What follows belongs to an exercise in optimizing a design on an open flow for small area and a short achievable clock period; a production flow would make more cautious choices.
RTL that was checked went through simulation tests only; none was proved equivalent to the original.
The series may have gaps, and a smaller design here may also do less where the tests do not look.
For run 3, only the layout was checked, not whether the RTL still works.

==> design/flow/design.v <==
`timescale 1ns / 1ps
module srpt_grant_pkts #(parameter MAX_OVERCOMMIT = 8,
			 parameter MAX_OVERCOMMIT_LOG2 = 3,
			 parameter MAX_SRPT = 64)
   (input ap_clk, ap_rst, ap_ce, ap_start, ap_continue,
    input			 header_in_empty_i,
    output reg			 header_in_read_en_o,
    input [64-1:0]	 header_in_data_i,
    input			 grant_pkt_full_i,
    output reg			 grant_pkt_write_en_o,
    output reg [97-1:0] grant_pkt_data_o, 
    output			 ap_idle, ap_done, ap_ready);
   (* mem2reg *) reg [97-1:0]	 srpt_queue[MAX_SRPT-1:0];
   wire [97-1:0]	 srpt_active[MAX_OVERCOMMIT-1:0];
   reg [97-1:0]	 srpt_odd[MAX_SRPT-1:0]; 
   reg [97-1:0]	 srpt_even[MAX_SRPT-1:0]; 
   reg				 swap_type;
   reg [MAX_OVERCOMMIT_LOG2-1:0] peer_match; 
   reg [MAX_OVERCOMMIT_LOG2-1:0] rpc_match;   
   reg [MAX_OVERCOMMIT_LOG2-1:0] ready_match;  
   reg				 peer_match_en;
   reg				 rpc_match_en;
   reg				 ready_match_en;
   reg [31:0]			 avail_pkts;
   reg [1:0]			 state;
   reg				 new_header;
   reg				 new_grant;
   reg				 new_active;
   assign ap_ready = 1;
   assign ap_idle = 0;
   assign ap_done = 1;
   task prioritize;
      output [97-1:0] low_o, high_o;
      input [97-1:0]  low_i, high_i;
      begin
	 if ((low_i[96:94] != high_i[96:94]) 
	     ? (low_i[96:94] < high_i[96:94]) 
	     : (low_i[93:62] > high_i[93:62])) begin
	    high_o = low_i;
	    low_o  = high_i;
	    if (low_i[13:0] == high_i[13:0]) begin
	       if (low_i[96:94] == 3'b001) begin
		  low_o[96:94]  = 3'b101;
	       end else if (low_i[96:94] == 3'b011) begin
		  low_o[96:94]  = 3'b110;
	       end else if (low_i[29:14] == high_i[29:14]
			    && low_i[96:94] == 3'b000) begin
		  low_o[93:62] = low_i[93:62] - 32'h56a;
		  low_o[61:30]      = low_i[61:30] + 32'h56a;
	       end 
	    end
	 end else begin 
	    high_o = high_i;
	    low_o  = low_i;
	 end 
      end
   endtask 
   integer entry;
   always @* begin
      grant_pkt_data_o     = 0;
      grant_pkt_write_en_o = 0;
      header_in_read_en_o  = 0;
      peer_match     = {MAX_OVERCOMMIT_LOG2{1'b1}};
      rpc_match      = {MAX_OVERCOMMIT_LOG2{1'b1}};
      ready_match    = {MAX_OVERCOMMIT_LOG2{1'b1}};
      peer_match_en  = 1'b0;
      rpc_match_en   = 1'b0;
      ready_match_en = 1'b0;
      new_header = header_in_empty_i;
      new_active = ((srpt_queue[MAX_OVERCOMMIT-1][96:94] != srpt_queue[MAX_OVERCOMMIT][96:94]) ?
		    (srpt_queue[MAX_OVERCOMMIT-1][96:94] < srpt_queue[MAX_OVERCOMMIT][96:94]) :
		    (srpt_queue[MAX_OVERCOMMIT-1][93:62] > srpt_queue[MAX_OVERCOMMIT][93:62])) && 
		   (srpt_queue[MAX_OVERCOMMIT][96:94] == 3'b110);
      for (entry = 0; entry < MAX_OVERCOMMIT; entry=entry+1) begin
	 if (header_in_data_i[13:0] == srpt_queue[entry][13:0] && peer_match_en == 1'b0) begin
	    peer_match = entry[MAX_OVERCOMMIT_LOG2-1:0];
	    peer_match_en = 1'b1;
	 end else begin
	    peer_match = peer_match;
	 end 
	 if (header_in_data_i[29:14] == srpt_queue[entry][29:14] && rpc_match_en == 1'b0) begin
	    rpc_match = entry[MAX_OVERCOMMIT_LOG2-1:0];
	    rpc_match_en = 1'b1;
	 end else begin
	    rpc_match = rpc_match;
	 end
	 if (srpt_queue[entry][96:94] == 3'b110 
	     && srpt_queue[entry][61:30] != 0 
	     && ready_match_en == 1'b0) begin
	    ready_match = entry[MAX_OVERCOMMIT_LOG2-1:0];
	    ready_match_en = 1'b1;
	 end else begin
	    ready_match = ready_match;
	 end
      end  
      new_grant = grant_pkt_full_i && ready_match_en && avail_pkts != 0;
      /*verilator lint_off WIDTH*/
      if (new_header) begin
	 header_in_read_en_o  = 1;
	 grant_pkt_write_en_o = 0;
      end else if (new_grant) begin  
	 grant_pkt_data_o[13:0]    = srpt_queue[ready_match][13:0];
	 grant_pkt_data_o[29:14]     = srpt_queue[ready_match][29:14];
	 grant_pkt_data_o[61:30] = 32'b0;
	 if (srpt_queue[ready_match][61:30] > avail_pkts) begin
	    grant_pkt_data_o[93:62] = srpt_queue[ready_match][93:62] - avail_pkts;
	 end else begin 
	    grant_pkt_data_o[93:62] = srpt_queue[ready_match][93:62] - srpt_queue[ready_match][61:30];
	 end 
	 header_in_read_en_o = 0;
	 grant_pkt_write_en_o = 1;
      end  
      /*verilator lint_on WIDTH*/
      srpt_odd[0] = srpt_queue[0];
      srpt_odd[MAX_SRPT-1] = srpt_queue[MAX_SRPT-1];
      for (entry = 2; entry < MAX_SRPT-1; entry=entry+2) begin
	 prioritize(srpt_odd[entry-1], srpt_odd[entry], srpt_queue[entry-1], srpt_queue[entry]);
      end
      for (entry = 1; entry < MAX_SRPT; entry=entry+2) begin
	 prioritize(srpt_even[entry-1], srpt_even[entry], srpt_queue[entry-1], srpt_queue[entry]);
      end
   end
   integer rst_entry;
   always @(posedge ap_clk) begin
      if (ap_rst) begin
	 swap_type <= 0;
	 avail_pkts <= 480000;
	 for (rst_entry = 0; rst_entry < MAX_SRPT; rst_entry=rst_entry+1) begin
	    srpt_queue[rst_entry][13:0]         <= 0;
	    srpt_queue[rst_entry][29:14]          <= 0;
	    srpt_queue[rst_entry][61:30]      <= 0;
	    srpt_queue[rst_entry][93:62] <= 0;
	    srpt_queue[rst_entry][96:94]        <= 3'b100;
	 end
      end else if (ap_ce && ap_start) begin
	 if (new_header) begin
	    for (entry = MAX_OVERCOMMIT+1; entry < MAX_SRPT-1; entry=entry+1) begin
	       srpt_queue[entry] <= srpt_queue[entry-1];
	    end
	    if (header_in_data_i[63:62] == 2'b00) begin
	       /*verilator lint_on WIDTH*/
	       srpt_queue[MAX_OVERCOMMIT][13:0]         <= header_in_data_i[13:0];
	       srpt_queue[MAX_OVERCOMMIT][29:14]          <= header_in_data_i[29:14];
	       srpt_queue[MAX_OVERCOMMIT][61:30]      <= 32'h56a;
	       srpt_queue[MAX_OVERCOMMIT][93:62] <= header_in_data_i[61:30] - 32'h56a;
	       if (peer_match_en) begin
		  /*verilator lint_off WIDTH*/
		  if ((header_in_data_i[61:30] -32'h56a) < srpt_queue[peer_match][93:62]) begin
		     srpt_queue[peer_match][96:94]     <= 3'b101;
		     srpt_queue[MAX_OVERCOMMIT][96:94] <= 3'b110;
		  end else begin
		     srpt_queue[MAX_OVERCOMMIT][96:94] <= 3'b101;
		  end
		  /*verilator lint_on WIDTH*/
	       end else begin 
		  avail_pkts <= avail_pkts + 32'h56a;
		  srpt_queue[MAX_OVERCOMMIT][96:94] <= 3'b110;
	       end
	    end else begin  
	       /*verilator lint_off WIDTH*/
	       if (rpc_match_en) begin
		  srpt_queue[rpc_match][61:30]      <= srpt_queue[rpc_match][61:30] + 32'h56a;
		  srpt_queue[rpc_match][93:62] <= srpt_queue[rpc_match][93:62] - 32'h56a;
	       end else begin
		  srpt_queue[MAX_OVERCOMMIT][13:0]         <= header_in_data_i[13:0];
		  srpt_queue[MAX_OVERCOMMIT][29:14]          <= header_in_data_i[29:14];
		  srpt_queue[MAX_OVERCOMMIT][61:30]      <= 0;
		  srpt_queue[MAX_OVERCOMMIT][93:62] <= 0;
		  srpt_queue[MAX_OVERCOMMIT][96:94]        <= 3'b000;
	       end
	       /*verilator lint_on WIDTH*/
	    end
	 end else if (new_grant) begin  
	    /*verilator lint_off WIDTH*/
	    if (srpt_queue[ready_match][61:30] > avail_pkts) begin
	       srpt_queue[ready_match][61:30]      <= srpt_queue[ready_match][61:30] - avail_pkts;
	       srpt_queue[ready_match][93:62] <= srpt_queue[ready_match][93:62] - avail_pkts;
	       avail_pkts <= 0;  
	    end else begin 
	       if ((srpt_queue[ready_match][93:62] - srpt_queue[ready_match][61:30]) == 0) begin
		  srpt_queue[ready_match][96:94] <= 3'b100;
	       end
	       srpt_queue[ready_match][61:30]      <= 0;
	       srpt_queue[ready_match][93:62] <= srpt_queue[ready_match][93:62] - srpt_queue[ready_match][61:30];
	       avail_pkts <= avail_pkts - srpt_queue[ready_match][61:30];
	    end  
	    /*verilator lint_on WIDTH*/
	 end else if (new_active) begin  
	    for (entry = MAX_OVERCOMMIT+2; entry < MAX_SRPT-1; entry=entry+1) begin
	       srpt_queue[entry] <= srpt_queue[entry-1];
	    end
	    srpt_queue[MAX_OVERCOMMIT][13:0]         <= srpt_queue[MAX_OVERCOMMIT][13:0];
	    srpt_queue[MAX_OVERCOMMIT][29:14]          <= srpt_queue[MAX_OVERCOMMIT][29:14];
	    srpt_queue[MAX_OVERCOMMIT][61:30]      <= 32'b0;
	    srpt_queue[MAX_OVERCOMMIT][93:62] <= 32'b0;
	    srpt_queue[MAX_OVERCOMMIT][96:94]        <= 3'b001;
	    srpt_queue[MAX_OVERCOMMIT-1] <= srpt_queue[MAX_OVERCOMMIT];
	    srpt_queue[MAX_OVERCOMMIT+1] <= srpt_queue[MAX_OVERCOMMIT-1];
	 end else begin
	    if (swap_type == 1'b0) begin
	       for (entry = 0; entry < MAX_SRPT; entry=entry+1) begin
		  srpt_queue[entry] <= srpt_even[entry];
	       end
	       swap_type <= 1'b1;
	    end else begin
	       for (entry = 0; entry < MAX_OVERCOMMIT-1; entry=entry+1) begin
		  srpt_queue[entry] <= srpt_odd[entry];
	       end
	       for (entry = MAX_OVERCOMMIT+1; entry < MAX_SRPT; entry=entry+1) begin
		  srpt_queue[entry] <= srpt_odd[entry];
	       end
	       swap_type <= 1'b0;
	    end
	 end
      end
   end 
endmodule  
==> design/flow/run.sh <==
#!/bin/bash
# synth_recipe.tcl (not shown) runs the flow's synth.tcl, then flattens the netlist and writes it again
# the make line also repeats each setting of config.mk as NAME=value (left out here)
make -C /OpenROAD-flow-scripts/flow DESIGN_CONFIG=/design/flow/config.mk WORK_HOME=/design/flow/orfs CLKGATE_MAP_FILE= SYNTH_SCRIPT=/design/flow/synth_recipe.tcl finish
==> design/flow/config.mk <==
export PLATFORM = sky130hd
export DESIGN_NAME = srpt_grant_pkts
export DESIGN_NICKNAME = srpt_grant_pkts
export VERILOG_FILES = /design/flow/design.v
export SDC_FILE = /design/flow/constraint.sdc
export NUM_CORES = 8
export LEC_CHECK = 0
export CAP_MARGIN = 20
export CORE_MARGIN = 2
export CORE_UTILIZATION = 45
export SLEW_MARGIN = 20
export SYNTH_MEMORY_MAX_BITS = 8192
==> design/flow/constraint.sdc <==
create_clock -name core_clock -period 15.0 [get_ports {ap_clk}]
set_input_delay 3.0000 -clock core_clock [delete_from_list [all_inputs] [get_ports {ap_clk}]]
set_output_delay 3.0000 -clock core_clock [all_outputs]
set_load 0.01 [all_outputs]
run_1/detail.png
Region (755, 755) to (785, 785) µm. Cells in gray, sequential cells in the stronger gray; small squares are vias.
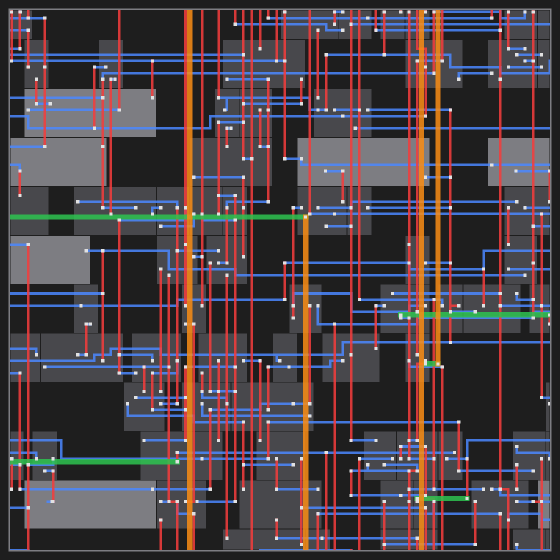
[red] metal 2
[green] metal 3
[orange] metal 4
[blue] metal 1
most frequent: nor2_1 (10), ha_1 (7), a21oi_1 (6)
sequential cells in the window: 5
netlist names of flops here include: srpt_queue (5)
cells with their middle in the window: 58

run_1/layout.png
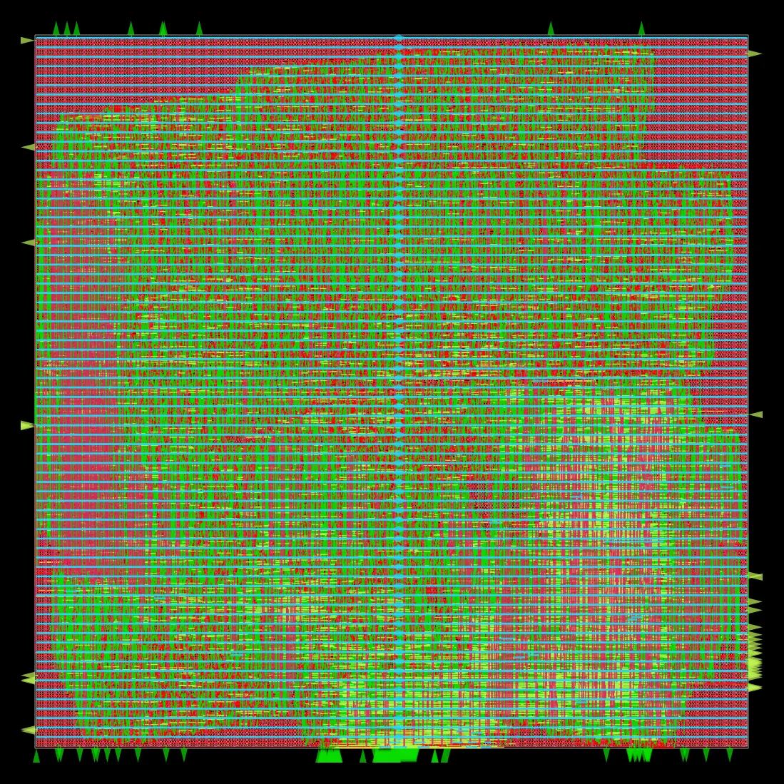
Finished Core Util: 0.4830
Die W: 1.027 mm
fin cells: 75000
IO Pins: 173
Design Area, Final: 503800 µm²

run_1/wires.png
Two of the layers only.
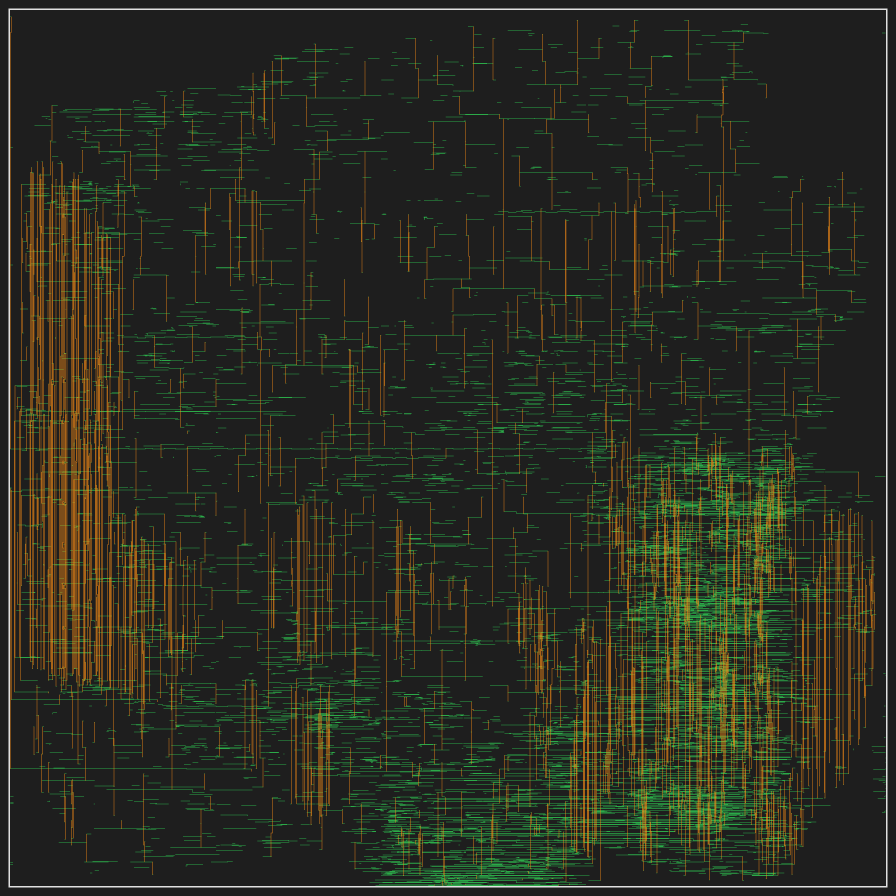
[orange] metal 4 | wire length: 103 mm
[green] metal 3 | wire length: 113 mm

==> impl_metrics.yaml, run 1 <==
run_status:
  status: "no timing/DRC/antenna violations"
sta:
  slew-limit-headroom: 0.1306
  tightestPinTransition_ps: 1297
  fin_setup_tns_ps: 0
  slew_violations: 0
  min_period_over_period: 0.9711
  rsz0062_at_grt: "false"
  setup_viol: 0
  hold_viol_final: 0
  fin_crit_ps: 14570
  fmax_ghz: 0.06865
  skew_ps: 78.33
route:
  via_per_inst: 5.963
  drtIter0Drc: 43260
  routed_wl_mm: 1714
  firstDrtPassIters: 9
  top_layer: "met5"
  wire_per_inst_um: 22.85
  met3_length_mm: 113.2
  drt-met1-wl_mm: 782.1
  ant_nets: 0
  drc: 0
  met2_length_mm: 714.9
  vias: 447200
global_routing:
  grtUsageMet3: 0.04696
  met1_usage: 0.4306
  grt_use_met2: 0.4633
  grt_max_degree: 208
  grt_first_pass_wirelength_mm: 2612
  grt_use_total: 0.3094
  grt.overflow.total: 0
  grt_pass1_vias: 407800
  grt.busiest_layer: "met2"
  antenna_found_initial: 80
logic_synthesis:
  synthArstFlopShare: 0
  synth_enable_flop_cells: 0
  postSynthAreaPerCell_um2: 7.348
  ys_seq_elements: 6241
  synth_cell_types: 122
  yosysWarnings: 3
  netlist_area_um2: 470900
  ys_seq_area_frac: 0.2653
  synth_ff_type: "dfxtp_1"
  synthCells: 64080
critical_path:
  endpoint_kind: "output port"
  critPathKind: "register to output port"
  arrival_ps: 11570
  rrSetupSlack_ps: 3940
  worstSetupStartpoint: "srpt_queue[5][44]$_SDFFE_PP0P_"
  critPathLaunchType: "register"
  crit_fanout: 28
  reg2reg_depth: 27
  rr_endpoint: "srpt_queue[2][96]$_SDFFE_PP1P_"
  r2r-start: "srpt_queue[5][44]$_SDFFE_PP0P_"
  endpoint: "grant_pkt_data_o[67]"
  critPathRequiredTime_ps: 12000
placed_design:
  portBuffers: 133
  placed_cell_area_um2: 477000
  dp_hpwl_mm: 1254
  routabilityCongestion: 0.9946
clock_network:
  insertion_delay_ps: 1200
  ctsHoldBuffers: 0
  tritoncts: "yes"
  cts_buffer_depth: 5
  post_cts_buffers: 0
  cts_buffers: 779
  cts_max_level: 6
  post_cts_resized: 0
  root_buffer: "clkbuf_16"
  clkSinkCount: 6241
  clk_pin_slew_ps: 60
worst_hold_path:
  hold_path.class: "register to register"
finish:
  drive_gt1_frac: 0.04307
  synthToLayoutAreaGrowth_pct: 6.990
  nets: 62940
die:
  core_um2: 1043000
  core.rowCount: 375
  die_area_um2: 1055000
  start_util: 0.4514
job:
  maxCapViolCount: 0
-- run 1: Yosys cell counts, types with 440 or more instances --
cell type,n,area (µm²)
a211oi_1,4834,36290
a21o_1,775,5818
a21oi_1,4452,22280
a311oi_1,1954,17110
clkbuf_1,4749,17830
dfxtp_1,6241,124900
ha_1,2489,31140
inv_1,2497,9373
mux2i_1,2290,22920
nand2_1,6646,24950
nand3_1,892,4464
nand4_1,1178,7370
nor2_1,9779,36710
nor2b_1,440,2753
nor3_1,642,3213
nor4_1,710,4442
o211ai_1,455,3416
o21ai_0,3019,15110
xnor2_1,3588,31430
xor2_1,1818,15920
-- run 1: cell families after synthesis --
group / Yosys count / synth area share
AOI/OAI and AO/OA: 17690 / 0.2500
xor gates and xnor gates: 5406 / 0.1006
adders and majority gates: 2493 / 0.06631
buffers and inverters: 8015 / 0.06606
DFF: 6241 / 0.2653
muxes: 2379 / 0.05081
other: 2 / 0.00001595
and+or+nand+nor: 21860 / 0.2009
-- run 1: through the flow --
stage | setup WS [ps] | hold slack, ps | instances
after global placement | 1919 | 465.2 | 73540
final | 433.9 | 486.5 | 75000
after floorplan | 6106 | 450.9 | 64120
after CTS | 715.2 | 491.0 | 74960
after detailed placement | 2020 | 474.9 | 73540
after global routing | 451.4 | 516.8 | 74980
-- run 1: how the worst min path moves through the flow --
stage,start,to,slack [ps],cells after the start
2_1_floorplan,srpt_queue[63][30]$_SDFFE_PP0P_,srpt_queue[63][30]$_SDFFE_PP0P_,450,2
3_3_place_gp,srpt_queue[63][30]$_SDFFE_PP0P_,srpt_queue[63][30]$_SDFFE_PP0P_,470,2
3_5_place_dp,srpt_queue[63][36]$_SDFFE_PP0P_,srpt_queue[63][36]$_SDFFE_PP0P_,470,2
4_1_cts,srpt_queue[63][36]$_SDFFE_PP0P_,srpt_queue[63][36]$_SDFFE_PP0P_,490,2
5_1_grt,srpt_queue[63][8]$_SDFFE_PP0P_,srpt_queue[62][8]$_SDFFE_PP0P_,520,2
6_report,srpt_queue[63][36]$_SDFFE_PP0P_,srpt_queue[63][36]$_SDFFE_PP0P_,490,2
-- run 1: state kept, by name (all words and copies together) (netlist names) --
name,flops
avail_pkts,32
swap_type,1
srpt_queue,6208
-- run 1: cell usage in the layout, fill, tap and decap left out, types with 131 or more instances in the layout --
cell type | netlist | final
o21a_1 | 325 | 322
o21ai_0 | 3019 | 3017
dfxtp_1 | 6241 | 6240
nand3_1 | 892 | 886
clkbuf_16 | 0 | 789
nand2b_1 | 346 | 346
nor3_1 | 642 | 627
a311oi_1 | 1954 | 1954
a221oi_1 | 339 | 339
nand4_1 | 1178 | 1178
clkbuf_1 | 4749 | 183
a211oi_1 | 4834 | 4815
clkbuf_8 | 0 | 207
nor2_1 | 9779 | 9738
xnor2_1 | 3588 | 3588
a31oi_1 | 356 | 353
a21oi_1 | 4452 | 4443
or3_1 | 412 | 412
ha_1 | 2489 | 2489
mux2i_1 | 2290 | 2289
inv_1 | 2497 | 2496
a21o_1 | 775 | 775
nor4_1 | 710 | 628
o211ai_1 | 455 | 455
xor2_1 | 1818 | 1818
clkdlybuf4s50_1 | 0 | 131
nor2b_1 | 440 | 429
buf_4 | 85 | 770
nand2_1 | 6646 | 6638
a22oi_1 | 198 | 198
and3_1 | 351 | 346
-- run 1: cell type report --
type,instances,area [µm²]
Fill cell,104100,539300
Inverter,2506,9418
Timing Repair Buffer,990,8831
Clock buffer,1179,23280
Sequential cell,6241,124900
Tap cell,13950,17450
Multi-Input combinational cell,49860,316500
Clock inverter,244,3221
Antenna cell,31,77.57
-- run 1: critical path, cell delays in order, from the launching register on --
cell and delay, ps:
dfxtp_1 480, nor4_1 560, nand4_1 790, o2111a_2 560
buf_4 250, or2_2 360, or2_2 680, nor2_1 910
nor2_4 350, mux2i_1 240, nor2_1 60, o32a_1 490
ha_1 590, nand4_1 350, nor4_1 480, nor2b_1 270
o211ai_1 150, o211ai_1 240, and2_2 690, buf_4 410
nand2_1 80, a21oi_1 660, clkdlybuf4s50_1 690
run_1/clk_routes.png
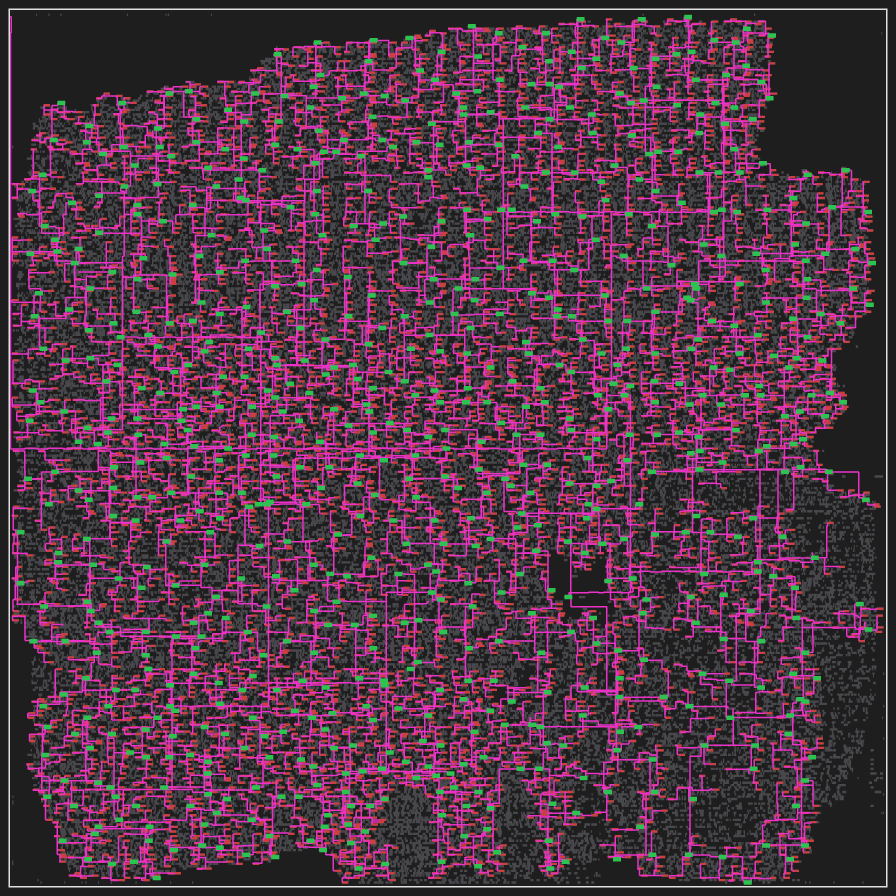

--- run 2 (changed files replaced; the others as in run 1) ---
removed: design/flow/run.sh
==> design/flow/design.v <==
`timescale 1ns / 1ps
module srpt_grant_pkts #(parameter MAX_OVERCOMMIT = 8,
			 parameter MAX_OVERCOMMIT_LOG2 = 3,
			 parameter MAX_SRPT = 64)
   (input ap_clk, ap_rst, ap_ce, ap_start, ap_continue,
    input			 header_in_empty_i,
    output reg			 header_in_read_en_o,
    input [63:0]		 header_in_data_i,
    input			 grant_pkt_full_i,
    output reg			 grant_pkt_write_en_o,
    output reg [96:0]		 grant_pkt_data_o,
    output			 ap_idle, ap_done, ap_ready);
   localparam N = 64;   
   localparam A = 8;    
   assign ap_ready = 1;
   assign ap_idle = 0;
   assign ap_done = 1;
   reg [N*14-1:0] pe_q;       
   reg [N*16-1:0] rp_q;       
   reg [N*32-1:0] rv_q;       
   reg [N*32-1:0] gbn_q;      
   reg [N*3-1:0]  prn_q;      
   wire [N*32-1:0] gb_q = ~gbn_q;
   wire [N*3-1:0]  pr_q = ~prn_q;
   reg [31:0]	  avail;      
   reg		  swap_type;  
   reg [A-1:0]	  rdy_q;      
   reg [A-1:0]	  gf_q;       
   reg		  rdany_q;    
   reg [31:0]	  rsel_q;     
   reg [31:0]	  gsel_q;     
   reg		  anz_q;      
   wire [N*14-1:0] pe_d;
   wire [N*16-1:0] rp_d;
   wire [N*32-1:0] rv_d;
   wire [N*32-1:0] gb_d;
   wire [N*3-1:0]  pr_d;
   wire [A-1:0]	   rdy_d;
   reg [31:0]	   avail_d;
   wire        hdr   = header_in_empty_i;
   wire [13:0] hpeer = header_in_data_i[13:0];
   wire [15:0] hrpc  = header_in_data_i[29:14];
   wire [31:0] hlen  = header_in_data_i[61:30];
   wire        hinit = header_in_data_i[63:62] == 2'b00;
   wire [31:0] hgb   = hlen - 32'h56a;
   wire [N-2:0] sw;     
   wire [N-2:0] mblk;   
   wire [N-2:0] mupd;   
   genvar k, j;
   generate
      for (k = 0; k < N-1; k = k + 1) begin : pair
	 wire [34:0] ca = {pr_q[(k+1)*3 +: 3], gb_q[(k)*32 +: 32]};
	 wire [34:0] cb = ~{pr_q[(k)*3 +: 3], gb_q[(k+1)*32 +: 32]};
	 wire [35:0] cc;
	 assign cc[0] = 1'b0;
	 for (j = 0; j < 35; j = j + 1) begin : rip
	    assign cc[j+1] = (ca[j] & cb[j]) | (ca[j] & cc[j]) | (cb[j] & cc[j]);
	 end
	 assign sw[k] = cc[35];
	 if (k < A) begin : act
	    assign mblk[k] = 1'b0;
	    assign mupd[k] = 1'b0;
	 end else begin : que
	    wire peq = pe_q[(k)*14 +: 14] == pe_q[(k+1)*14 +: 14];
	    wire req = rp_q[(k)*16 +: 16] == rp_q[(k+1)*16 +: 16];
	    assign mblk[k] = peq && pr_q[(k)*3 +: 3] == 3'b001;
	    assign mupd[k] = peq && req && pr_q[(k)*3 +: 3] == 3'b000;
	 end
      end
   endgenerate
   wire [A-1:0] pm, rm, lt;
   generate
      for (k = 0; k < A; k = k + 1) begin : am
	 assign pm[k] = hpeer == pe_q[(k)*14 +: 14];
	 assign rm[k] = hrpc == rp_q[(k)*16 +: 16];
	 wire [31:0] la = gb_q[(k)*32 +: 32];
	 wire [31:0] lb = ~hgb;
	 wire [32:0] lc;
	 assign lc[0] = 1'b0;
	 for (j = 0; j < 32; j = j + 1) begin : rip
	    assign lc[j+1] = (la[j] & lb[j]) | (la[j] & lc[j]) | (lb[j] & lc[j]);
	 end
	 assign lt[k] = lc[32];
      end
   endgenerate
   wire [A-1:0] pf = pm & ~(pm - 1'b1);
   wire [A-1:0] rf = rm & ~(rm - 1'b1);
   wire pm_any = |pm;
   wire rm_any = |rm;
   wire shorter = |(pf & lt);
   reg [31:0] hrsel, hgsel;
   reg [13:0] pesel;
   reg [15:0] rpsel;
   integer    jj;
   always @* begin
      hrsel = 0; hgsel = 0; pesel = 0; rpsel = 0;
      for (jj = 0; jj < A; jj = jj + 1) begin
	 hrsel = hrsel | ({32{rf[jj]}} & rv_q[(jj)*32 +: 32]);
	 hgsel = hgsel | ({32{rf[jj]}} & gb_q[(jj)*32 +: 32]);
	 pesel = pesel | ({14{gf_q[jj]}} & pe_q[(jj)*14 +: 14]);
	 rpsel = rpsel | ({16{gf_q[jj]}} & rp_q[(jj)*16 +: 16]);
      end
   end
   wire [31:0] hrnew = hrsel + 32'h56a;
   wire [31:0] hgnew = hgsel - 32'h56a;
   wire        r_gt_a = rsel_q > avail;
   wire [31:0] g_m_a  = gsel_q - avail;
   wire [31:0] g_m_r  = gsel_q - rsel_q;
   wire [31:0] r_m_a  = rsel_q - avail;
   wire [31:0] a_m_r  = avail - rsel_q;
   wire [31:0] gout   = r_gt_a ? g_m_a : g_m_r;
   wire [31:0] rnew   = r_gt_a ? r_m_a : 32'd0;
   wire        gempty = !r_gt_a && gsel_q == rsel_q;
   wire new_grant  = grant_pkt_full_i && rdany_q && anz_q;
   wire new_active = sw[A-1] && pr_q[(A)*3 +: 3] == 3'b110;
   always @* begin
      header_in_read_en_o  = hdr;
      grant_pkt_write_en_o = !hdr && new_grant;
      grant_pkt_data_o     = {3'b000, gout, 32'd0, rpsel, pesel};
   end
   wire run  = !ap_rst && ap_ce && ap_start;
   wire op_h = run && hdr;
   wire op_g = run && !hdr && new_grant;
   wire op_a = run && !hdr && !new_grant && new_active;
   wire op_s = run && !hdr && !new_grant && !new_active;
   wire op_e = op_s && !swap_type;    
   wire op_o = op_s && swap_type;     
   wire keep = !ap_rst && !run;       
   wire [A-1:0] w_hr = {A{op_h && !hinit}} & rf;      
   wire [A-1:0] w_hb = {A{op_h && hinit}} & pf & lt;  
   wire [A-1:0] w_g  = {A{op_g}} & gf_q;              
   wire [A-1:0] w_rg = w_hr | w_g;
   wire [31:0]	wr_r = hdr ? hrnew : rnew;
   wire [31:0]	wr_g = hdr ? hgnew : gout;
   genvar i;
   generate
      for (i = 0; i < N; i = i + 1) begin : ent
	 wire lo_act, hi_act;    
	 if (i == N-1 || i == A-1) begin : lnone
	    assign lo_act = 1'b0;
	 end else begin : lx
	    assign lo_act = (i % 2 == 0) ? op_e : op_o;
	 end
	 if (i == 0 || i == A) begin : hnone
	    assign hi_act = 1'b0;
	 end else begin : hx
	    assign hi_act = (i % 2 == 1) ? op_e : op_o;
	 end
	 wire sw_lo = sw[i < N-1 ? i : 0];
	 wire sw_hi = sw[i > 0 ? i-1 : 0];
	 wire take_n = lo_act && sw_lo;    
	 wire take_p = hi_act && sw_hi;    
	 wire stay_s = (lo_act && !sw_lo) || (hi_act && !sw_hi);
	 if (i < A) begin : act
	    wire tn = take_n || (i == A-1 && op_a);    
	    wire hold = keep || op_h || op_g || stay_s || (op_o && (i == 0 || i == A-1))
			|| (op_a && i != A-1);
	    wire hold_rg = hold && !w_rg[i];
	    wire hold_p  = hold && !w_hb[i] && !(w_g[i] && gempty);
	    wire [13:0] pe_p = pe_q[(i > 0 ? i-1 : 0)*14 +: 14];
	    wire [15:0] rp_p = rp_q[(i > 0 ? i-1 : 0)*16 +: 16];
	    wire [31:0] rv_p = rv_q[(i > 0 ? i-1 : 0)*32 +: 32];
	    wire [31:0] gb_p = gb_q[(i > 0 ? i-1 : 0)*32 +: 32];
	    wire [2:0]  pr_p = pr_q[(i > 0 ? i-1 : 0)*3 +: 3];
	    assign pe_d[i*14 +: 14] = ({14{take_p}} & pe_p) | ({14{hold}} & pe_q[(i)*14 +: 14]) | ({14{tn}} & pe_q[(i+1)*14 +: 14]);
	    assign rp_d[i*16 +: 16] = ({16{take_p}} & rp_p) | ({16{hold}} & rp_q[(i)*16 +: 16]) | ({16{tn}} & rp_q[(i+1)*16 +: 16]);
	    assign rv_d[i*32 +: 32] = ({32{take_p}} & rv_p) | ({32{hold_rg}} & rv_q[(i)*32 +: 32]) | ({32{tn}} & rv_q[(i+1)*32 +: 32])
				      | ({32{w_rg[i]}} & wr_r);
	    assign gb_d[i*32 +: 32] = ({32{take_p}} & gb_p) | ({32{hold_rg}} & gb_q[(i)*32 +: 32]) | ({32{tn}} & gb_q[(i+1)*32 +: 32])
				      | ({32{w_rg[i]}} & wr_g);
	    assign pr_d[i*3 +: 3]   = ({3{take_p}} & pr_p) | ({3{hold_p}} & pr_q[(i)*3 +: 3]) | ({3{tn}} & pr_q[(i+1)*3 +: 3])
				      | ({3{w_hb[i]}} & 3'b101) | ({3{w_g[i] && gempty}} & 3'b100)
				      | ({3{ap_rst}} & 3'b100);
	    wire rdy_p = rdy_q[i > 0 ? i-1 : 0];
	    wire rdy_n = (i == A-1) ? (rv_q[(A)*32 +: 32] != 0) : rdy_q[i < A-1 ? i+1 : 0];
	    assign rdy_d[i] = (take_p & rdy_p) | (hold_rg & !w_hb[i] & rdy_q[i]) | (tn & rdy_n)
			      | (w_hr[i] & pr_q[(i)*3 +: 3] == 3'b110 & rv_q[(i)*32 +: 32] != (32'd0 - 32'h56a))
			      | (w_g[i] & r_gt_a);
	 end else if (i == A) begin : e8
	    wire h_new = op_h && (hinit || !rm_any);
	    wire hold  = keep || op_g || op_o || (op_h && !hinit && rm_any) || stay_s;
	    wire mvu   = take_n && mupd[i];
	    wire mvb   = take_n && mblk[i];
	    wire [2:0] h_pr = hinit ? ((!pm_any || shorter) ? 3'b110 : 3'b101) : 3'b000;
	    wire [31:0] h_gb = hinit ? hgb : (32'd0 - 32'h56a);
	    assign pe_d[i*14 +: 14] = ({14{hold || op_a}} & pe_q[(i)*14 +: 14]) | ({14{take_n}} & pe_q[(i+1)*14 +: 14]) | ({14{h_new}} & hpeer);
	    assign rp_d[i*16 +: 16] = ({16{hold || op_a}} & rp_q[(i)*16 +: 16]) | ({16{take_n}} & rp_q[(i+1)*16 +: 16]) | ({16{h_new}} & hrpc);
	    assign rv_d[i*32 +: 32] = ({32{hold || mvu}} & rv_q[(i)*32 +: 32]) | ({32{take_n && !mupd[i]}} & rv_q[(i+1)*32 +: 32])
				      | ({32{h_new}} & 32'h56a);
	    assign gb_d[i*32 +: 32] = ({32{hold || mvu}} & gb_q[(i)*32 +: 32]) | ({32{take_n && !mupd[i]}} & gb_q[(i+1)*32 +: 32])
				      | ({32{h_new}} & h_gb);
	    assign pr_d[i*3 +: 3]   = ({3{hold}} & pr_q[(i)*3 +: 3]) | ({3{take_n && !mblk[i]}} & pr_q[(i+1)*3 +: 3])
				      | ({3{mvb}} & 3'b101) | ({3{h_new}} & h_pr)
				      | ({3{op_a}} & 3'b001) | ({3{ap_rst}} & 3'b100);
	 end else begin : que
	    wire from_7 = (i == A+1) && op_a;                      
	    wire shift  = (i < N-1) && (op_h || (op_a && i != A+1));
	    wire tp     = take_p || shift;
	    wire hold   = keep || op_g || stay_s || (i == N-1 && (op_h || op_a || op_o));
	    wire mu     = mupd[i < N-1 ? i : 0];
	    wire mb     = mblk[i < N-1 ? i : 0];
	    wire hold_rg = hold || (take_n && mu);
	    wire tn_rg   = take_n && !mu;
	    wire tn_p    = take_n && !mb;
	    wire mvb     = take_n && mb;
	    wire [13:0] pe_n = pe_q[(i < N-1 ? i+1 : i)*14 +: 14];
	    wire [15:0] rp_n = rp_q[(i < N-1 ? i+1 : i)*16 +: 16];
	    wire [31:0] rv_n = rv_q[(i < N-1 ? i+1 : i)*32 +: 32];
	    wire [31:0] gb_n = gb_q[(i < N-1 ? i+1 : i)*32 +: 32];
	    wire [2:0]  pr_n = pr_q[(i < N-1 ? i+1 : i)*3 +: 3];
	    assign pe_d[i*14 +: 14] = ({14{tp}} & pe_q[(i-1)*14 +: 14]) | ({14{hold}} & pe_q[(i)*14 +: 14]) | ({14{take_n}} & pe_n)
				      | ({14{from_7}} & pe_q[(A-1)*14 +: 14]);
	    assign rp_d[i*16 +: 16] = ({16{tp}} & rp_q[(i-1)*16 +: 16]) | ({16{hold}} & rp_q[(i)*16 +: 16]) | ({16{take_n}} & rp_n)
				      | ({16{from_7}} & rp_q[(A-1)*16 +: 16]);
	    assign rv_d[i*32 +: 32] = ({32{tp}} & rv_q[(i-1)*32 +: 32]) | ({32{hold_rg}} & rv_q[(i)*32 +: 32]) | ({32{tn_rg}} & rv_n)
				      | ({32{from_7}} & rv_q[(A-1)*32 +: 32]);
	    assign gb_d[i*32 +: 32] = ({32{tp}} & gb_q[(i-1)*32 +: 32]) | ({32{hold_rg}} & gb_q[(i)*32 +: 32]) | ({32{tn_rg}} & gb_n)
				      | ({32{from_7}} & gb_q[(A-1)*32 +: 32]);
	    assign pr_d[i*3 +: 3]   = ({3{tp}} & pr_q[(i-1)*3 +: 3]) | ({3{hold}} & pr_q[(i)*3 +: 3]) | ({3{tn_p}} & pr_n)
				      | ({3{mvb}} & 3'b101) | ({3{from_7}} & pr_q[(A-1)*3 +: 3])
				      | ({3{ap_rst}} & 3'b100);
	 end
      end
   endgenerate
   always @* begin
      if (ap_rst)
	avail_d = 32'd480000;
      else if (op_h && hinit && !pm_any)
	avail_d = avail + 32'h56a;
      else if (op_g)
	avail_d = r_gt_a ? 32'd0 : a_m_r;
      else
	avail_d = avail;
   end
   wire [A-1:0] gf_d = rdy_d & ~(rdy_d - 1'b1);
   reg [31:0]	rsel_d, gsel_d;
   always @* begin
      rsel_d = 0; gsel_d = 0;
      for (jj = 0; jj < A; jj = jj + 1) begin
	 rsel_d = rsel_d | ({32{gf_d[jj]}} & rv_d[jj*32 +: 32]);
	 gsel_d = gsel_d | ({32{gf_d[jj]}} & gb_d[jj*32 +: 32]);
      end
   end
   always @(posedge ap_clk) begin
      pe_q    <= pe_d;
      rp_q    <= rp_d;
      rv_q    <= rv_d;
      gbn_q   <= ~gb_d;
      prn_q   <= ~pr_d;
      avail   <= avail_d;
      anz_q   <= avail_d != 0;
      rdy_q   <= rdy_d;
      gf_q    <= gf_d;
      rdany_q <= |rdy_d;
      rsel_q  <= rsel_d;
      gsel_q  <= gsel_d;
      if (ap_rst)
	swap_type <= 1'b0;
      else if (op_s)
	swap_type <= !swap_type;
   end
endmodule
==> design/flow/flow/run.sh <==
#!/bin/bash
set -euo pipefail
bash standard.sh SETUP_SLACK_MARGIN=8.5 finish > standard_finish.log 2>&1
==> design/flow/standard.sh <==
#!/bin/bash
# synth_recipe.tcl (not shown) runs the flow's synth.tcl, then flattens the netlist and writes it again
# the make line also repeats each setting of config.mk as NAME=value (left out here)
make -C /OpenROAD-flow-scripts/flow DESIGN_CONFIG=/design/flow/config.mk WORK_HOME=/design/flow/orfs CLKGATE_MAP_FILE= SYNTH_SCRIPT=/design/flow/synth_recipe.tcl "${@:-finish}"
==> design/flow/config.mk <==
export PLATFORM = sky130hd
export DESIGN_NAME = srpt_grant_pkts
export DESIGN_NICKNAME = srpt_grant_pkts
export VERILOG_FILES = /design/flow/design.v
export SDC_FILE = /design/flow/constraint.sdc
export NUM_CORES = 8
export LEC_CHECK = 0
export ABC_CLOCK_PERIOD_IN_PS = 5000
export CAP_MARGIN = 20
export CORE_MARGIN = 2
export CORE_UTILIZATION = 45
export SLEW_MARGIN = 20
export SYNTH_MEMORY_MAX_BITS = 8192
run_2/clk_routes.png
(1 px per µm)
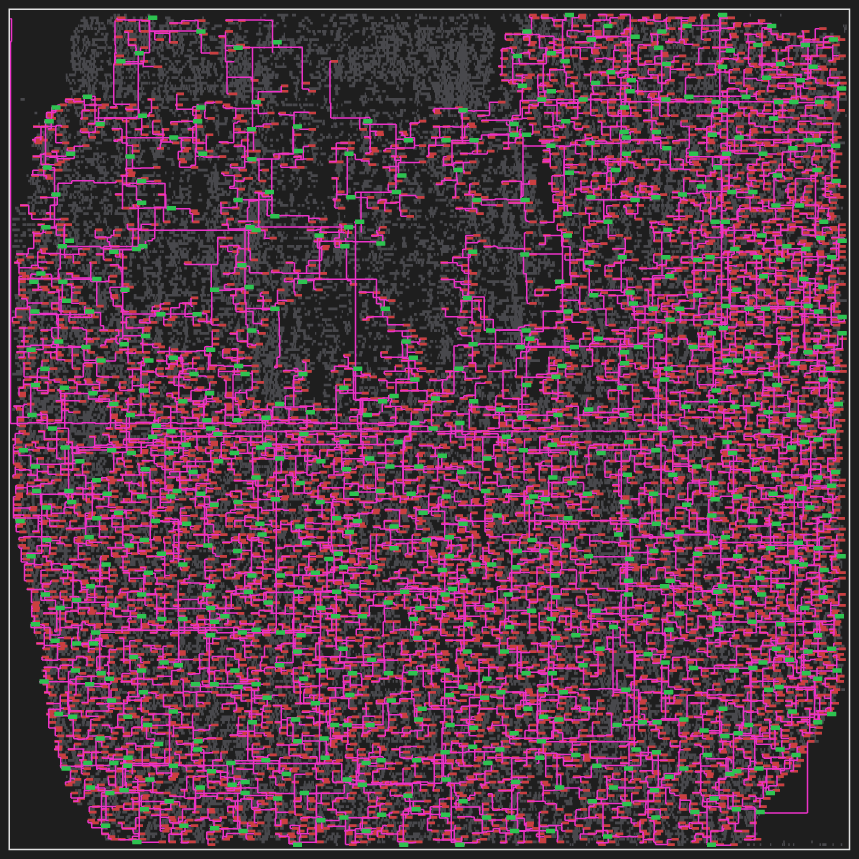
[magenta] clock wires | length: 85.4 mm
[red] flip-flops | count: 6322
[green] clock drivers | count: 704
routed clock nets: 705
clk_skew: 120.7 ps
clock latency (worst-skew pair): 1250 ps

run_2/wires.png
(1 px per µm) Two of the layers only.
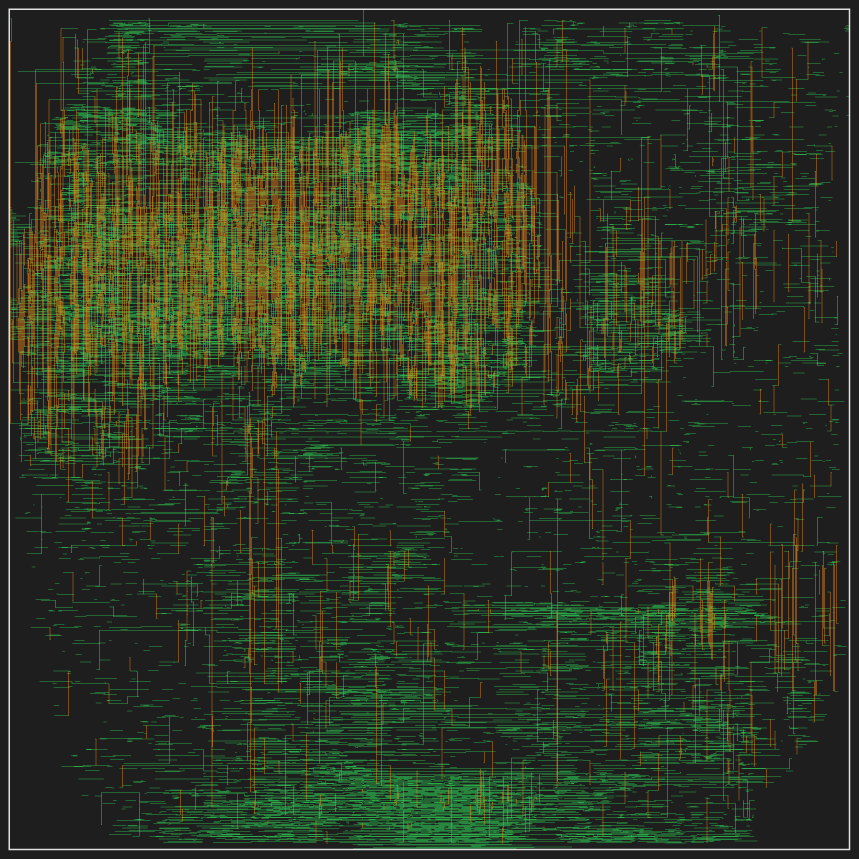
[green] metal 3 | wire length: 205 mm
[orange] metal 4 | wire length: 107 mm
final WL: 1561 mm
GRT Total Usage: 0.4155
detailed-route via count: 326400
per-cell routed wire length: 33.59 µm

==> impl_metrics.yaml, run 2 <==
placed_design:
  portBuffers: 133
  dp_hpwl_mm: 1049
  routabilityCongestion: 1.083
  placed_cell_area_um2: 324000
  detailedPlace.worstSlack_ps: 2882
logic_synthesis:
  ys_seq_elements: 6322
  netlist_area_um2: 313600
  post-synth-top-count-cell: "dfxtp_1"
  postSynthAreaPerCell_um2: 8.530
  synthTopCellsByArea: "dfxtp_1 (40%), a222oi_1 (10%), inv_1 (5.4%)"
  yosysWarnings: 1
  ys_seq_area_frac: 0.4036
  yosys.area.top_type: "dfxtp_1"
  synth_cell_types: 118
  yosysTopAreaCellShare: 0.4036
  synth_commonest_cells: "dfxtp_1 (6322), inv_1 (4491), nand2_1 (3161), a222oi_1 (3159), clkbuf_1 (2243)"
  synth_ff_type: "dfxtp_1"
  synth_enable_flop_cells: 0
  synthCells: 36760
  synthArstFlopShare: 0
clock_network:
  clk_pin_slew_ps: 60
  clkSinkCount: 6322
  cts_buffers: 704
  cts_max_level: 6
  cts_buffer_depth: 4
  tritoncts: "yes"
  ctsHoldBuffers: 0
  root_buffer: "clkbuf_16"
critical_path:
  critPathKind: "register to output port"
  critPathLaunchType: "register"
  critPathRequiredTime_ps: 12000
  arrival_ps: 5040
  crit_fanout: 6
  endpoint_kind: "output port"
global_routing:
  grt.overflow.total: 0
  grt_max_degree: 135
  grt_first_pass_wirelength_mm: 2193
  antenna_found_initial: 159
  grt_pass1_vias: 298800
sta:
  fin_crit_ps: 8042
  finalHoldWorstSlack_ps: 457.3
  rsz0062_at_grt: "true"
  fin_setup_tns_ps: 0
  slew-limit-headroom: 0.08533
  hold_viol_final: 0
  fmax_ghz: 0.1243
  min_period_over_period: 0.5361
  setup_viol: 0
  fin_ws_ps: 6958
  tightestPinTransition_ps: 1372
  slew_violations: 0
finish:
  fin_area_um2: 366300
  top_regs: "gbn_q: 2048 flops, rv_q: 2048 flops, rp_q: 1024 flops"
  final_cell_mix: "dfxtp_1 (6267), inv_1 (4421), a222oi_1 (3159)"
  drive_gt1_frac: 0.1163
  final_common_cell: "dfxtp_1"
  n_fill_cell: 64720
  synthToLayoutAreaGrowth_pct: 16.80
  nets: 36740
die:
  start_util: 0.4515
  die_h_um: 838.8
  die_area_um2: 703500
  dieWidth_um: 838.8
  core_um2: 694500
  core.rowCount: 306
  io_pins: 173
route:
  drc: 0
  drtIter0Drc: 60420
  via_per_inst: 7.025
  firstDrtPassIters: 22
  ant_nets: 0
worst_hold_path:
  hold_path.class: "register to register"
run_status:
  status: "no timing/DRC/antenna violations"
job:
  maxCapViolCount: 0
run_2/flops_by_reg.png
(1 px per µm) Other sequential cells in the stronger gray, the rest of the logic in the fainter gray.
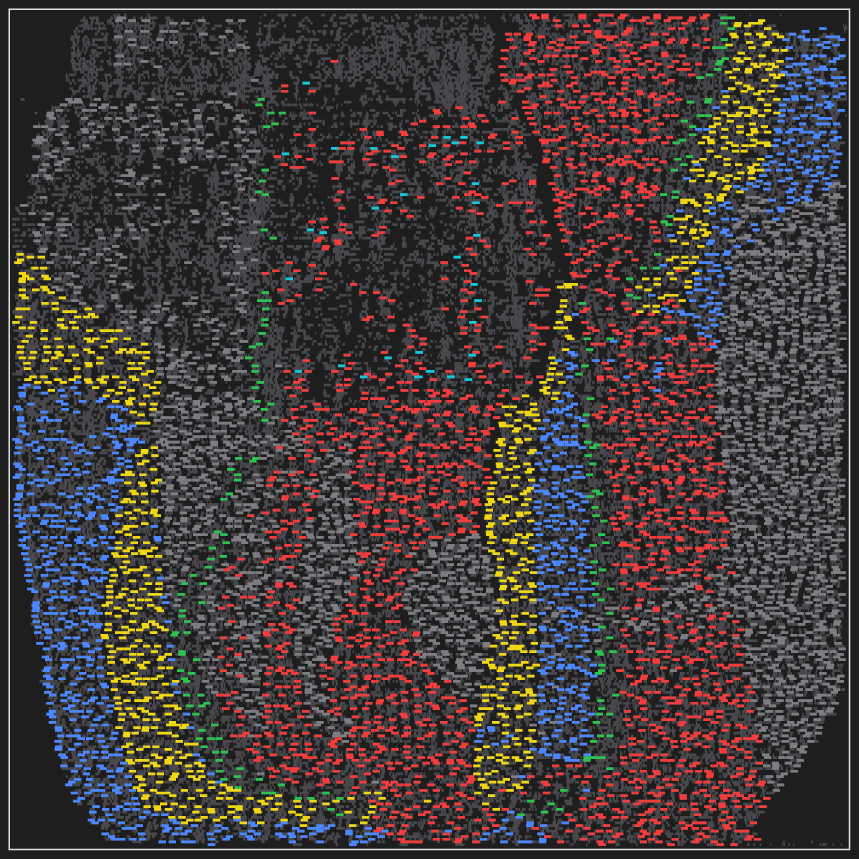
[cyan] gsel_q | placed flops: 32
[green] prn_q | placed flops: 192
[blue] rp_q | placed flops: 1024 | where: all over the die
[red] gbn_q | placed flops: 2048
[yellow] pe_q | placed flops: 896 | where: all over the die
register area: 126700 µm²
Finished Core Util: 0.5273

## run 2: cell types whose count changed in the layout (fill, tap and decap cells not counted), moves of 2517 or more
| cell | before | now |
|---|---|---|
| nor2_1 | 9738 | 1373 |
| a211oi_1 | 4815 | 206 |
| nand2_1 | 6638 | 3055 |
| a222oi_1 | 4 | 3159 |
| xnor2_1 | 3588 | 490 |
| a21oi_1 | 4443 | 1926 |
## run 2: per-stage QoR
step / std cells
finish: 46470
global route: 46390
CTS: 46010
detailed placement: 44120
global placement: 44120
floorplan: 36800
## run 2: layout make-up
cell class,count,area (µm²),area share
Timing Repair inverter,4,61.31,0.0001674
Clock inverter,218,3010,0.008219
Sequential cell,6322,126700,0.3460
Tap cell,9240,11560,0.03157
Timing Repair Buffer,1643,17380,0.04745
Antenna cell,122,305.3,0.0008336
Inverter,4504,17260,0.04712
Multi-Input combinational cell,23360,169100,0.4618
Clock buffer,1059,20830,0.05688
## run 2: metal layers
layer | vias up | wire length, µm | GRT usage
met5 | - | 3337 | 0.02405
met3 | 5159 | 205400 | 0.1563
met2 | 21830 | 653100 | 0.6108
met1 | 160700 | 592000 | 0.5218
met4 | 100 | 107100 | 0.2297
li1 | 138700 | - | -
## run 2: final timing paths
kind | end | start | cells after the start | slack, ps
max reg2reg | gsel_q[17]$_DFF_P_ | gbn_q[90]$_DFF_P_ | 26 | 7390
max | grant_pkt_data_o[93] | gsel_q[23]$_DFF_P_ | 13 | 6960
min reg2reg | rv_q[1206]$_DFF_P_ | rv_q[1206]$_DFF_P_ | 2 | 460
min | rv_q[1206]$_DFF_P_ | rv_q[1206]$_DFF_P_ | 2 | 460
## run 2: repair_timing
item	CTS	global route
buffers inserted	511	293
endpoints found under the setup margin	6054	5022
gates resized for setup	1661	715
cloned	101	22
pin swaps	270	283
## run 2: critical path, cell delays in order (launching register included)
cell     delay (ps)
dfxtp_1        1200
ha_1            500
or2_2           310
a21oi_1         210
a21oi_2         110
o41ai_4         290
buf_4           210
o21a_4          150
nor2_1           60
mux2i_1         130
nor4_2          190
xor2_1          200
buf_6           140
buf_6           100
## run 2: cell families after synthesis
kind of cell,count (synthesis),synth area share
AOI/OAI and AO/OA,12540,0.3048
xor gates and xnor gates,2055,0.05740
adders and majority gates,911,0.03025
buffers and inverters,7194,0.08782
DFF,6322,0.4036
muxes,28,0.0009696
other,2,0.00002395
and+or+nand+nor,7713,0.1151
==> run 3: changes to the inputs <==
--- a/design/flow/design.v
+++ b/design/flow/design.v
@@ -47,16 +47,34 @@
    wire [N-2:0] mblk;   
    wire [N-2:0] mupd;   
    genvar k, j;
-   generate
+   integer jj;
+   generate
+      for (k = 1; k < N-1; k = k + 2) begin : csh
+	 if (k != A-1) begin : c
+	    wire [34:0] ca = {pr_q[(k)*3 +: 3], ~gb_q[(k)*32 +: 32]};
+	    wire [34:0] cb = ~(swap_type ? {pr_q[(k+1)*3 +: 3], ~gb_q[(k+1)*32 +: 32]} : {pr_q[(k-1)*3 +: 3], ~gb_q[(k-1)*32 +: 32]});
+	    wire [35:0] cc;
+	    assign cc[0] = swap_type;
+	    for (j = 0; j < 35; j = j + 1) begin : rip
+	       assign cc[j+1] = (ca[j] & cb[j]) | (ca[j] & cc[j]) | (cb[j] & cc[j]);
+	    end
+	    assign sw[k-1] = cc[35] ^ swap_type;
+	    assign sw[k]   = cc[35] ^ swap_type;
+	 end
+      end
+      for (k = A-2; k < N-1; k = k + 1) begin : cown
+	 if (k == A-2 || k == A-1 || k == N-2) begin : c
+	    wire [34:0] ca = {pr_q[(k+1)*3 +: 3], ~gb_q[(k+1)*32 +: 32]};
+	    wire [34:0] cb = ~{pr_q[(k)*3 +: 3], ~gb_q[(k)*32 +: 32]};
+	    wire [35:0] cc;
+	    assign cc[0] = 1'b0;
+	    for (j = 0; j < 35; j = j + 1) begin : rip
+	       assign cc[j+1] = (ca[j] & cb[j]) | (ca[j] & cc[j]) | (cb[j] & cc[j]);
+	    end
+	    assign sw[k] = cc[35];
+	 end
+      end
       for (k = 0; k < N-1; k = k + 1) begin : pair
-	 wire [34:0] ca = {pr_q[(k+1)*3 +: 3], gb_q[(k)*32 +: 32]};
-	 wire [34:0] cb = ~{pr_q[(k)*3 +: 3], gb_q[(k+1)*32 +: 32]};
-	 wire [35:0] cc;
-	 assign cc[0] = 1'b0;
-	 for (j = 0; j < 35; j = j + 1) begin : rip
-	    assign cc[j+1] = (ca[j] & cb[j]) | (ca[j] & cc[j]) | (cb[j] & cc[j]);
-	 end
-	 assign sw[k] = cc[35];
 	 if (k < A) begin : act
 	    assign mblk[k] = 1'b0;
 	    assign mupd[k] = 1'b0;
@@ -68,44 +86,78 @@
 	 end
       end
    endgenerate
-   wire [A-1:0] pm, rm, lt;
+   wire [A-1:0] pm, rm;
    generate
       for (k = 0; k < A; k = k + 1) begin : am
 	 assign pm[k] = hpeer == pe_q[(k)*14 +: 14];
 	 assign rm[k] = hrpc == rp_q[(k)*16 +: 16];
-	 wire [31:0] la = gb_q[(k)*32 +: 32];
-	 wire [31:0] lb = ~hgb;
-	 wire [32:0] lc;
-	 assign lc[0] = 1'b0;
-	 for (j = 0; j < 32; j = j + 1) begin : rip
-	    assign lc[j+1] = (la[j] & lb[j]) | (la[j] & lc[j]) | (lb[j] & lc[j]);
-	 end
-	 assign lt[k] = lc[32];
       end
    endgenerate
    wire [A-1:0] pf = pm & ~(pm - 1'b1);
    wire [A-1:0] rf = rm & ~(rm - 1'b1);
    wire pm_any = |pm;
    wire rm_any = |rm;
-   wire shorter = |(pf & lt);
-   reg [31:0] hrsel, hgsel;
+   reg [31:0] gpf;
+   always @* begin
+      gpf = 0;
+      for (jj = 0; jj < A; jj = jj + 1)
+	gpf = gpf | ({32{pf[jj]}} & gb_q[(jj)*32 +: 32]);
+   end
+   wire [32:0] lc;
+   assign lc[0] = 1'b0;
+   generate
+      for (j = 0; j < 32; j = j + 1) begin : ltr
+	 assign lc[j+1] = (gpf[j] & ~hgb[j]) | (gpf[j] & lc[j]) | (~hgb[j] & lc[j]);
+      end
+   endgenerate
+   wire shorter = lc[32];
    reg [13:0] pesel;
    reg [15:0] rpsel;
-   integer    jj;
-   always @* begin
-      hrsel = 0; hgsel = 0; pesel = 0; rpsel = 0;
+   always @* begin
+      pesel = 0; rpsel = 0;
       for (jj = 0; jj < A; jj = jj + 1) begin
-	 hrsel = hrsel | ({32{rf[jj]}} & rv_q[(jj)*32 +: 32]);
-	 hgsel = hgsel | ({32{rf[jj]}} & gb_q[(jj)*32 +: 32]);
 	 pesel = pesel | ({14{gf_q[jj]}} & pe_q[(jj)*14 +: 14]);
 	 rpsel = rpsel | ({16{gf_q[jj]}} & rp_q[(jj)*16 +: 16]);
       end
    end
-   wire [31:0] hrnew = hrsel + 32'h56a;
-   wire [31:0] hgnew = hgsel - 32'h56a;
-   wire        r_gt_a = rsel_q > avail;
-   wire [31:0] g_m_a  = gsel_q - avail;
-   wire [31:0] g_m_r  = gsel_q - rsel_q;
+   wire [31:0] ks_x [0:2];
+   wire [31:0] ks_y [0:2];
+   wire [31:0] ks_d [0:2];
+   wire [2:0]  ks_c;
+   assign ks_x[0] = gsel_q; assign ks_y[0] = avail;
+   assign ks_x[1] = gsel_q; assign ks_y[1] = rsel_q;
+   assign ks_x[2] = rsel_q; assign ks_y[2] = avail;
+   genvar ka, kl, kb;
+   generate
+      for (ka = 0; ka < 3; ka = ka + 1) begin : ks
+	 wire [31:0] g0 = ks_x[ka] & ~ks_y[ka];
+	 wire [31:0] t0 = ks_x[ka] | ~ks_y[ka];
+	 wire [31:0] pg [0:5];
+	 wire [31:0] pt [0:5];
+	 if (ka < 2) begin : ci1
+	    assign pg[0] = {g0[31:1], t0[0]};
+	 end else begin : ci0
+	    assign pg[0] = g0;
+	 end
+	 assign pt[0] = {t0[31:1], ka < 2 ? 1'b0 : t0[0]};
+	 for (kl = 0; kl < 5; kl = kl + 1) begin : lv
+	    for (kb = 0; kb < 32; kb = kb + 1) begin : b
+	       if (kb >= (1 << kl)) begin : c
+		  assign pg[kl+1][kb] = pg[kl][kb] | (pt[kl][kb] & pg[kl][kb - (1 << kl)]);
+		  assign pt[kl+1][kb] = pt[kl][kb] & pt[kl][kb - (1 << kl)];
+	       end else begin : n
+		  assign pg[kl+1][kb] = pg[kl][kb];
+		  assign pt[kl+1][kb] = pt[kl][kb];
+	       end
+	    end
+	 end
+	 assign ks_d[ka] = ~(ks_x[ka] ^ ks_y[ka]) ^ {pg[5][30:0], ka < 2 ? 1'b1 : 1'b0};
+	 assign ks_c[ka] = pg[5][31];
+      end
+   endgenerate
+   wire        r_gt_a = ks_c[2];
+   wire [31:0] g_m_a  = ks_d[0];
+   wire [31:0] g_m_r  = ks_d[1];
    wire [31:0] r_m_a  = rsel_q - avail;
    wire [31:0] a_m_r  = avail - rsel_q;
    wire [31:0] gout   = r_gt_a ? g_m_a : g_m_r;
@@ -127,11 +179,9 @@
    wire op_o = op_s && swap_type;     
    wire keep = !ap_rst && !run;       
    wire [A-1:0] w_hr = {A{op_h && !hinit}} & rf;      
-   wire [A-1:0] w_hb = {A{op_h && hinit}} & pf & lt;  
+   wire [A-1:0] w_hb = {A{op_h && hinit && shorter}} & pf;  
    wire [A-1:0] w_g  = {A{op_g}} & gf_q;              
    wire [A-1:0] w_rg = w_hr | w_g;
-   wire [31:0]	wr_r = hdr ? hrnew : rnew;
-   wire [31:0]	wr_g = hdr ? hgnew : gout;
    genvar i;
    generate
       for (i = 0; i < N; i = i + 1) begin : ent
@@ -164,10 +214,12 @@
 	    wire [2:0]  pr_p = pr_q[(i > 0 ? i-1 : 0)*3 +: 3];
 	    assign pe_d[i*14 +: 14] = ({14{take_p}} & pe_p) | ({14{hold}} & pe_q[(i)*14 +: 14]) | ({14{tn}} & pe_q[(i+1)*14 +: 14]);
 	    assign rp_d[i*16 +: 16] = ({16{take_p}} & rp_p) | ({16{hold}} & rp_q[(i)*16 +: 16]) | ({16{tn}} & rp_q[(i+1)*16 +: 16]);
+	    wire [31:0] rv_h = rv_q[(i)*32 +: 32] + 32'h56a;
+	    wire [31:0] gb_h = gb_q[(i)*32 +: 32] - 32'h56a;
 	    assign rv_d[i*32 +: 32] = ({32{take_p}} & rv_p) | ({32{hold_rg}} & rv_q[(i)*32 +: 32]) | ({32{tn}} & rv_q[(i+1)*32 +: 32])
-				      | ({32{w_rg[i]}} & wr_r);
+				      | ({32{w_hr[i]}} & rv_h) | ({32{w_g[i]}} & rnew);
 	    assign gb_d[i*32 +: 32] = ({32{take_p}} & gb_p) | ({32{hold_rg}} & gb_q[(i)*32 +: 32]) | ({32{tn}} & gb_q[(i+1)*32 +: 32])
-				      | ({32{w_rg[i]}} & wr_g);
+				      | ({32{w_hr[i]}} & gb_h) | ({32{w_g[i]}} & gout);
 	    assign pr_d[i*3 +: 3]   = ({3{take_p}} & pr_p) | ({3{hold_p}} & pr_q[(i)*3 +: 3]) | ({3{tn}} & pr_q[(i+1)*3 +: 3])
 				      | ({3{w_hb[i]}} & 3'b101) | ({3{w_g[i] && gempty}} & 3'b100)
 				      | ({3{ap_rst}} & 3'b100);
==> design/flow/flow/run.sh (replaced) <==
#!/bin/bash
# The standard layout (standard.sh), with two changes to how it is made:
#  - timing repair aims at a setup margin below the clock period, so the
#    resizer keeps working on paths that already meet the 15 ns clock;
#  - clock tree synthesis without dummy loads and with larger sink clusters.
# Synthesis, floorplan, placement, routing and the constraints are the standard flow's own.
set -euo pipefail
bash standard.sh SETUP_SLACK_MARGIN=8.7 \
  "CTS_ARGS=-sink_clustering_enable -repair_clock_nets -sink_clustering_size 20 -sink_clustering_max_diameter 80 -dont_use_dummy_load" \
  finish > standard_finish.log 2>&1
--- a/design/flow/config.mk
+++ b/design/flow/config.mk
@@ -5,9 +5,9 @@
 export SDC_FILE = /design/flow/constraint.sdc
 export NUM_CORES = 8
 export LEC_CHECK = 0
-export ABC_CLOCK_PERIOD_IN_PS = 5000
 export CAP_MARGIN = 20
 export CORE_MARGIN = 2
-export CORE_UTILIZATION = 45
+export CORE_UTILIZATION = 35
+export MIN_ROUTING_LAYER = met2
 export SLEW_MARGIN = 20
 export SYNTH_MEMORY_MAX_BITS = 8192
==> impl_metrics.yaml, run 3 <==
die:
  core.rowCount: 349
  io_pins: 173
  die_h_um: 956.6
  start_util: 0.3514
  dieWidth_um: 956.6
logic_synthesis:
  synthArstFlopShare: 0
  netlist_area_um2: 317600
  synth_commonest_cells: "dfxtp_1 (6322), inv_1 (3761), a222oi_1 (2275), nand2_1 (2092), clkbuf_1 (1999)"
  synth_cell_types: 128
  ys_seq_area_frac: 0.3985
  synthCells: 36250
  synth_enable_flop_cells: 0
  synth_ff_type: "dfxtp_1"
  post-synth-top-count-cell: "dfxtp_1"
  yosys.area.top_type: "dfxtp_1"
  postSynthAreaPerCell_um2: 8.763
  yosysTopAreaCellShare: 0.3985
  synthTopCellsByArea: "dfxtp_1 (40%), a222oi_1 (7.2%), xor2_1 (4.5%)"
  ys_seq_elements: 6322
  yosysWarnings: 1
run_status:
  status: "stopped before the end"
  first-error: "[ERROR GRT-0232] Routing congestion too high. Check the congestion heatmap in the GUI."
  lastStage: "global routing"
clock_network:
  cts_buffer_depth: 4
  ctsHoldBuffers: 0
  root_buffer: "clkbuf_16"
  clkSinkCount: 6322
  cts_buffers: 443
  cts_max_level: 5
global_routing:
  grt_max_degree: 100
  grt_use_total: 0.5474
  grt.overflow.total: 1
placed_design:
  dp_hpwl_mm: 1074
  portBuffers: 133
  routabilityCongestion: 1.173
  placed_cell_area_um2: 329900
[run 3: worst max-delay path by stage]
stage	depth (start not counted)	slack (ps)	endpoint	from
4_1_cts	19	6680	grant_pkt_data_o[64]	rsel_q[0]$_DFF_P_
3_5_place_dp	27	3110	rsel_q[19]$_DFF_P_	header_in_data_i[5]
3_3_place_gp	27	3050	rsel_q[19]$_DFF_P_	header_in_data_i[13]
2_1_floorplan	26	7360	gsel_q[13]$_DFF_P_	header_in_data_i[5]
[run 3: metrics by stage]
stage          cells    util  worst slack [ps]  hold slack (ps)
3_5_place_dp   46270  0.3650              3110            443.8
4_1_cts        47240  0.3898              6681            407.3
2_1_floorplan  36280       -              7359            425.9
3_3_place_gp   46270  0.3649              3046            435.9
[run 3: kinds of logic after synthesis]
kind of cell | synth area share
xor gates and xnor gates | 0.06695
DFF | 0.3985
muxes | 0.03103
buffers and inverters | 0.08417
AOI/OAI and AO/OA | 0.3012
and+or+nand+nor | 0.1042
other | 0.00002364
adders and majority gates | 0.01387
[run 3: routing by layer]
layer / overflow / GRT usage
met1: - / -
met2: 0 / 0.5863
met3: 0 / 0.6390
met4: 0 / 0.3470
met5: 1 / 0.4066
[run 3: repair_timing]
action / in CTS
pin swaps: 239
hold endpoints to repair: 0
setup buffers: 372
gates resized for setup: 1487
cloned: 152
endpoints found under the setup margin: 6295
==> run 4: changes to the inputs <==
--- a/design/flow/design.v
+++ b/design/flow/design.v
@@ -24,12 +24,12 @@
    wire [N*3-1:0]  pr_q = ~prn_q;
    reg [31:0]	  avail;      
    reg		  swap_type;  
+   reg [7:0]	  swc;        
    reg [A-1:0]	  rdy_q;      
    reg [A-1:0]	  gf_q;       
-   reg		  rdany_q;    
+   reg		  gok_q;      
    reg [31:0]	  rsel_q;     
    reg [31:0]	  gsel_q;     
-   reg		  anz_q;      
    wire [N*14-1:0] pe_d;
    wire [N*16-1:0] rp_d;
    wire [N*32-1:0] rv_d;
@@ -52,14 +52,15 @@
       for (k = 1; k < N-1; k = k + 2) begin : csh
 	 if (k != A-1) begin : c
 	    wire [34:0] ca = {pr_q[(k)*3 +: 3], ~gb_q[(k)*32 +: 32]};
-	    wire [34:0] cb = ~(swap_type ? {pr_q[(k+1)*3 +: 3], ~gb_q[(k+1)*32 +: 32]} : {pr_q[(k-1)*3 +: 3], ~gb_q[(k-1)*32 +: 32]});
+	    wire st = swc[k >> 3];
+	    wire [34:0] cb = ~(st ? {pr_q[(k+1)*3 +: 3], ~gb_q[(k+1)*32 +: 32]} : {pr_q[(k-1)*3 +: 3], ~gb_q[(k-1)*32 +: 32]});
 	    wire [35:0] cc;
-	    assign cc[0] = swap_type;
+	    assign cc[0] = st;
 	    for (j = 0; j < 35; j = j + 1) begin : rip
 	       assign cc[j+1] = (ca[j] & cb[j]) | (ca[j] & cc[j]) | (cb[j] & cc[j]);
 	    end
-	    assign sw[k-1] = cc[35] ^ swap_type;
-	    assign sw[k]   = cc[35] ^ swap_type;
+	    assign sw[k-1] = cc[35] ^ st;
+	    assign sw[k]   = cc[35] ^ st;
 	 end
       end
       for (k = A-2; k < N-1; k = k + 1) begin : cown
@@ -120,50 +121,12 @@
 	 rpsel = rpsel | ({16{gf_q[jj]}} & rp_q[(jj)*16 +: 16]);
       end
    end
-   wire [31:0] ks_x [0:2];
-   wire [31:0] ks_y [0:2];
-   wire [31:0] ks_d [0:2];
-   wire [2:0]  ks_c;
-   assign ks_x[0] = gsel_q; assign ks_y[0] = avail;
-   assign ks_x[1] = gsel_q; assign ks_y[1] = rsel_q;
-   assign ks_x[2] = rsel_q; assign ks_y[2] = avail;
-   genvar ka, kl, kb;
-   generate
-      for (ka = 0; ka < 3; ka = ka + 1) begin : ks
-	 wire [31:0] g0 = ks_x[ka] & ~ks_y[ka];
-	 wire [31:0] t0 = ks_x[ka] | ~ks_y[ka];
-	 wire [31:0] pg [0:5];
-	 wire [31:0] pt [0:5];
-	 if (ka < 2) begin : ci1
-	    assign pg[0] = {g0[31:1], t0[0]};
-	 end else begin : ci0
-	    assign pg[0] = g0;
-	 end
-	 assign pt[0] = {t0[31:1], ka < 2 ? 1'b0 : t0[0]};
-	 for (kl = 0; kl < 5; kl = kl + 1) begin : lv
-	    for (kb = 0; kb < 32; kb = kb + 1) begin : b
-	       if (kb >= (1 << kl)) begin : c
-		  assign pg[kl+1][kb] = pg[kl][kb] | (pt[kl][kb] & pg[kl][kb - (1 << kl)]);
-		  assign pt[kl+1][kb] = pt[kl][kb] & pt[kl][kb - (1 << kl)];
-	       end else begin : n
-		  assign pg[kl+1][kb] = pg[kl][kb];
-		  assign pt[kl+1][kb] = pt[kl][kb];
-	       end
-	    end
-	 end
-	 assign ks_d[ka] = ~(ks_x[ka] ^ ks_y[ka]) ^ {pg[5][30:0], ka < 2 ? 1'b1 : 1'b0};
-	 assign ks_c[ka] = pg[5][31];
-      end
-   endgenerate
-   wire        r_gt_a = ks_c[2];
-   wire [31:0] g_m_a  = ks_d[0];
-   wire [31:0] g_m_r  = ks_d[1];
-   wire [31:0] r_m_a  = rsel_q - avail;
-   wire [31:0] a_m_r  = avail - rsel_q;
-   wire [31:0] gout   = r_gt_a ? g_m_a : g_m_r;
-   wire [31:0] rnew   = r_gt_a ? r_m_a : 32'd0;
-   wire        gempty = !r_gt_a && gsel_q == rsel_q;
-   wire new_grant  = grant_pkt_full_i && rdany_q && anz_q;
+   wire        r_gt_a;
+   wire [31:0] gout, rnew, a_m_r;
+   wire        gempty;
+   srpt_grant_arith arith (.g(gsel_q), .r(rsel_q), .a(avail), .r_gt_a(r_gt_a),
+			   .gout(gout), .rnew(rnew), .a_m_r(a_m_r), .gempty(gempty));
+   wire new_grant  = grant_pkt_full_i && gok_q;
    wire new_active = sw[A-1] && pr_q[(A)*3 +: 3] == 3'b110;
    always @* begin
       header_in_read_en_o  = hdr;
@@ -182,6 +145,16 @@
    wire [A-1:0] w_hb = {A{op_h && hinit && shorter}} & pf;  
    wire [A-1:0] w_g  = {A{op_g}} & gf_q;              
    wire [A-1:0] w_rg = w_hr | w_g;
+   reg [31:0] hrsel, hgsel;
+   always @* begin
+      hrsel = 0; hgsel = 0;
+      for (jj = 0; jj < A; jj = jj + 1) begin
+	 hrsel = hrsel | ({32{rf[jj]}} & rv_q[(jj)*32 +: 32]);
+	 hgsel = hgsel | ({32{rf[jj]}} & gb_q[(jj)*32 +: 32]);
+      end
+   end
+   wire [31:0]	wr_r = hdr ? hrsel + 32'h56a : rnew;
+   wire [31:0]	wr_g = hdr ? hgsel - 32'h56a : gout;
    genvar i;
    generate
       for (i = 0; i < N; i = i + 1) begin : ent
@@ -214,12 +187,10 @@
 	    wire [2:0]  pr_p = pr_q[(i > 0 ? i-1 : 0)*3 +: 3];
 	    assign pe_d[i*14 +: 14] = ({14{take_p}} & pe_p) | ({14{hold}} & pe_q[(i)*14 +: 14]) | ({14{tn}} & pe_q[(i+1)*14 +: 14]);
 	    assign rp_d[i*16 +: 16] = ({16{take_p}} & rp_p) | ({16{hold}} & rp_q[(i)*16 +: 16]) | ({16{tn}} & rp_q[(i+1)*16 +: 16]);
-	    wire [31:0] rv_h = rv_q[(i)*32 +: 32] + 32'h56a;
-	    wire [31:0] gb_h = gb_q[(i)*32 +: 32] - 32'h56a;
 	    assign rv_d[i*32 +: 32] = ({32{take_p}} & rv_p) | ({32{hold_rg}} & rv_q[(i)*32 +: 32]) | ({32{tn}} & rv_q[(i+1)*32 +: 32])
-				      | ({32{w_hr[i]}} & rv_h) | ({32{w_g[i]}} & rnew);
+				      | ({32{w_rg[i]}} & wr_r);
 	    assign gb_d[i*32 +: 32] = ({32{take_p}} & gb_p) | ({32{hold_rg}} & gb_q[(i)*32 +: 32]) | ({32{tn}} & gb_q[(i+1)*32 +: 32])
-				      | ({32{w_hr[i]}} & gb_h) | ({32{w_g[i]}} & gout);
+				      | ({32{w_rg[i]}} & wr_g);
 	    assign pr_d[i*3 +: 3]   = ({3{take_p}} & pr_p) | ({3{hold_p}} & pr_q[(i)*3 +: 3]) | ({3{tn}} & pr_q[(i+1)*3 +: 3])
 				      | ({3{w_hb[i]}} & 3'b101) | ({3{w_g[i] && gempty}} & 3'b100)
 				      | ({3{ap_rst}} & 3'b100);
@@ -300,15 +271,62 @@
       gbn_q   <= ~gb_d;
       prn_q   <= ~pr_d;
       avail   <= avail_d;
-      anz_q   <= avail_d != 0;
       rdy_q   <= rdy_d;
       gf_q    <= gf_d;
-      rdany_q <= |rdy_d;
+      gok_q   <= |rdy_d && avail_d != 0;
       rsel_q  <= rsel_d;
       gsel_q  <= gsel_d;
       if (ap_rst)
 	swap_type <= 1'b0;
       else if (op_s)
 	swap_type <= !swap_type;
+      for (jj = 0; jj < 8; jj = jj + 1)
+	if (ap_rst)
+	  swc[jj] <= 1'b0;
+	else if (op_s)
+	  swc[jj] <= !swc[jj];
    end
 endmodule
+module srpt_grant_arith (input [31:0] g, r, a,
+			 output r_gt_a, output [31:0] gout, rnew, a_m_r,
+			 output gempty);
+   wire [31:0] px_x [0:2];
+   wire [31:0] px_y [0:2];
+   wire [31:0] px_g [0:2];
+   wire [31:0] px_t [0:2];
+   wire [31:0] px_p [0:2];
+   assign px_x[0] = r; assign px_y[0] = a;
+   assign px_x[1] = g; assign px_y[1] = a;
+   assign px_x[2] = g; assign px_y[2] = r;
+   genvar ka, kl, kb;
+   generate
+      for (ka = 0; ka < 3; ka = ka + 1) begin : px
+	 wire [31:0] pg [0:5];
+	 wire [31:0] pt [0:5];
+	 assign pg[0] = px_x[ka] & ~px_y[ka];
+	 assign pt[0] = px_x[ka] | ~px_y[ka];
+	 assign px_p[ka] = ~(px_x[ka] ^ px_y[ka]);
+	 for (kl = 0; kl < 5; kl = kl + 1) begin : lv
+	    for (kb = 0; kb < 32; kb = kb + 1) begin : b
+	       if ((kb >> kl) & 1) begin : c
+		  assign pg[kl+1][kb] = pg[kl][kb] | (pt[kl][kb] & pg[kl][((kb >> kl) << kl) - 1]);
+		  assign pt[kl+1][kb] = pg[kl][kb] | (pt[kl][kb] & pt[kl][((kb >> kl) << kl) - 1]);
+	       end else begin : n
+		  assign pg[kl+1][kb] = pg[kl][kb];
+		  assign pt[kl+1][kb] = pt[kl][kb];
+	       end
+	    end
+	 end
+	 assign px_g[ka] = pg[5];
+	 assign px_t[ka] = pt[5];
+      end
+   endgenerate
+   assign r_gt_a = px_g[0][31];
+   wire [31:0] r_m_a = px_p[0] ^ {px_t[0][30:0], 1'b1};
+   assign a_m_r = ~(px_p[0] ^ {px_g[0][30:0], 1'b0});
+   wire [31:0] g_m_a = px_p[1] ^ {px_t[1][30:0], 1'b1};
+   wire [31:0] g_m_r = px_p[2] ^ {px_t[2][30:0], 1'b1};
+   assign gout   = r_gt_a ? g_m_a : g_m_r;
+   assign rnew   = r_gt_a ? r_m_a : 32'd0;
+   assign gempty = !r_gt_a && g == r;
+endmodule
==> design/flow/flow/run.sh (replaced) <==
#!/bin/bash
# The standard layout (standard.sh), with changes to how it is made:
#  - timing repair aims at a setup margin below the clock period, so the
#    resizer keeps working on paths that already meet the 15 ns clock;
#  - timing repair does not clone gates (a clone adds load to the gate that
#    drives it, which nothing repairs after routing);
#  - clock tree synthesis without dummy loads and with larger sink clusters.
# Synthesis, floorplan, placement, routing and the constraints are the standard flow's own.
set -euo pipefail
bash standard.sh SETUP_SLACK_MARGIN=7.5 SKIP_GATE_CLONING=1 \
  "CTS_ARGS=-sink_clustering_enable -repair_clock_nets -sink_clustering_size 20 -sink_clustering_max_diameter 80 -dont_use_dummy_load" \
  finish > standard_finish.log 2>&1
--- a/design/flow/config.mk
+++ b/design/flow/config.mk
@@ -7,7 +7,8 @@
 export LEC_CHECK = 0
 export CAP_MARGIN = 20
 export CORE_MARGIN = 2
-export CORE_UTILIZATION = 35
-export MIN_ROUTING_LAYER = met2
+export CORE_UTILIZATION = 40
 export SLEW_MARGIN = 20
+export SYNTH_HIERARCHICAL = 1
 export SYNTH_MEMORY_MAX_BITS = 8192
+export SYNTH_MINIMUM_KEEP_SIZE = 0
run_4/wires.png
Two of the layers only.
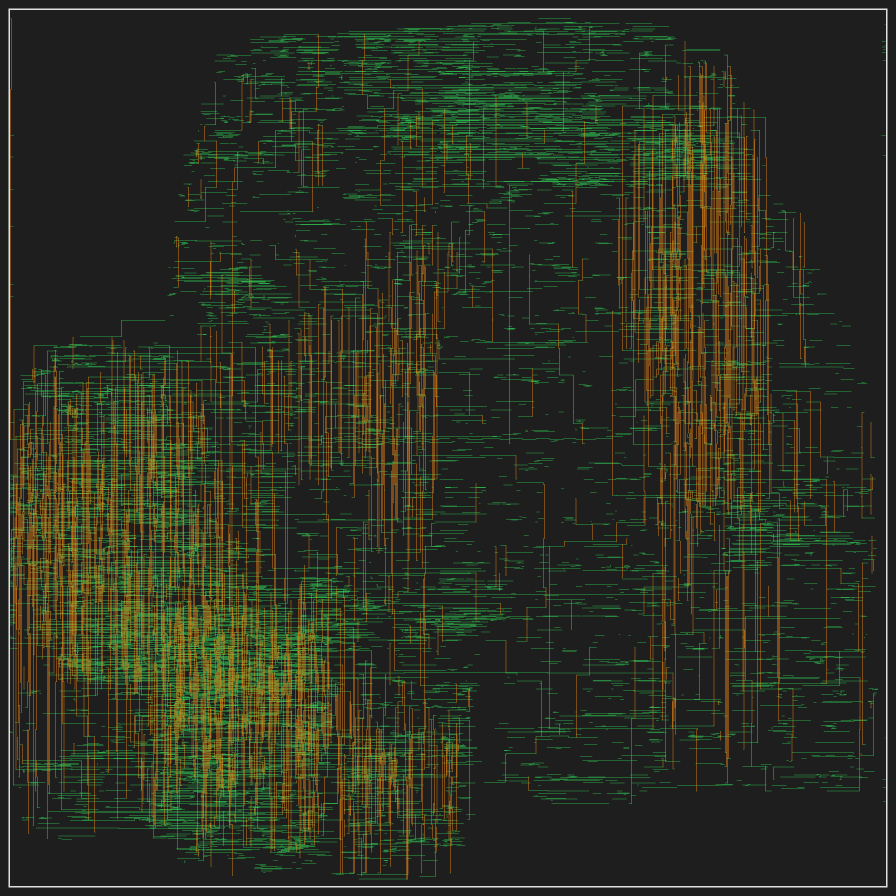
[orange] metal 4 | wire length: 109 mm
[green] metal 3 | wire length: 137 mm
GRT Total Usage: 0.3278
detailed-route via count: 302400
per-cell routed wire length: 30.59 µm
final WL: 1381 mm

run_4/layout.png
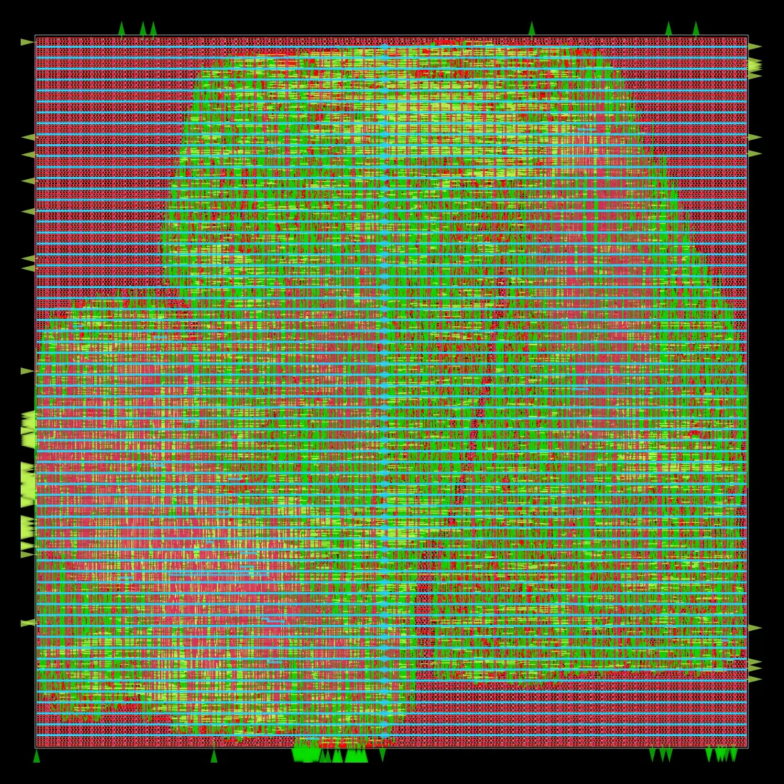
Rows: 324
Die W: 887.9 µm
chip height: 887.9 µm

run_4/flops_by_reg.png
Other sequential cells in the stronger gray, the rest of the logic in the fainter gray.
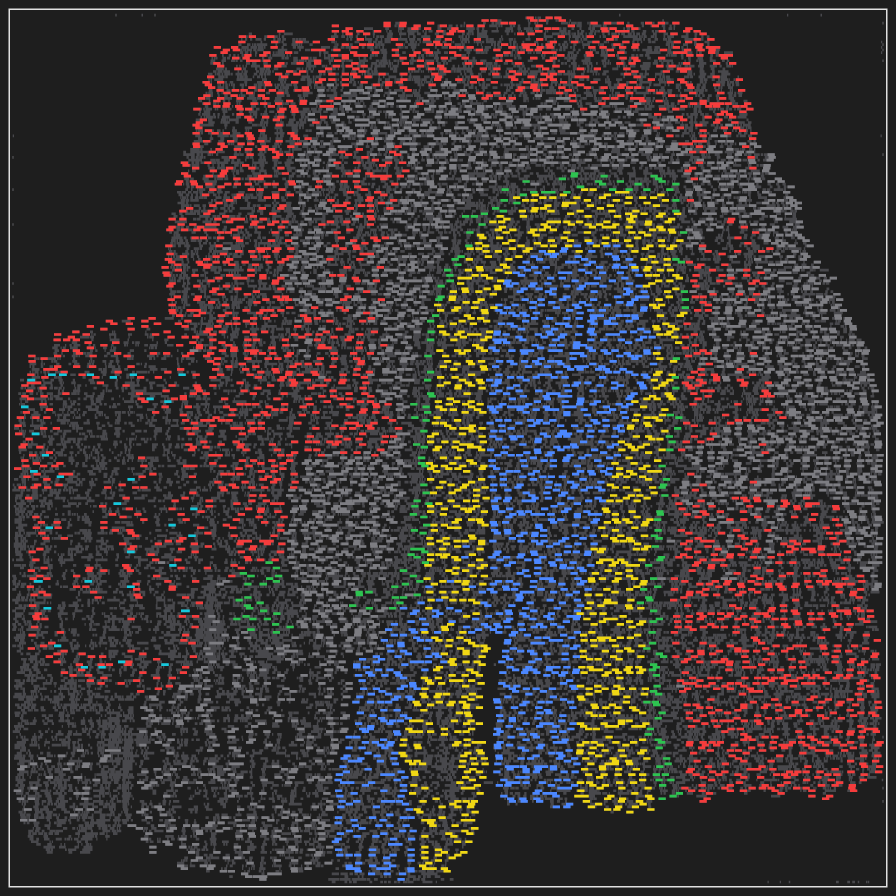
[green] prn_q | placed flops: 192
[cyan] gsel_q | placed flops: 32 | where: middle left
[red] gbn_q | placed flops: 2048 | where: all over the die
[yellow] pe_q | placed flops: 896 | where: a column down the middle
[blue] rp_q | placed flops: 1024
not colored: 2137

==> impl_metrics.yaml, run 4 <==
clock_network:
  cts_buffer_depth: 4
  cts_buffers: 423
  cts_max_level: 5
  clkSinkCount: 6329
  insertion_delay_ps: 1140
  root_buffer: "clkbuf_16"
run_status:
  status: "no timing/DRC/antenna violations"
global_routing:
  grt_pass1_vias: 283900
  grt_first_pass_wirelength_mm: 1984
  grt_max_degree: 155
  grt.overflow.total: 0
critical_path:
  critPathRequiredTime_ps: 15970
  endpoint_kind: "register"
  critPathKind: "input pin to register"
  slowest_delay_ps: 740
  arrival_ps: 9280
  cp_top_family: "simple AND/OR/NAND/NOR gates"
die:
  die_area_um2: 788300
  io_pins: 173
  core_um2: 778300
  start_util: 0.4015
finish:
  n_fill_cell: 75750
  fin_area_um2: 342700
  drive_gt1_frac: 0.08442
  final_common_cell: "dfxtp_1"
sta:
  fmax_ghz: 0.1203
  finalHoldWorstSlack_ps: 460.6
  setup_viol: 0
  hold_viol_final: 0
  fin_setup_tns_ps: 0
  tightestPinTransition_ps: 1275
logic_synthesis:
  synth_cell_types: 136
  yosysWarnings: 8
  yosysTopAreaCellShare: 0.4055
  ys_seq_area_frac: 0.4055
  synthCells: 35790
  netlist_area_um2: 312500
  synth_fa_ha_area_frac: 0.01598
  synthArstFlopShare: 0
  postSynthAreaPerCell_um2: 8.730
  post-synth-top-count-cell: "dfxtp_1"
  synthMuxAreaShare: 0.03070
  synth_enable_flop_cells: 0
  synthTopCellsByArea: "dfxtp_1 (41%), a222oi_1 (8.5%), inv_1 (4.6%)"
  synth_commonest_cells: "dfxtp_1 (6329), inv_1 (3830), a222oi_1 (2666), nor2_1 (2385), nand2_1 (2313)"
  synthSimpleGateAreaFrac: 0.1122
  synth-xor-area-share: 0.05777
  synth-compound-area-share: 0.2963
  synth_top_family_by_area: "compound AO/OA/AOI/OAI gates"
  ys_seq_elements: 6329
  synth_ff_type: "dfxtp_1"
  yosys.area.top_type: "dfxtp_1"
placed_design:
  portBuffers: 133
  placed_cell_area_um2: 323500
  routabilityCongestion: 0.9963
  dp_hpwl_mm: 951.1
job:
  maxCapViolCount: 0
route:
  ant_nets: 0
run 4: cell count changes after synthesis, sizes merged, moves of 190 or more:
cell,before,now
o22ai,1181,1428
a221o,813,565
a21o,750,439
a222oi,2275,2666
a21oi,1625,1395
nand2,2093,2315
nor2,1788,2388
nand3,562,372
o21ai,1696,1429
xnor2,803,431
run 4: per-module statistics from Yosys, one instance, submodules excluded:
module / cells / copies in the design / area [µm²]
srpt_grant_arith: 898 / 1 / 6643
srpt_grant_pkts: 34900 / 1 / 305800
run 4: layer usage:
metal	track usage	wire length, µm	up-vias
met5	0	368	-
met4	0.2112	108700	34
met3	0.07270	137200	4086
met2	0.5170	609700	16830
met1	0.4044	524900	149100
li1	-	-	132300
run 4: final timing paths:
kind                   startpoint                  to
max          header_in_data_i[11]  gsel_q[25]$_DFF_P_
min            rv_q[1915]$_DFF_P_  rv_q[1915]$_DFF_P_
max reg2reg   swc[0]$_SDFFE_PP0N_  gsel_q[30]$_DFF_P_
min reg2reg    rv_q[1915]$_DFF_P_  rv_q[1915]$_DFF_P_
run 4: what timing repair did:
action / CTS / global route
pin swaps: 143 / 105
setup buffers: 296 / 103
endpoints found under the setup margin: 2297 / 2009
endpoints found under the hold margin: 0 / 0
gates resized for setup: 830 / 389
hold buffers: 0 / 0
run 4: final cells by class:
class                   instances  area (µm²)  area share
multi-input cells           23040      165500      0.4829
flip-flops and latches       6329      126800      0.3701
inverters                    3838       14510     0.04234
well taps                   10270       12850     0.03749
repair buffers               1210       12340     0.03600
clock buffers                 423       10590     0.03088
diodes                         43       107.6   0.0003139
run 4: worst min-delay path, delay by kind of cell, from the launching register on:
kind,cells,cell delay [ps]
flops,1,330
simple gates,2,90
run 4: through the flow:
step,setup WS (ps),cells
after floorplan,7386,35830
after global placement,2803,44270
after detailed placement,2864,44280
after CTS,7054,45000
after global routing,6707,45110
final,6688,45150
run 4: cell families (layout without fill, tap and decap cells):
kind of cell,Yosys count,count (layout)
AO/OA/AOI/OAI,11980,11980
AND/OR/NAND/NOR,7578,7578
buffers and inverters,6463,5471
flip-flops,6329,6329
XOR/XNOR,2061,2061
multiplexers,952,952
adder cells (fa/ha/maj),432,432
other,2,81
run_4/detail.png
Region (651, 651) to (681, 681) µm. Cells in gray, sequential cells in the stronger gray; small squares are vias.
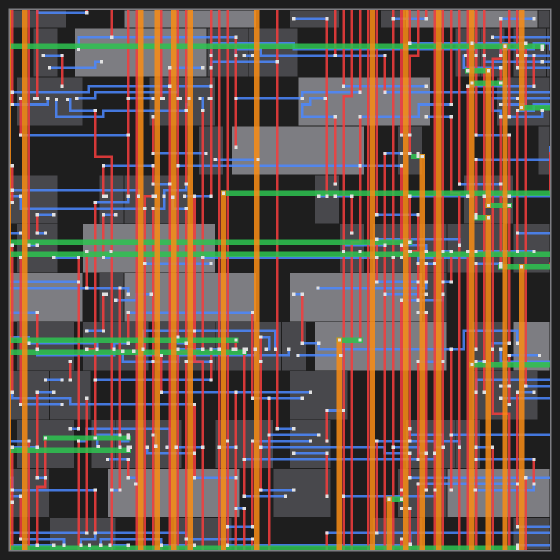

==> run 5: changes to the inputs <==
--- a/design/flow/design.v
+++ b/design/flow/design.v
@@ -35,6 +35,8 @@
    wire [N*32-1:0] rv_d;
    wire [N*32-1:0] gb_d;
    wire [N*3-1:0]  pr_d;
+   wire [N*32-1:0] gbn_d;     
+   wire [N*3-1:0]  prn_d;     
    wire [A-1:0]	   rdy_d;
    reg [31:0]	   avail_d;
    wire        hdr   = header_in_empty_i;
@@ -121,17 +123,19 @@
 	 rpsel = rpsel | ({16{gf_q[jj]}} & rp_q[(jj)*16 +: 16]);
       end
    end
-   wire        r_gt_a;
-   wire [31:0] gout, rnew, a_m_r;
-   wire        gempty;
-   srpt_grant_arith arith (.g(gsel_q), .r(rsel_q), .a(avail), .r_gt_a(r_gt_a),
-			   .gout(gout), .rnew(rnew), .a_m_r(a_m_r), .gempty(gempty));
+   wire        r_gt_a = rsel_q > avail;
+   wire [31:0] gout   = r_gt_a ? gsel_q - avail : gsel_q - rsel_q;
+   wire [31:0] rnew   = r_gt_a ? rsel_q - avail : 32'd0;
+   wire [31:0] a_m_r  = avail - rsel_q;
+   wire        gempty = !r_gt_a && gsel_q == rsel_q;
+   wire [31:0] gout_o;
+   srpt_grant_arith arith (.g(gsel_q), .r(rsel_q), .a(avail), .gout(gout_o));
    wire new_grant  = grant_pkt_full_i && gok_q;
    wire new_active = sw[A-1] && pr_q[(A)*3 +: 3] == 3'b110;
    always @* begin
       header_in_read_en_o  = hdr;
       grant_pkt_write_en_o = !hdr && new_grant;
-      grant_pkt_data_o     = {3'b000, gout, 32'd0, rpsel, pesel};
+      grant_pkt_data_o     = {3'b000, gout_o, 32'd0, rpsel, pesel};
    end
    wire run  = !ap_rst && ap_ce && ap_start;
    wire op_h = run && hdr;
@@ -199,7 +203,11 @@
 	    assign rdy_d[i] = (take_p & rdy_p) | (hold_rg & !w_hb[i] & rdy_q[i]) | (tn & rdy_n)
 			      | (w_hr[i] & pr_q[(i)*3 +: 3] == 3'b110 & rv_q[(i)*32 +: 32] != (32'd0 - 32'h56a))
 			      | (w_g[i] & r_gt_a);
+	    assign gbn_d[i*32 +: 32] = ~gb_d[i*32 +: 32];
+	    assign prn_d[i*3 +: 3] = ~pr_d[i*3 +: 3];
 	 end else if (i == A) begin : e8
+	    assign gbn_d[i*32 +: 32] = ~gb_d[i*32 +: 32];
+	    assign prn_d[i*3 +: 3] = ~pr_d[i*3 +: 3];
 	    wire h_new = op_h && (hinit || !rm_any);
 	    wire hold  = keep || op_g || op_o || (op_h && !hinit && rm_any) || stay_s;
 	    wire mvu   = take_n && mupd[i];
@@ -231,6 +239,19 @@
 	    wire [31:0] rv_n = rv_q[(i < N-1 ? i+1 : i)*32 +: 32];
 	    wire [31:0] gb_n = gb_q[(i < N-1 ? i+1 : i)*32 +: 32];
 	    wire [2:0]  pr_n = pr_q[(i < N-1 ? i+1 : i)*3 +: 3];
+	    if (i > A+1 && i < N-1) begin : m
+	       srpt_qmux qm (.tp(tp), .hold(hold), .take_n(take_n), .hold_rg(hold_rg), .tn_rg(tn_rg),
+			     .tn_p(tn_p), .mvb(mvb), .rst(ap_rst),
+			     .p_pe(pe_q[(i-1)*14 +: 14]), .s_pe(pe_q[(i)*14 +: 14]), .n_pe(pe_n),
+			     .p_rp(rp_q[(i-1)*16 +: 16]), .s_rp(rp_q[(i)*16 +: 16]), .n_rp(rp_n),
+			     .p_rv(rv_q[(i-1)*32 +: 32]), .s_rv(rv_q[(i)*32 +: 32]), .n_rv(rv_n),
+			     .p_gb(gb_q[(i-1)*32 +: 32]), .s_gb(gb_q[(i)*32 +: 32]), .n_gb(gb_n),
+			     .p_pr(pr_q[(i-1)*3 +: 3]), .s_pr(pr_q[(i)*3 +: 3]), .n_pr(pr_n),
+			     .pe_d(pe_d[i*14 +: 14]), .rp_d(rp_d[i*16 +: 16]), .rv_d(rv_d[i*32 +: 32]),
+			     .gbn_d(gbn_d[i*32 +: 32]), .prn_d(prn_d[i*3 +: 3]));
+	    end else begin : f
+	    assign gbn_d[i*32 +: 32] = ~gb_d[i*32 +: 32];
+	    assign prn_d[i*3 +: 3] = ~pr_d[i*3 +: 3];
 	    assign pe_d[i*14 +: 14] = ({14{tp}} & pe_q[(i-1)*14 +: 14]) | ({14{hold}} & pe_q[(i)*14 +: 14]) | ({14{take_n}} & pe_n)
 				      | ({14{from_7}} & pe_q[(A-1)*14 +: 14]);
 	    assign rp_d[i*16 +: 16] = ({16{tp}} & rp_q[(i-1)*16 +: 16]) | ({16{hold}} & rp_q[(i)*16 +: 16]) | ({16{take_n}} & rp_n)
@@ -242,6 +263,7 @@
 	    assign pr_d[i*3 +: 3]   = ({3{tp}} & pr_q[(i-1)*3 +: 3]) | ({3{hold}} & pr_q[(i)*3 +: 3]) | ({3{tn_p}} & pr_n)
 				      | ({3{mvb}} & 3'b101) | ({3{from_7}} & pr_q[(A-1)*3 +: 3])
 				      | ({3{ap_rst}} & 3'b100);
+	    end
 	 end
       end
    endgenerate
@@ -268,8 +290,8 @@
       pe_q    <= pe_d;
       rp_q    <= rp_d;
       rv_q    <= rv_d;
-      gbn_q   <= ~gb_d;
-      prn_q   <= ~pr_d;
+      gbn_q   <= gbn_d;
+      prn_q   <= prn_d;
       avail   <= avail_d;
       rdy_q   <= rdy_d;
       gf_q    <= gf_d;
@@ -287,14 +309,11 @@
 	  swc[jj] <= !swc[jj];
    end
 endmodule
-module srpt_grant_arith (input [31:0] g, r, a,
-			 output r_gt_a, output [31:0] gout, rnew, a_m_r,
-			 output gempty);
+module srpt_grant_arith (input [31:0] g, r, a, output [31:0] gout);
    wire [31:0] px_x [0:2];
    wire [31:0] px_y [0:2];
    wire [31:0] px_g [0:2];
    wire [31:0] px_t [0:2];
-   wire [31:0] px_p [0:2];
    assign px_x[0] = r; assign px_y[0] = a;
    assign px_x[1] = g; assign px_y[1] = a;
    assign px_x[2] = g; assign px_y[2] = r;
@@ -305,7 +324,6 @@
 	 wire [31:0] pt [0:5];
 	 assign pg[0] = px_x[ka] & ~px_y[ka];
 	 assign pt[0] = px_x[ka] | ~px_y[ka];
-	 assign px_p[ka] = ~(px_x[ka] ^ px_y[ka]);
 	 for (kl = 0; kl < 5; kl = kl + 1) begin : lv
 	    for (kb = 0; kb < 32; kb = kb + 1) begin : b
 	       if ((kb >> kl) & 1) begin : c
@@ -321,12 +339,21 @@
 	 assign px_t[ka] = pt[5];
       end
    endgenerate
-   assign r_gt_a = px_g[0][31];
-   wire [31:0] r_m_a = px_p[0] ^ {px_t[0][30:0], 1'b1};
-   assign a_m_r = ~(px_p[0] ^ {px_g[0][30:0], 1'b0});
-   wire [31:0] g_m_a = px_p[1] ^ {px_t[1][30:0], 1'b1};
-   wire [31:0] g_m_r = px_p[2] ^ {px_t[2][30:0], 1'b1};
-   assign gout   = r_gt_a ? g_m_a : g_m_r;
-   assign rnew   = r_gt_a ? r_m_a : 32'd0;
-   assign gempty = !r_gt_a && g == r;
+   wire        r_gt_a = px_g[0][31];
+   wire [31:0] g_m_a  = ~(g ^ a) ^ {px_t[1][30:0], 1'b1};
+   wire [31:0] g_m_r  = ~(g ^ r) ^ {px_t[2][30:0], 1'b1};
+   assign gout = r_gt_a ? g_m_a : g_m_r;
+endmodule
+module srpt_qmux (input tp, hold, take_n, hold_rg, tn_rg, tn_p, mvb, rst,
+		  input [13:0] p_pe, s_pe, n_pe, input [15:0] p_rp, s_rp, n_rp,
+		  input [31:0] p_rv, s_rv, n_rv, input [31:0] p_gb, s_gb, n_gb,
+		  input [2:0] p_pr, s_pr, n_pr,
+		  output [13:0] pe_d, output [15:0] rp_d, output [31:0] rv_d,
+		  output [31:0] gbn_d, output [2:0] prn_d);
+   assign pe_d  = ({14{tp}} & p_pe) | ({14{hold}} & s_pe) | ({14{take_n}} & n_pe);
+   assign rp_d  = ({16{tp}} & p_rp) | ({16{hold}} & s_rp) | ({16{take_n}} & n_rp);
+   assign rv_d  = ({32{tp}} & p_rv) | ({32{hold_rg}} & s_rv) | ({32{tn_rg}} & n_rv);
+   assign gbn_d = ~(({32{tp}} & p_gb) | ({32{hold_rg}} & s_gb) | ({32{tn_rg}} & n_gb));
+   assign prn_d = ~(({3{tp}} & p_pr) | ({3{hold}} & s_pr) | ({3{tn_p}} & n_pr)
+		    | ({3{mvb}} & 3'b101) | ({3{rst}} & 3'b100));
 endmodule
run_5/detail.png
Region (649, 649) to (679, 679) µm. Cells in gray, sequential cells in the stronger gray; small squares are vias.
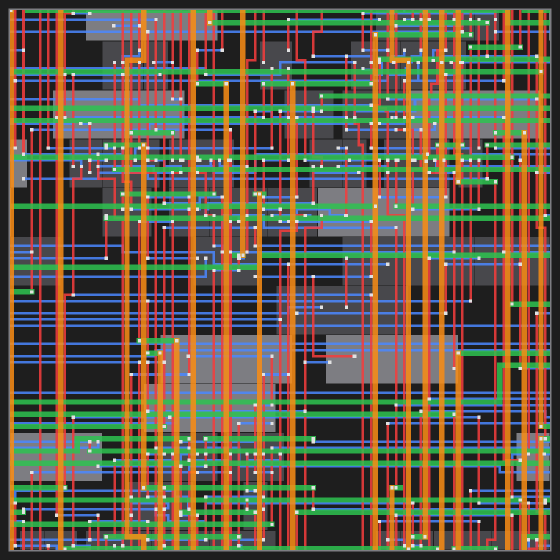
[blue] metal 1
[orange] metal 4
[green] metal 3
[red] metal 2
netlist names of flops here include: rv_q (8)
sequential cells in the window: 8
most frequent: dfxtp_1 (8), nand2_1 (6)
cells with their middle in the window: 40

run_5/flops_by_reg.png
Other sequential cells in the stronger gray, the rest of the logic in the fainter gray.
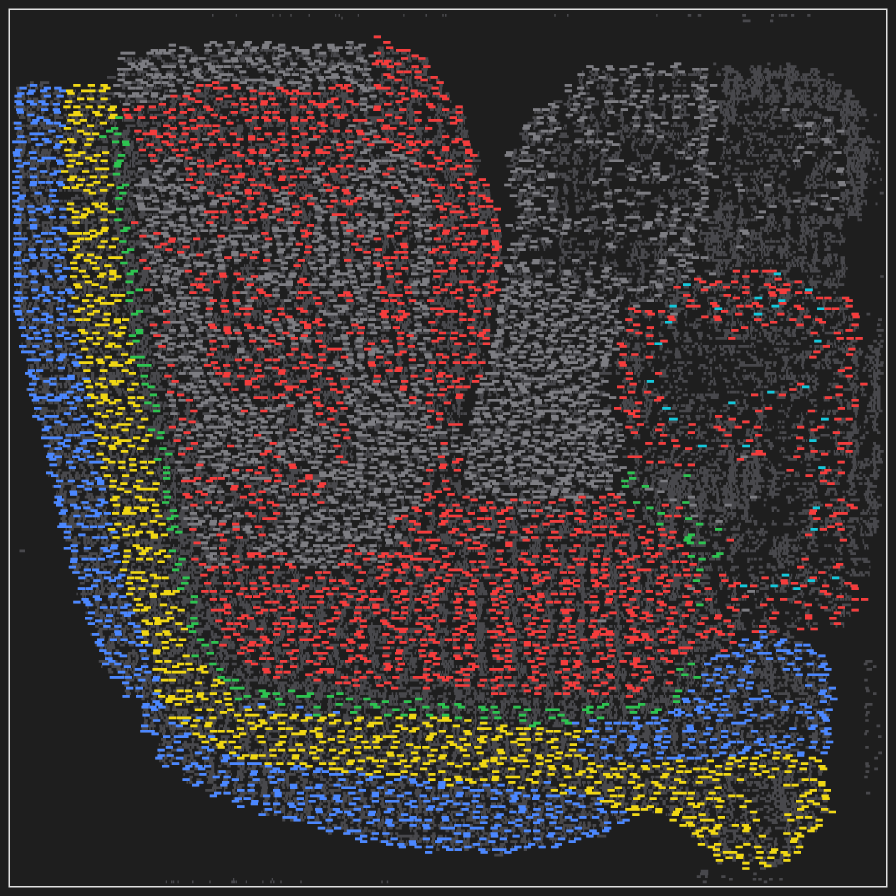
[red] gbn_q | placed flops: 2048
[blue] rp_q | placed flops: 1024 | where: all over the die
[cyan] gsel_q | placed flops: 32 | where: middle right
[yellow] pe_q | placed flops: 896 | where: all over the die
[green] prn_q | placed flops: 192
Seq/total area: 0.3780
register area: 126800 µm²

run_5/wires.png
Two of the layers only.
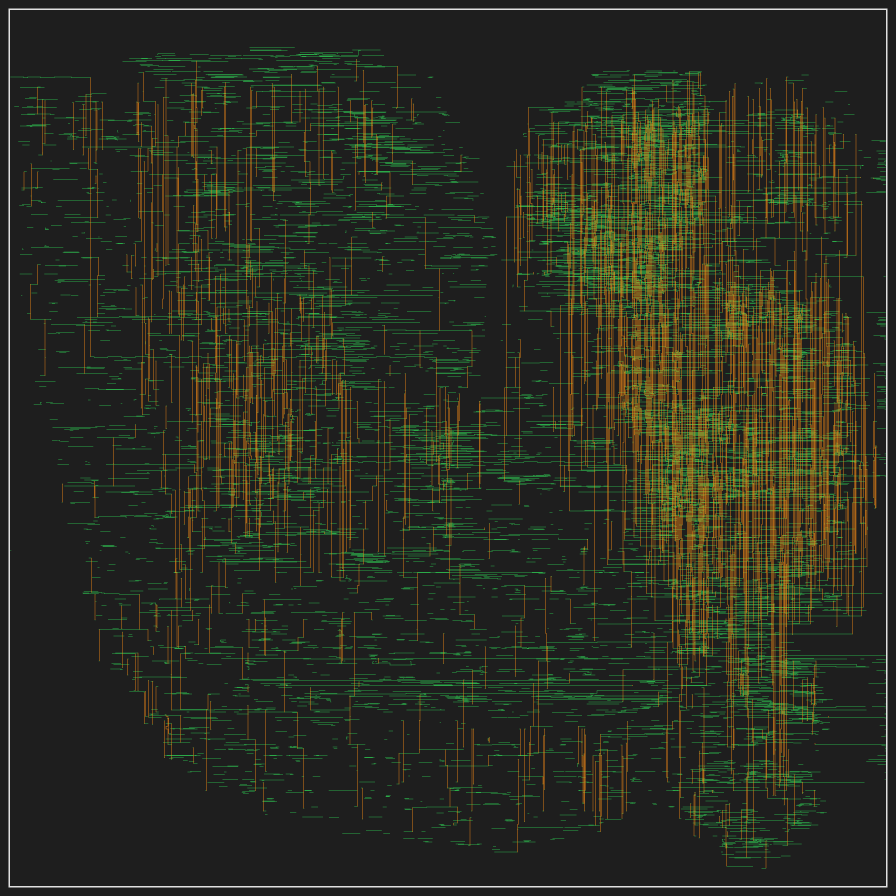
[green] metal 3 | wire length: 111 mm
[orange] metal 4 | wire length: 95.3 mm
detailed-route via count: 289100
per-cell routed wire length: 29.08 µm

==> impl_metrics.yaml, run 5 <==
run_status:
  status: "no timing/DRC/antenna violations"
die:
  die_area_um2: 784000
  start_util: 0.4015
  core_um2: 773900
  core.rowCount: 323
  die_h_um: 885.4
  dieWidth_um: 885.4
  io_pins: 173
logic_synthesis:
  synth_ff_type: "dfxtp_1"
  post-synth-top-count-cell: "dfxtp_1"
  ys_seq_elements: 6329
  synthCells: 34230
  yosysTopAreaCellShare: 0.4077
  yosysWarnings: 8
  yosys.area.top_type: "dfxtp_1"
  synth_cell_types: 113
  postSynthAreaPerCell_um2: 9.079
  synthTopCellsByArea: "dfxtp_1 (41%), a222oi_1 (18%), inv_1 (7.1%)"
  synthArstFlopShare: 0
  synth_enable_flop_cells: 0
  ys_seq_area_frac: 0.4077
  netlist_area_um2: 310800
  synth_commonest_cells: "dfxtp_1 (6329), inv_1 (5851), a222oi_1 (5517), xor2_1 (1657), nand2_1 (1573)"
sta:
  slew-limit-headroom: 0.07575
  fmax_ghz: 0.1163
  slew_violations: 0
  fin_ws_ps: 6404
  rsz0062_at_grt: "true"
  min_period_over_period: 0.5731
  hold_viol_final: 0
  skew_ps: 145.6
  tightestPinTransition_ps: 1374
  fin_crit_ps: 8596
  setup_viol: 0
  finalHoldWorstSlack_ps: 415.4
  fin_setup_tns_ps: 0
global_routing:
  grt.overflow.total: 0
  grt_pass1_vias: 274000
  grt_max_degree: 128
  grt_first_pass_wirelength_mm: 1839
  grt_use_total: 0.2992
  antenna_found_initial: 63
route:
  drc: 0
  top_layer: "met5"
  drtIter0Drc: 52460
  via_per_inst: 6.688
  ant_nets: 0
  firstDrtPassIters: 15
  met2_length_mm: 560.7
  met3_length_mm: 110.6
  routed_wl_mm: 1257
  drt-met1-wl_mm: 490.2
critical_path:
  cp_common_cell: "buf_12"
  critPathRequiredTime_ps: 15990
  arrival_ps: 9580
  critPathKind: "input pin to register"
  crit_fanout: 8
  endpoint_kind: "register"
  slowest_delay_ps: 560
  critPathLaunchType: "input pin"
  crit_slowest_cell: "or4_4"
clock_network:
  clk_pin_slew_ps: 80
  cts_max_level: 5
  tritoncts: "yes"
  root_buffer: "clkbuf_16"
  clkSinkCount: 6329
  ctsHoldBuffers: 0
  cts_buffers: 412
  cts_buffer_depth: 4
  insertion_delay_ps: 1130
finish:
  top_regs: "gbn_q: 2048 flops, rv_q: 2048 flops, rp_q: 1024 flops"
  drive_gt1_frac: 0.07028
  n_fill_cell: 74710
  synthToLayoutAreaGrowth_pct: 7.953
  nets: 33280
  final_cell_mix: "dfxtp_1 (6279), inv_1 (5840), a222oi_1 (5517)"
  final_common_cell: "dfxtp_1"
  instances_no_fill: 43230
  final_util: 0.4335
placed_design:
  portBuffers: 133
  dp_hpwl_mm: 864.7
  numPlacedInstances: 42470
  detailedPlace.worstSlack_ps: 2188
  routabilityCongestion: 1.010
worst_hold_path:
  hold_path.class: "register to register"
job:
  maxCapViolCount: 0
[run 5: cell types whose count changed in the layout (fill, tap and decap cells not counted), sizes merged, moves of 213 or more]
cell,delta
inv,+2024
o21ai,-614
a22oi,-776
nor2,-1034
a22o,-304
nand2,-742
buf,-254
a221o,-412
o221a,-213
a21o,-330
o22ai,-954
a21oi,-496
a222oi,+2851
[run 5: per-stage QoR]
stage	area [µm²]
2_1_floorplan	311300
3_3_place_gp	318200
3_5_place_dp	318200
4_1_cts	332700
5_1_grt	335400
6_report	335500
[run 5: path summary, 6_finish.rpt]
check	slack [ps]	cells after the start	start	endpoint
setup / recovery	6400	30	header_in_data_i[6]	rsel_q[0]$_DFF_P_
hold / removal	420	2	rv_q[1992]$_DFF_P_	rv_q[1960]$_DFF_P_
setup reg to reg	6460	22	swc[0]$_SDFFE_PP0N_	gsel_q[16]$_DFF_P_
hold reg to reg	420	2	rv_q[1992]$_DFF_P_	rv_q[1960]$_DFF_P_
[run 5: Yosys stat by module, one instance, submodules excluded]
module / area [µm²] / flops+latches / copies in the design / cells inside
srpt_grant_arith: 4503 / 0 / 1 / 603
srpt_grant_pkts: 232500 / 6329 / 1 / 23400
srpt_qmux: 1391 / 0 / 53 / 193
[run 5: metal layers]
layer,up-vias,global-route usage
met4,42,0.1917
met3,3598,0.05353
met1,142100,0.3712
met2,15050,0.4795
li1,128300,-
met5,-,0
[run 5: logic make-up (layout without fill, tap and decap cells)]
family,Yosys count,in the layout,share of synthesized area
muxes,901,901,0.02907
AOI/OAI and AO/OA,10490,10490,0.2905
DFF,6329,6329,0.4077
and+or+nand+nor,5291,5291,0.08050
other,2,91,0.00002417
xor gates and xnor gates,2142,2142,0.06037
buffers and inverters,8567,7244,0.1131
adders and majority gates,507,507,0.01880
[run 5: area by class of cell]
type | instances | area (µm²) | area share
Antenna cell | 53 | 132.6 | 0.0003953
Clock buffer | 412 | 10310 | 0.03073
Inverter | 5861 | 22080 | 0.06581
Multi-Input combinational cell | 19370 | 153600 | 0.4579
Sequential cell | 6329 | 126800 | 0.3780
Tap cell | 10240 | 12810 | 0.03818
Timing Repair Buffer | 971 | 9708 | 0.02894
[run 5: worst max-delay path, delay by kind of cell]
kind                   cells  cell delay (ps)
XOR/XNOR                   1              130
buffers and inverters     11             1550
AO/OA/AOI/OAI              8             2160
AND/OR/NAND/NOR           10             2650
[run 5: timing repair]
item | CTS | global route
resized for setup | 747 | 337
pin swaps | 121 | 97
setup endpoints to repair | 3792 | 4291
buffers inserted | 190 | 105
endpoints found under the hold margin | 0 | 0
cloned | 0 | 0

==> re-timing with driven ports <==
How much do the figures lean on ideal ports? The routed layouts below were timed once more, with nothing changed but the port constraints. Step 1 assumes that a clkbuf_16 drives the clock port and a buf_2 every other input. Step 2 also shifts input and output timing later by t, the mid clock arrival at the registers, as if the neighbouring blocks saw the same clock. Slacks: no drivers / after step 1 / after step 2; pairs: no drivers / after step 1.
run | t, ns | setup WS [ns] | worst setup path after step 2 | clock arrival spread, ns
run 1 | 1.329 | 0.434 / 0.264 / 1.593 | register to output | 0.086 / 0.086
run 2 | 1.330 | 6.958 / 6.809 / 5.903 | input to register | 0.143 / 0.143
run 4 | 1.186 | 6.688 / 6.791 / 5.605 | input to register | 0.206 / 0.206
run 5 | 1.220 | 6.404 / 6.463 / 5.269 | input to register | 0.151 / 0.151
After both steps every run listed still meets setup and hold. For run 5, which loses most, drivers alone change the setup slack by +0.059 ns; drivers and shift together by -1.135 ns.
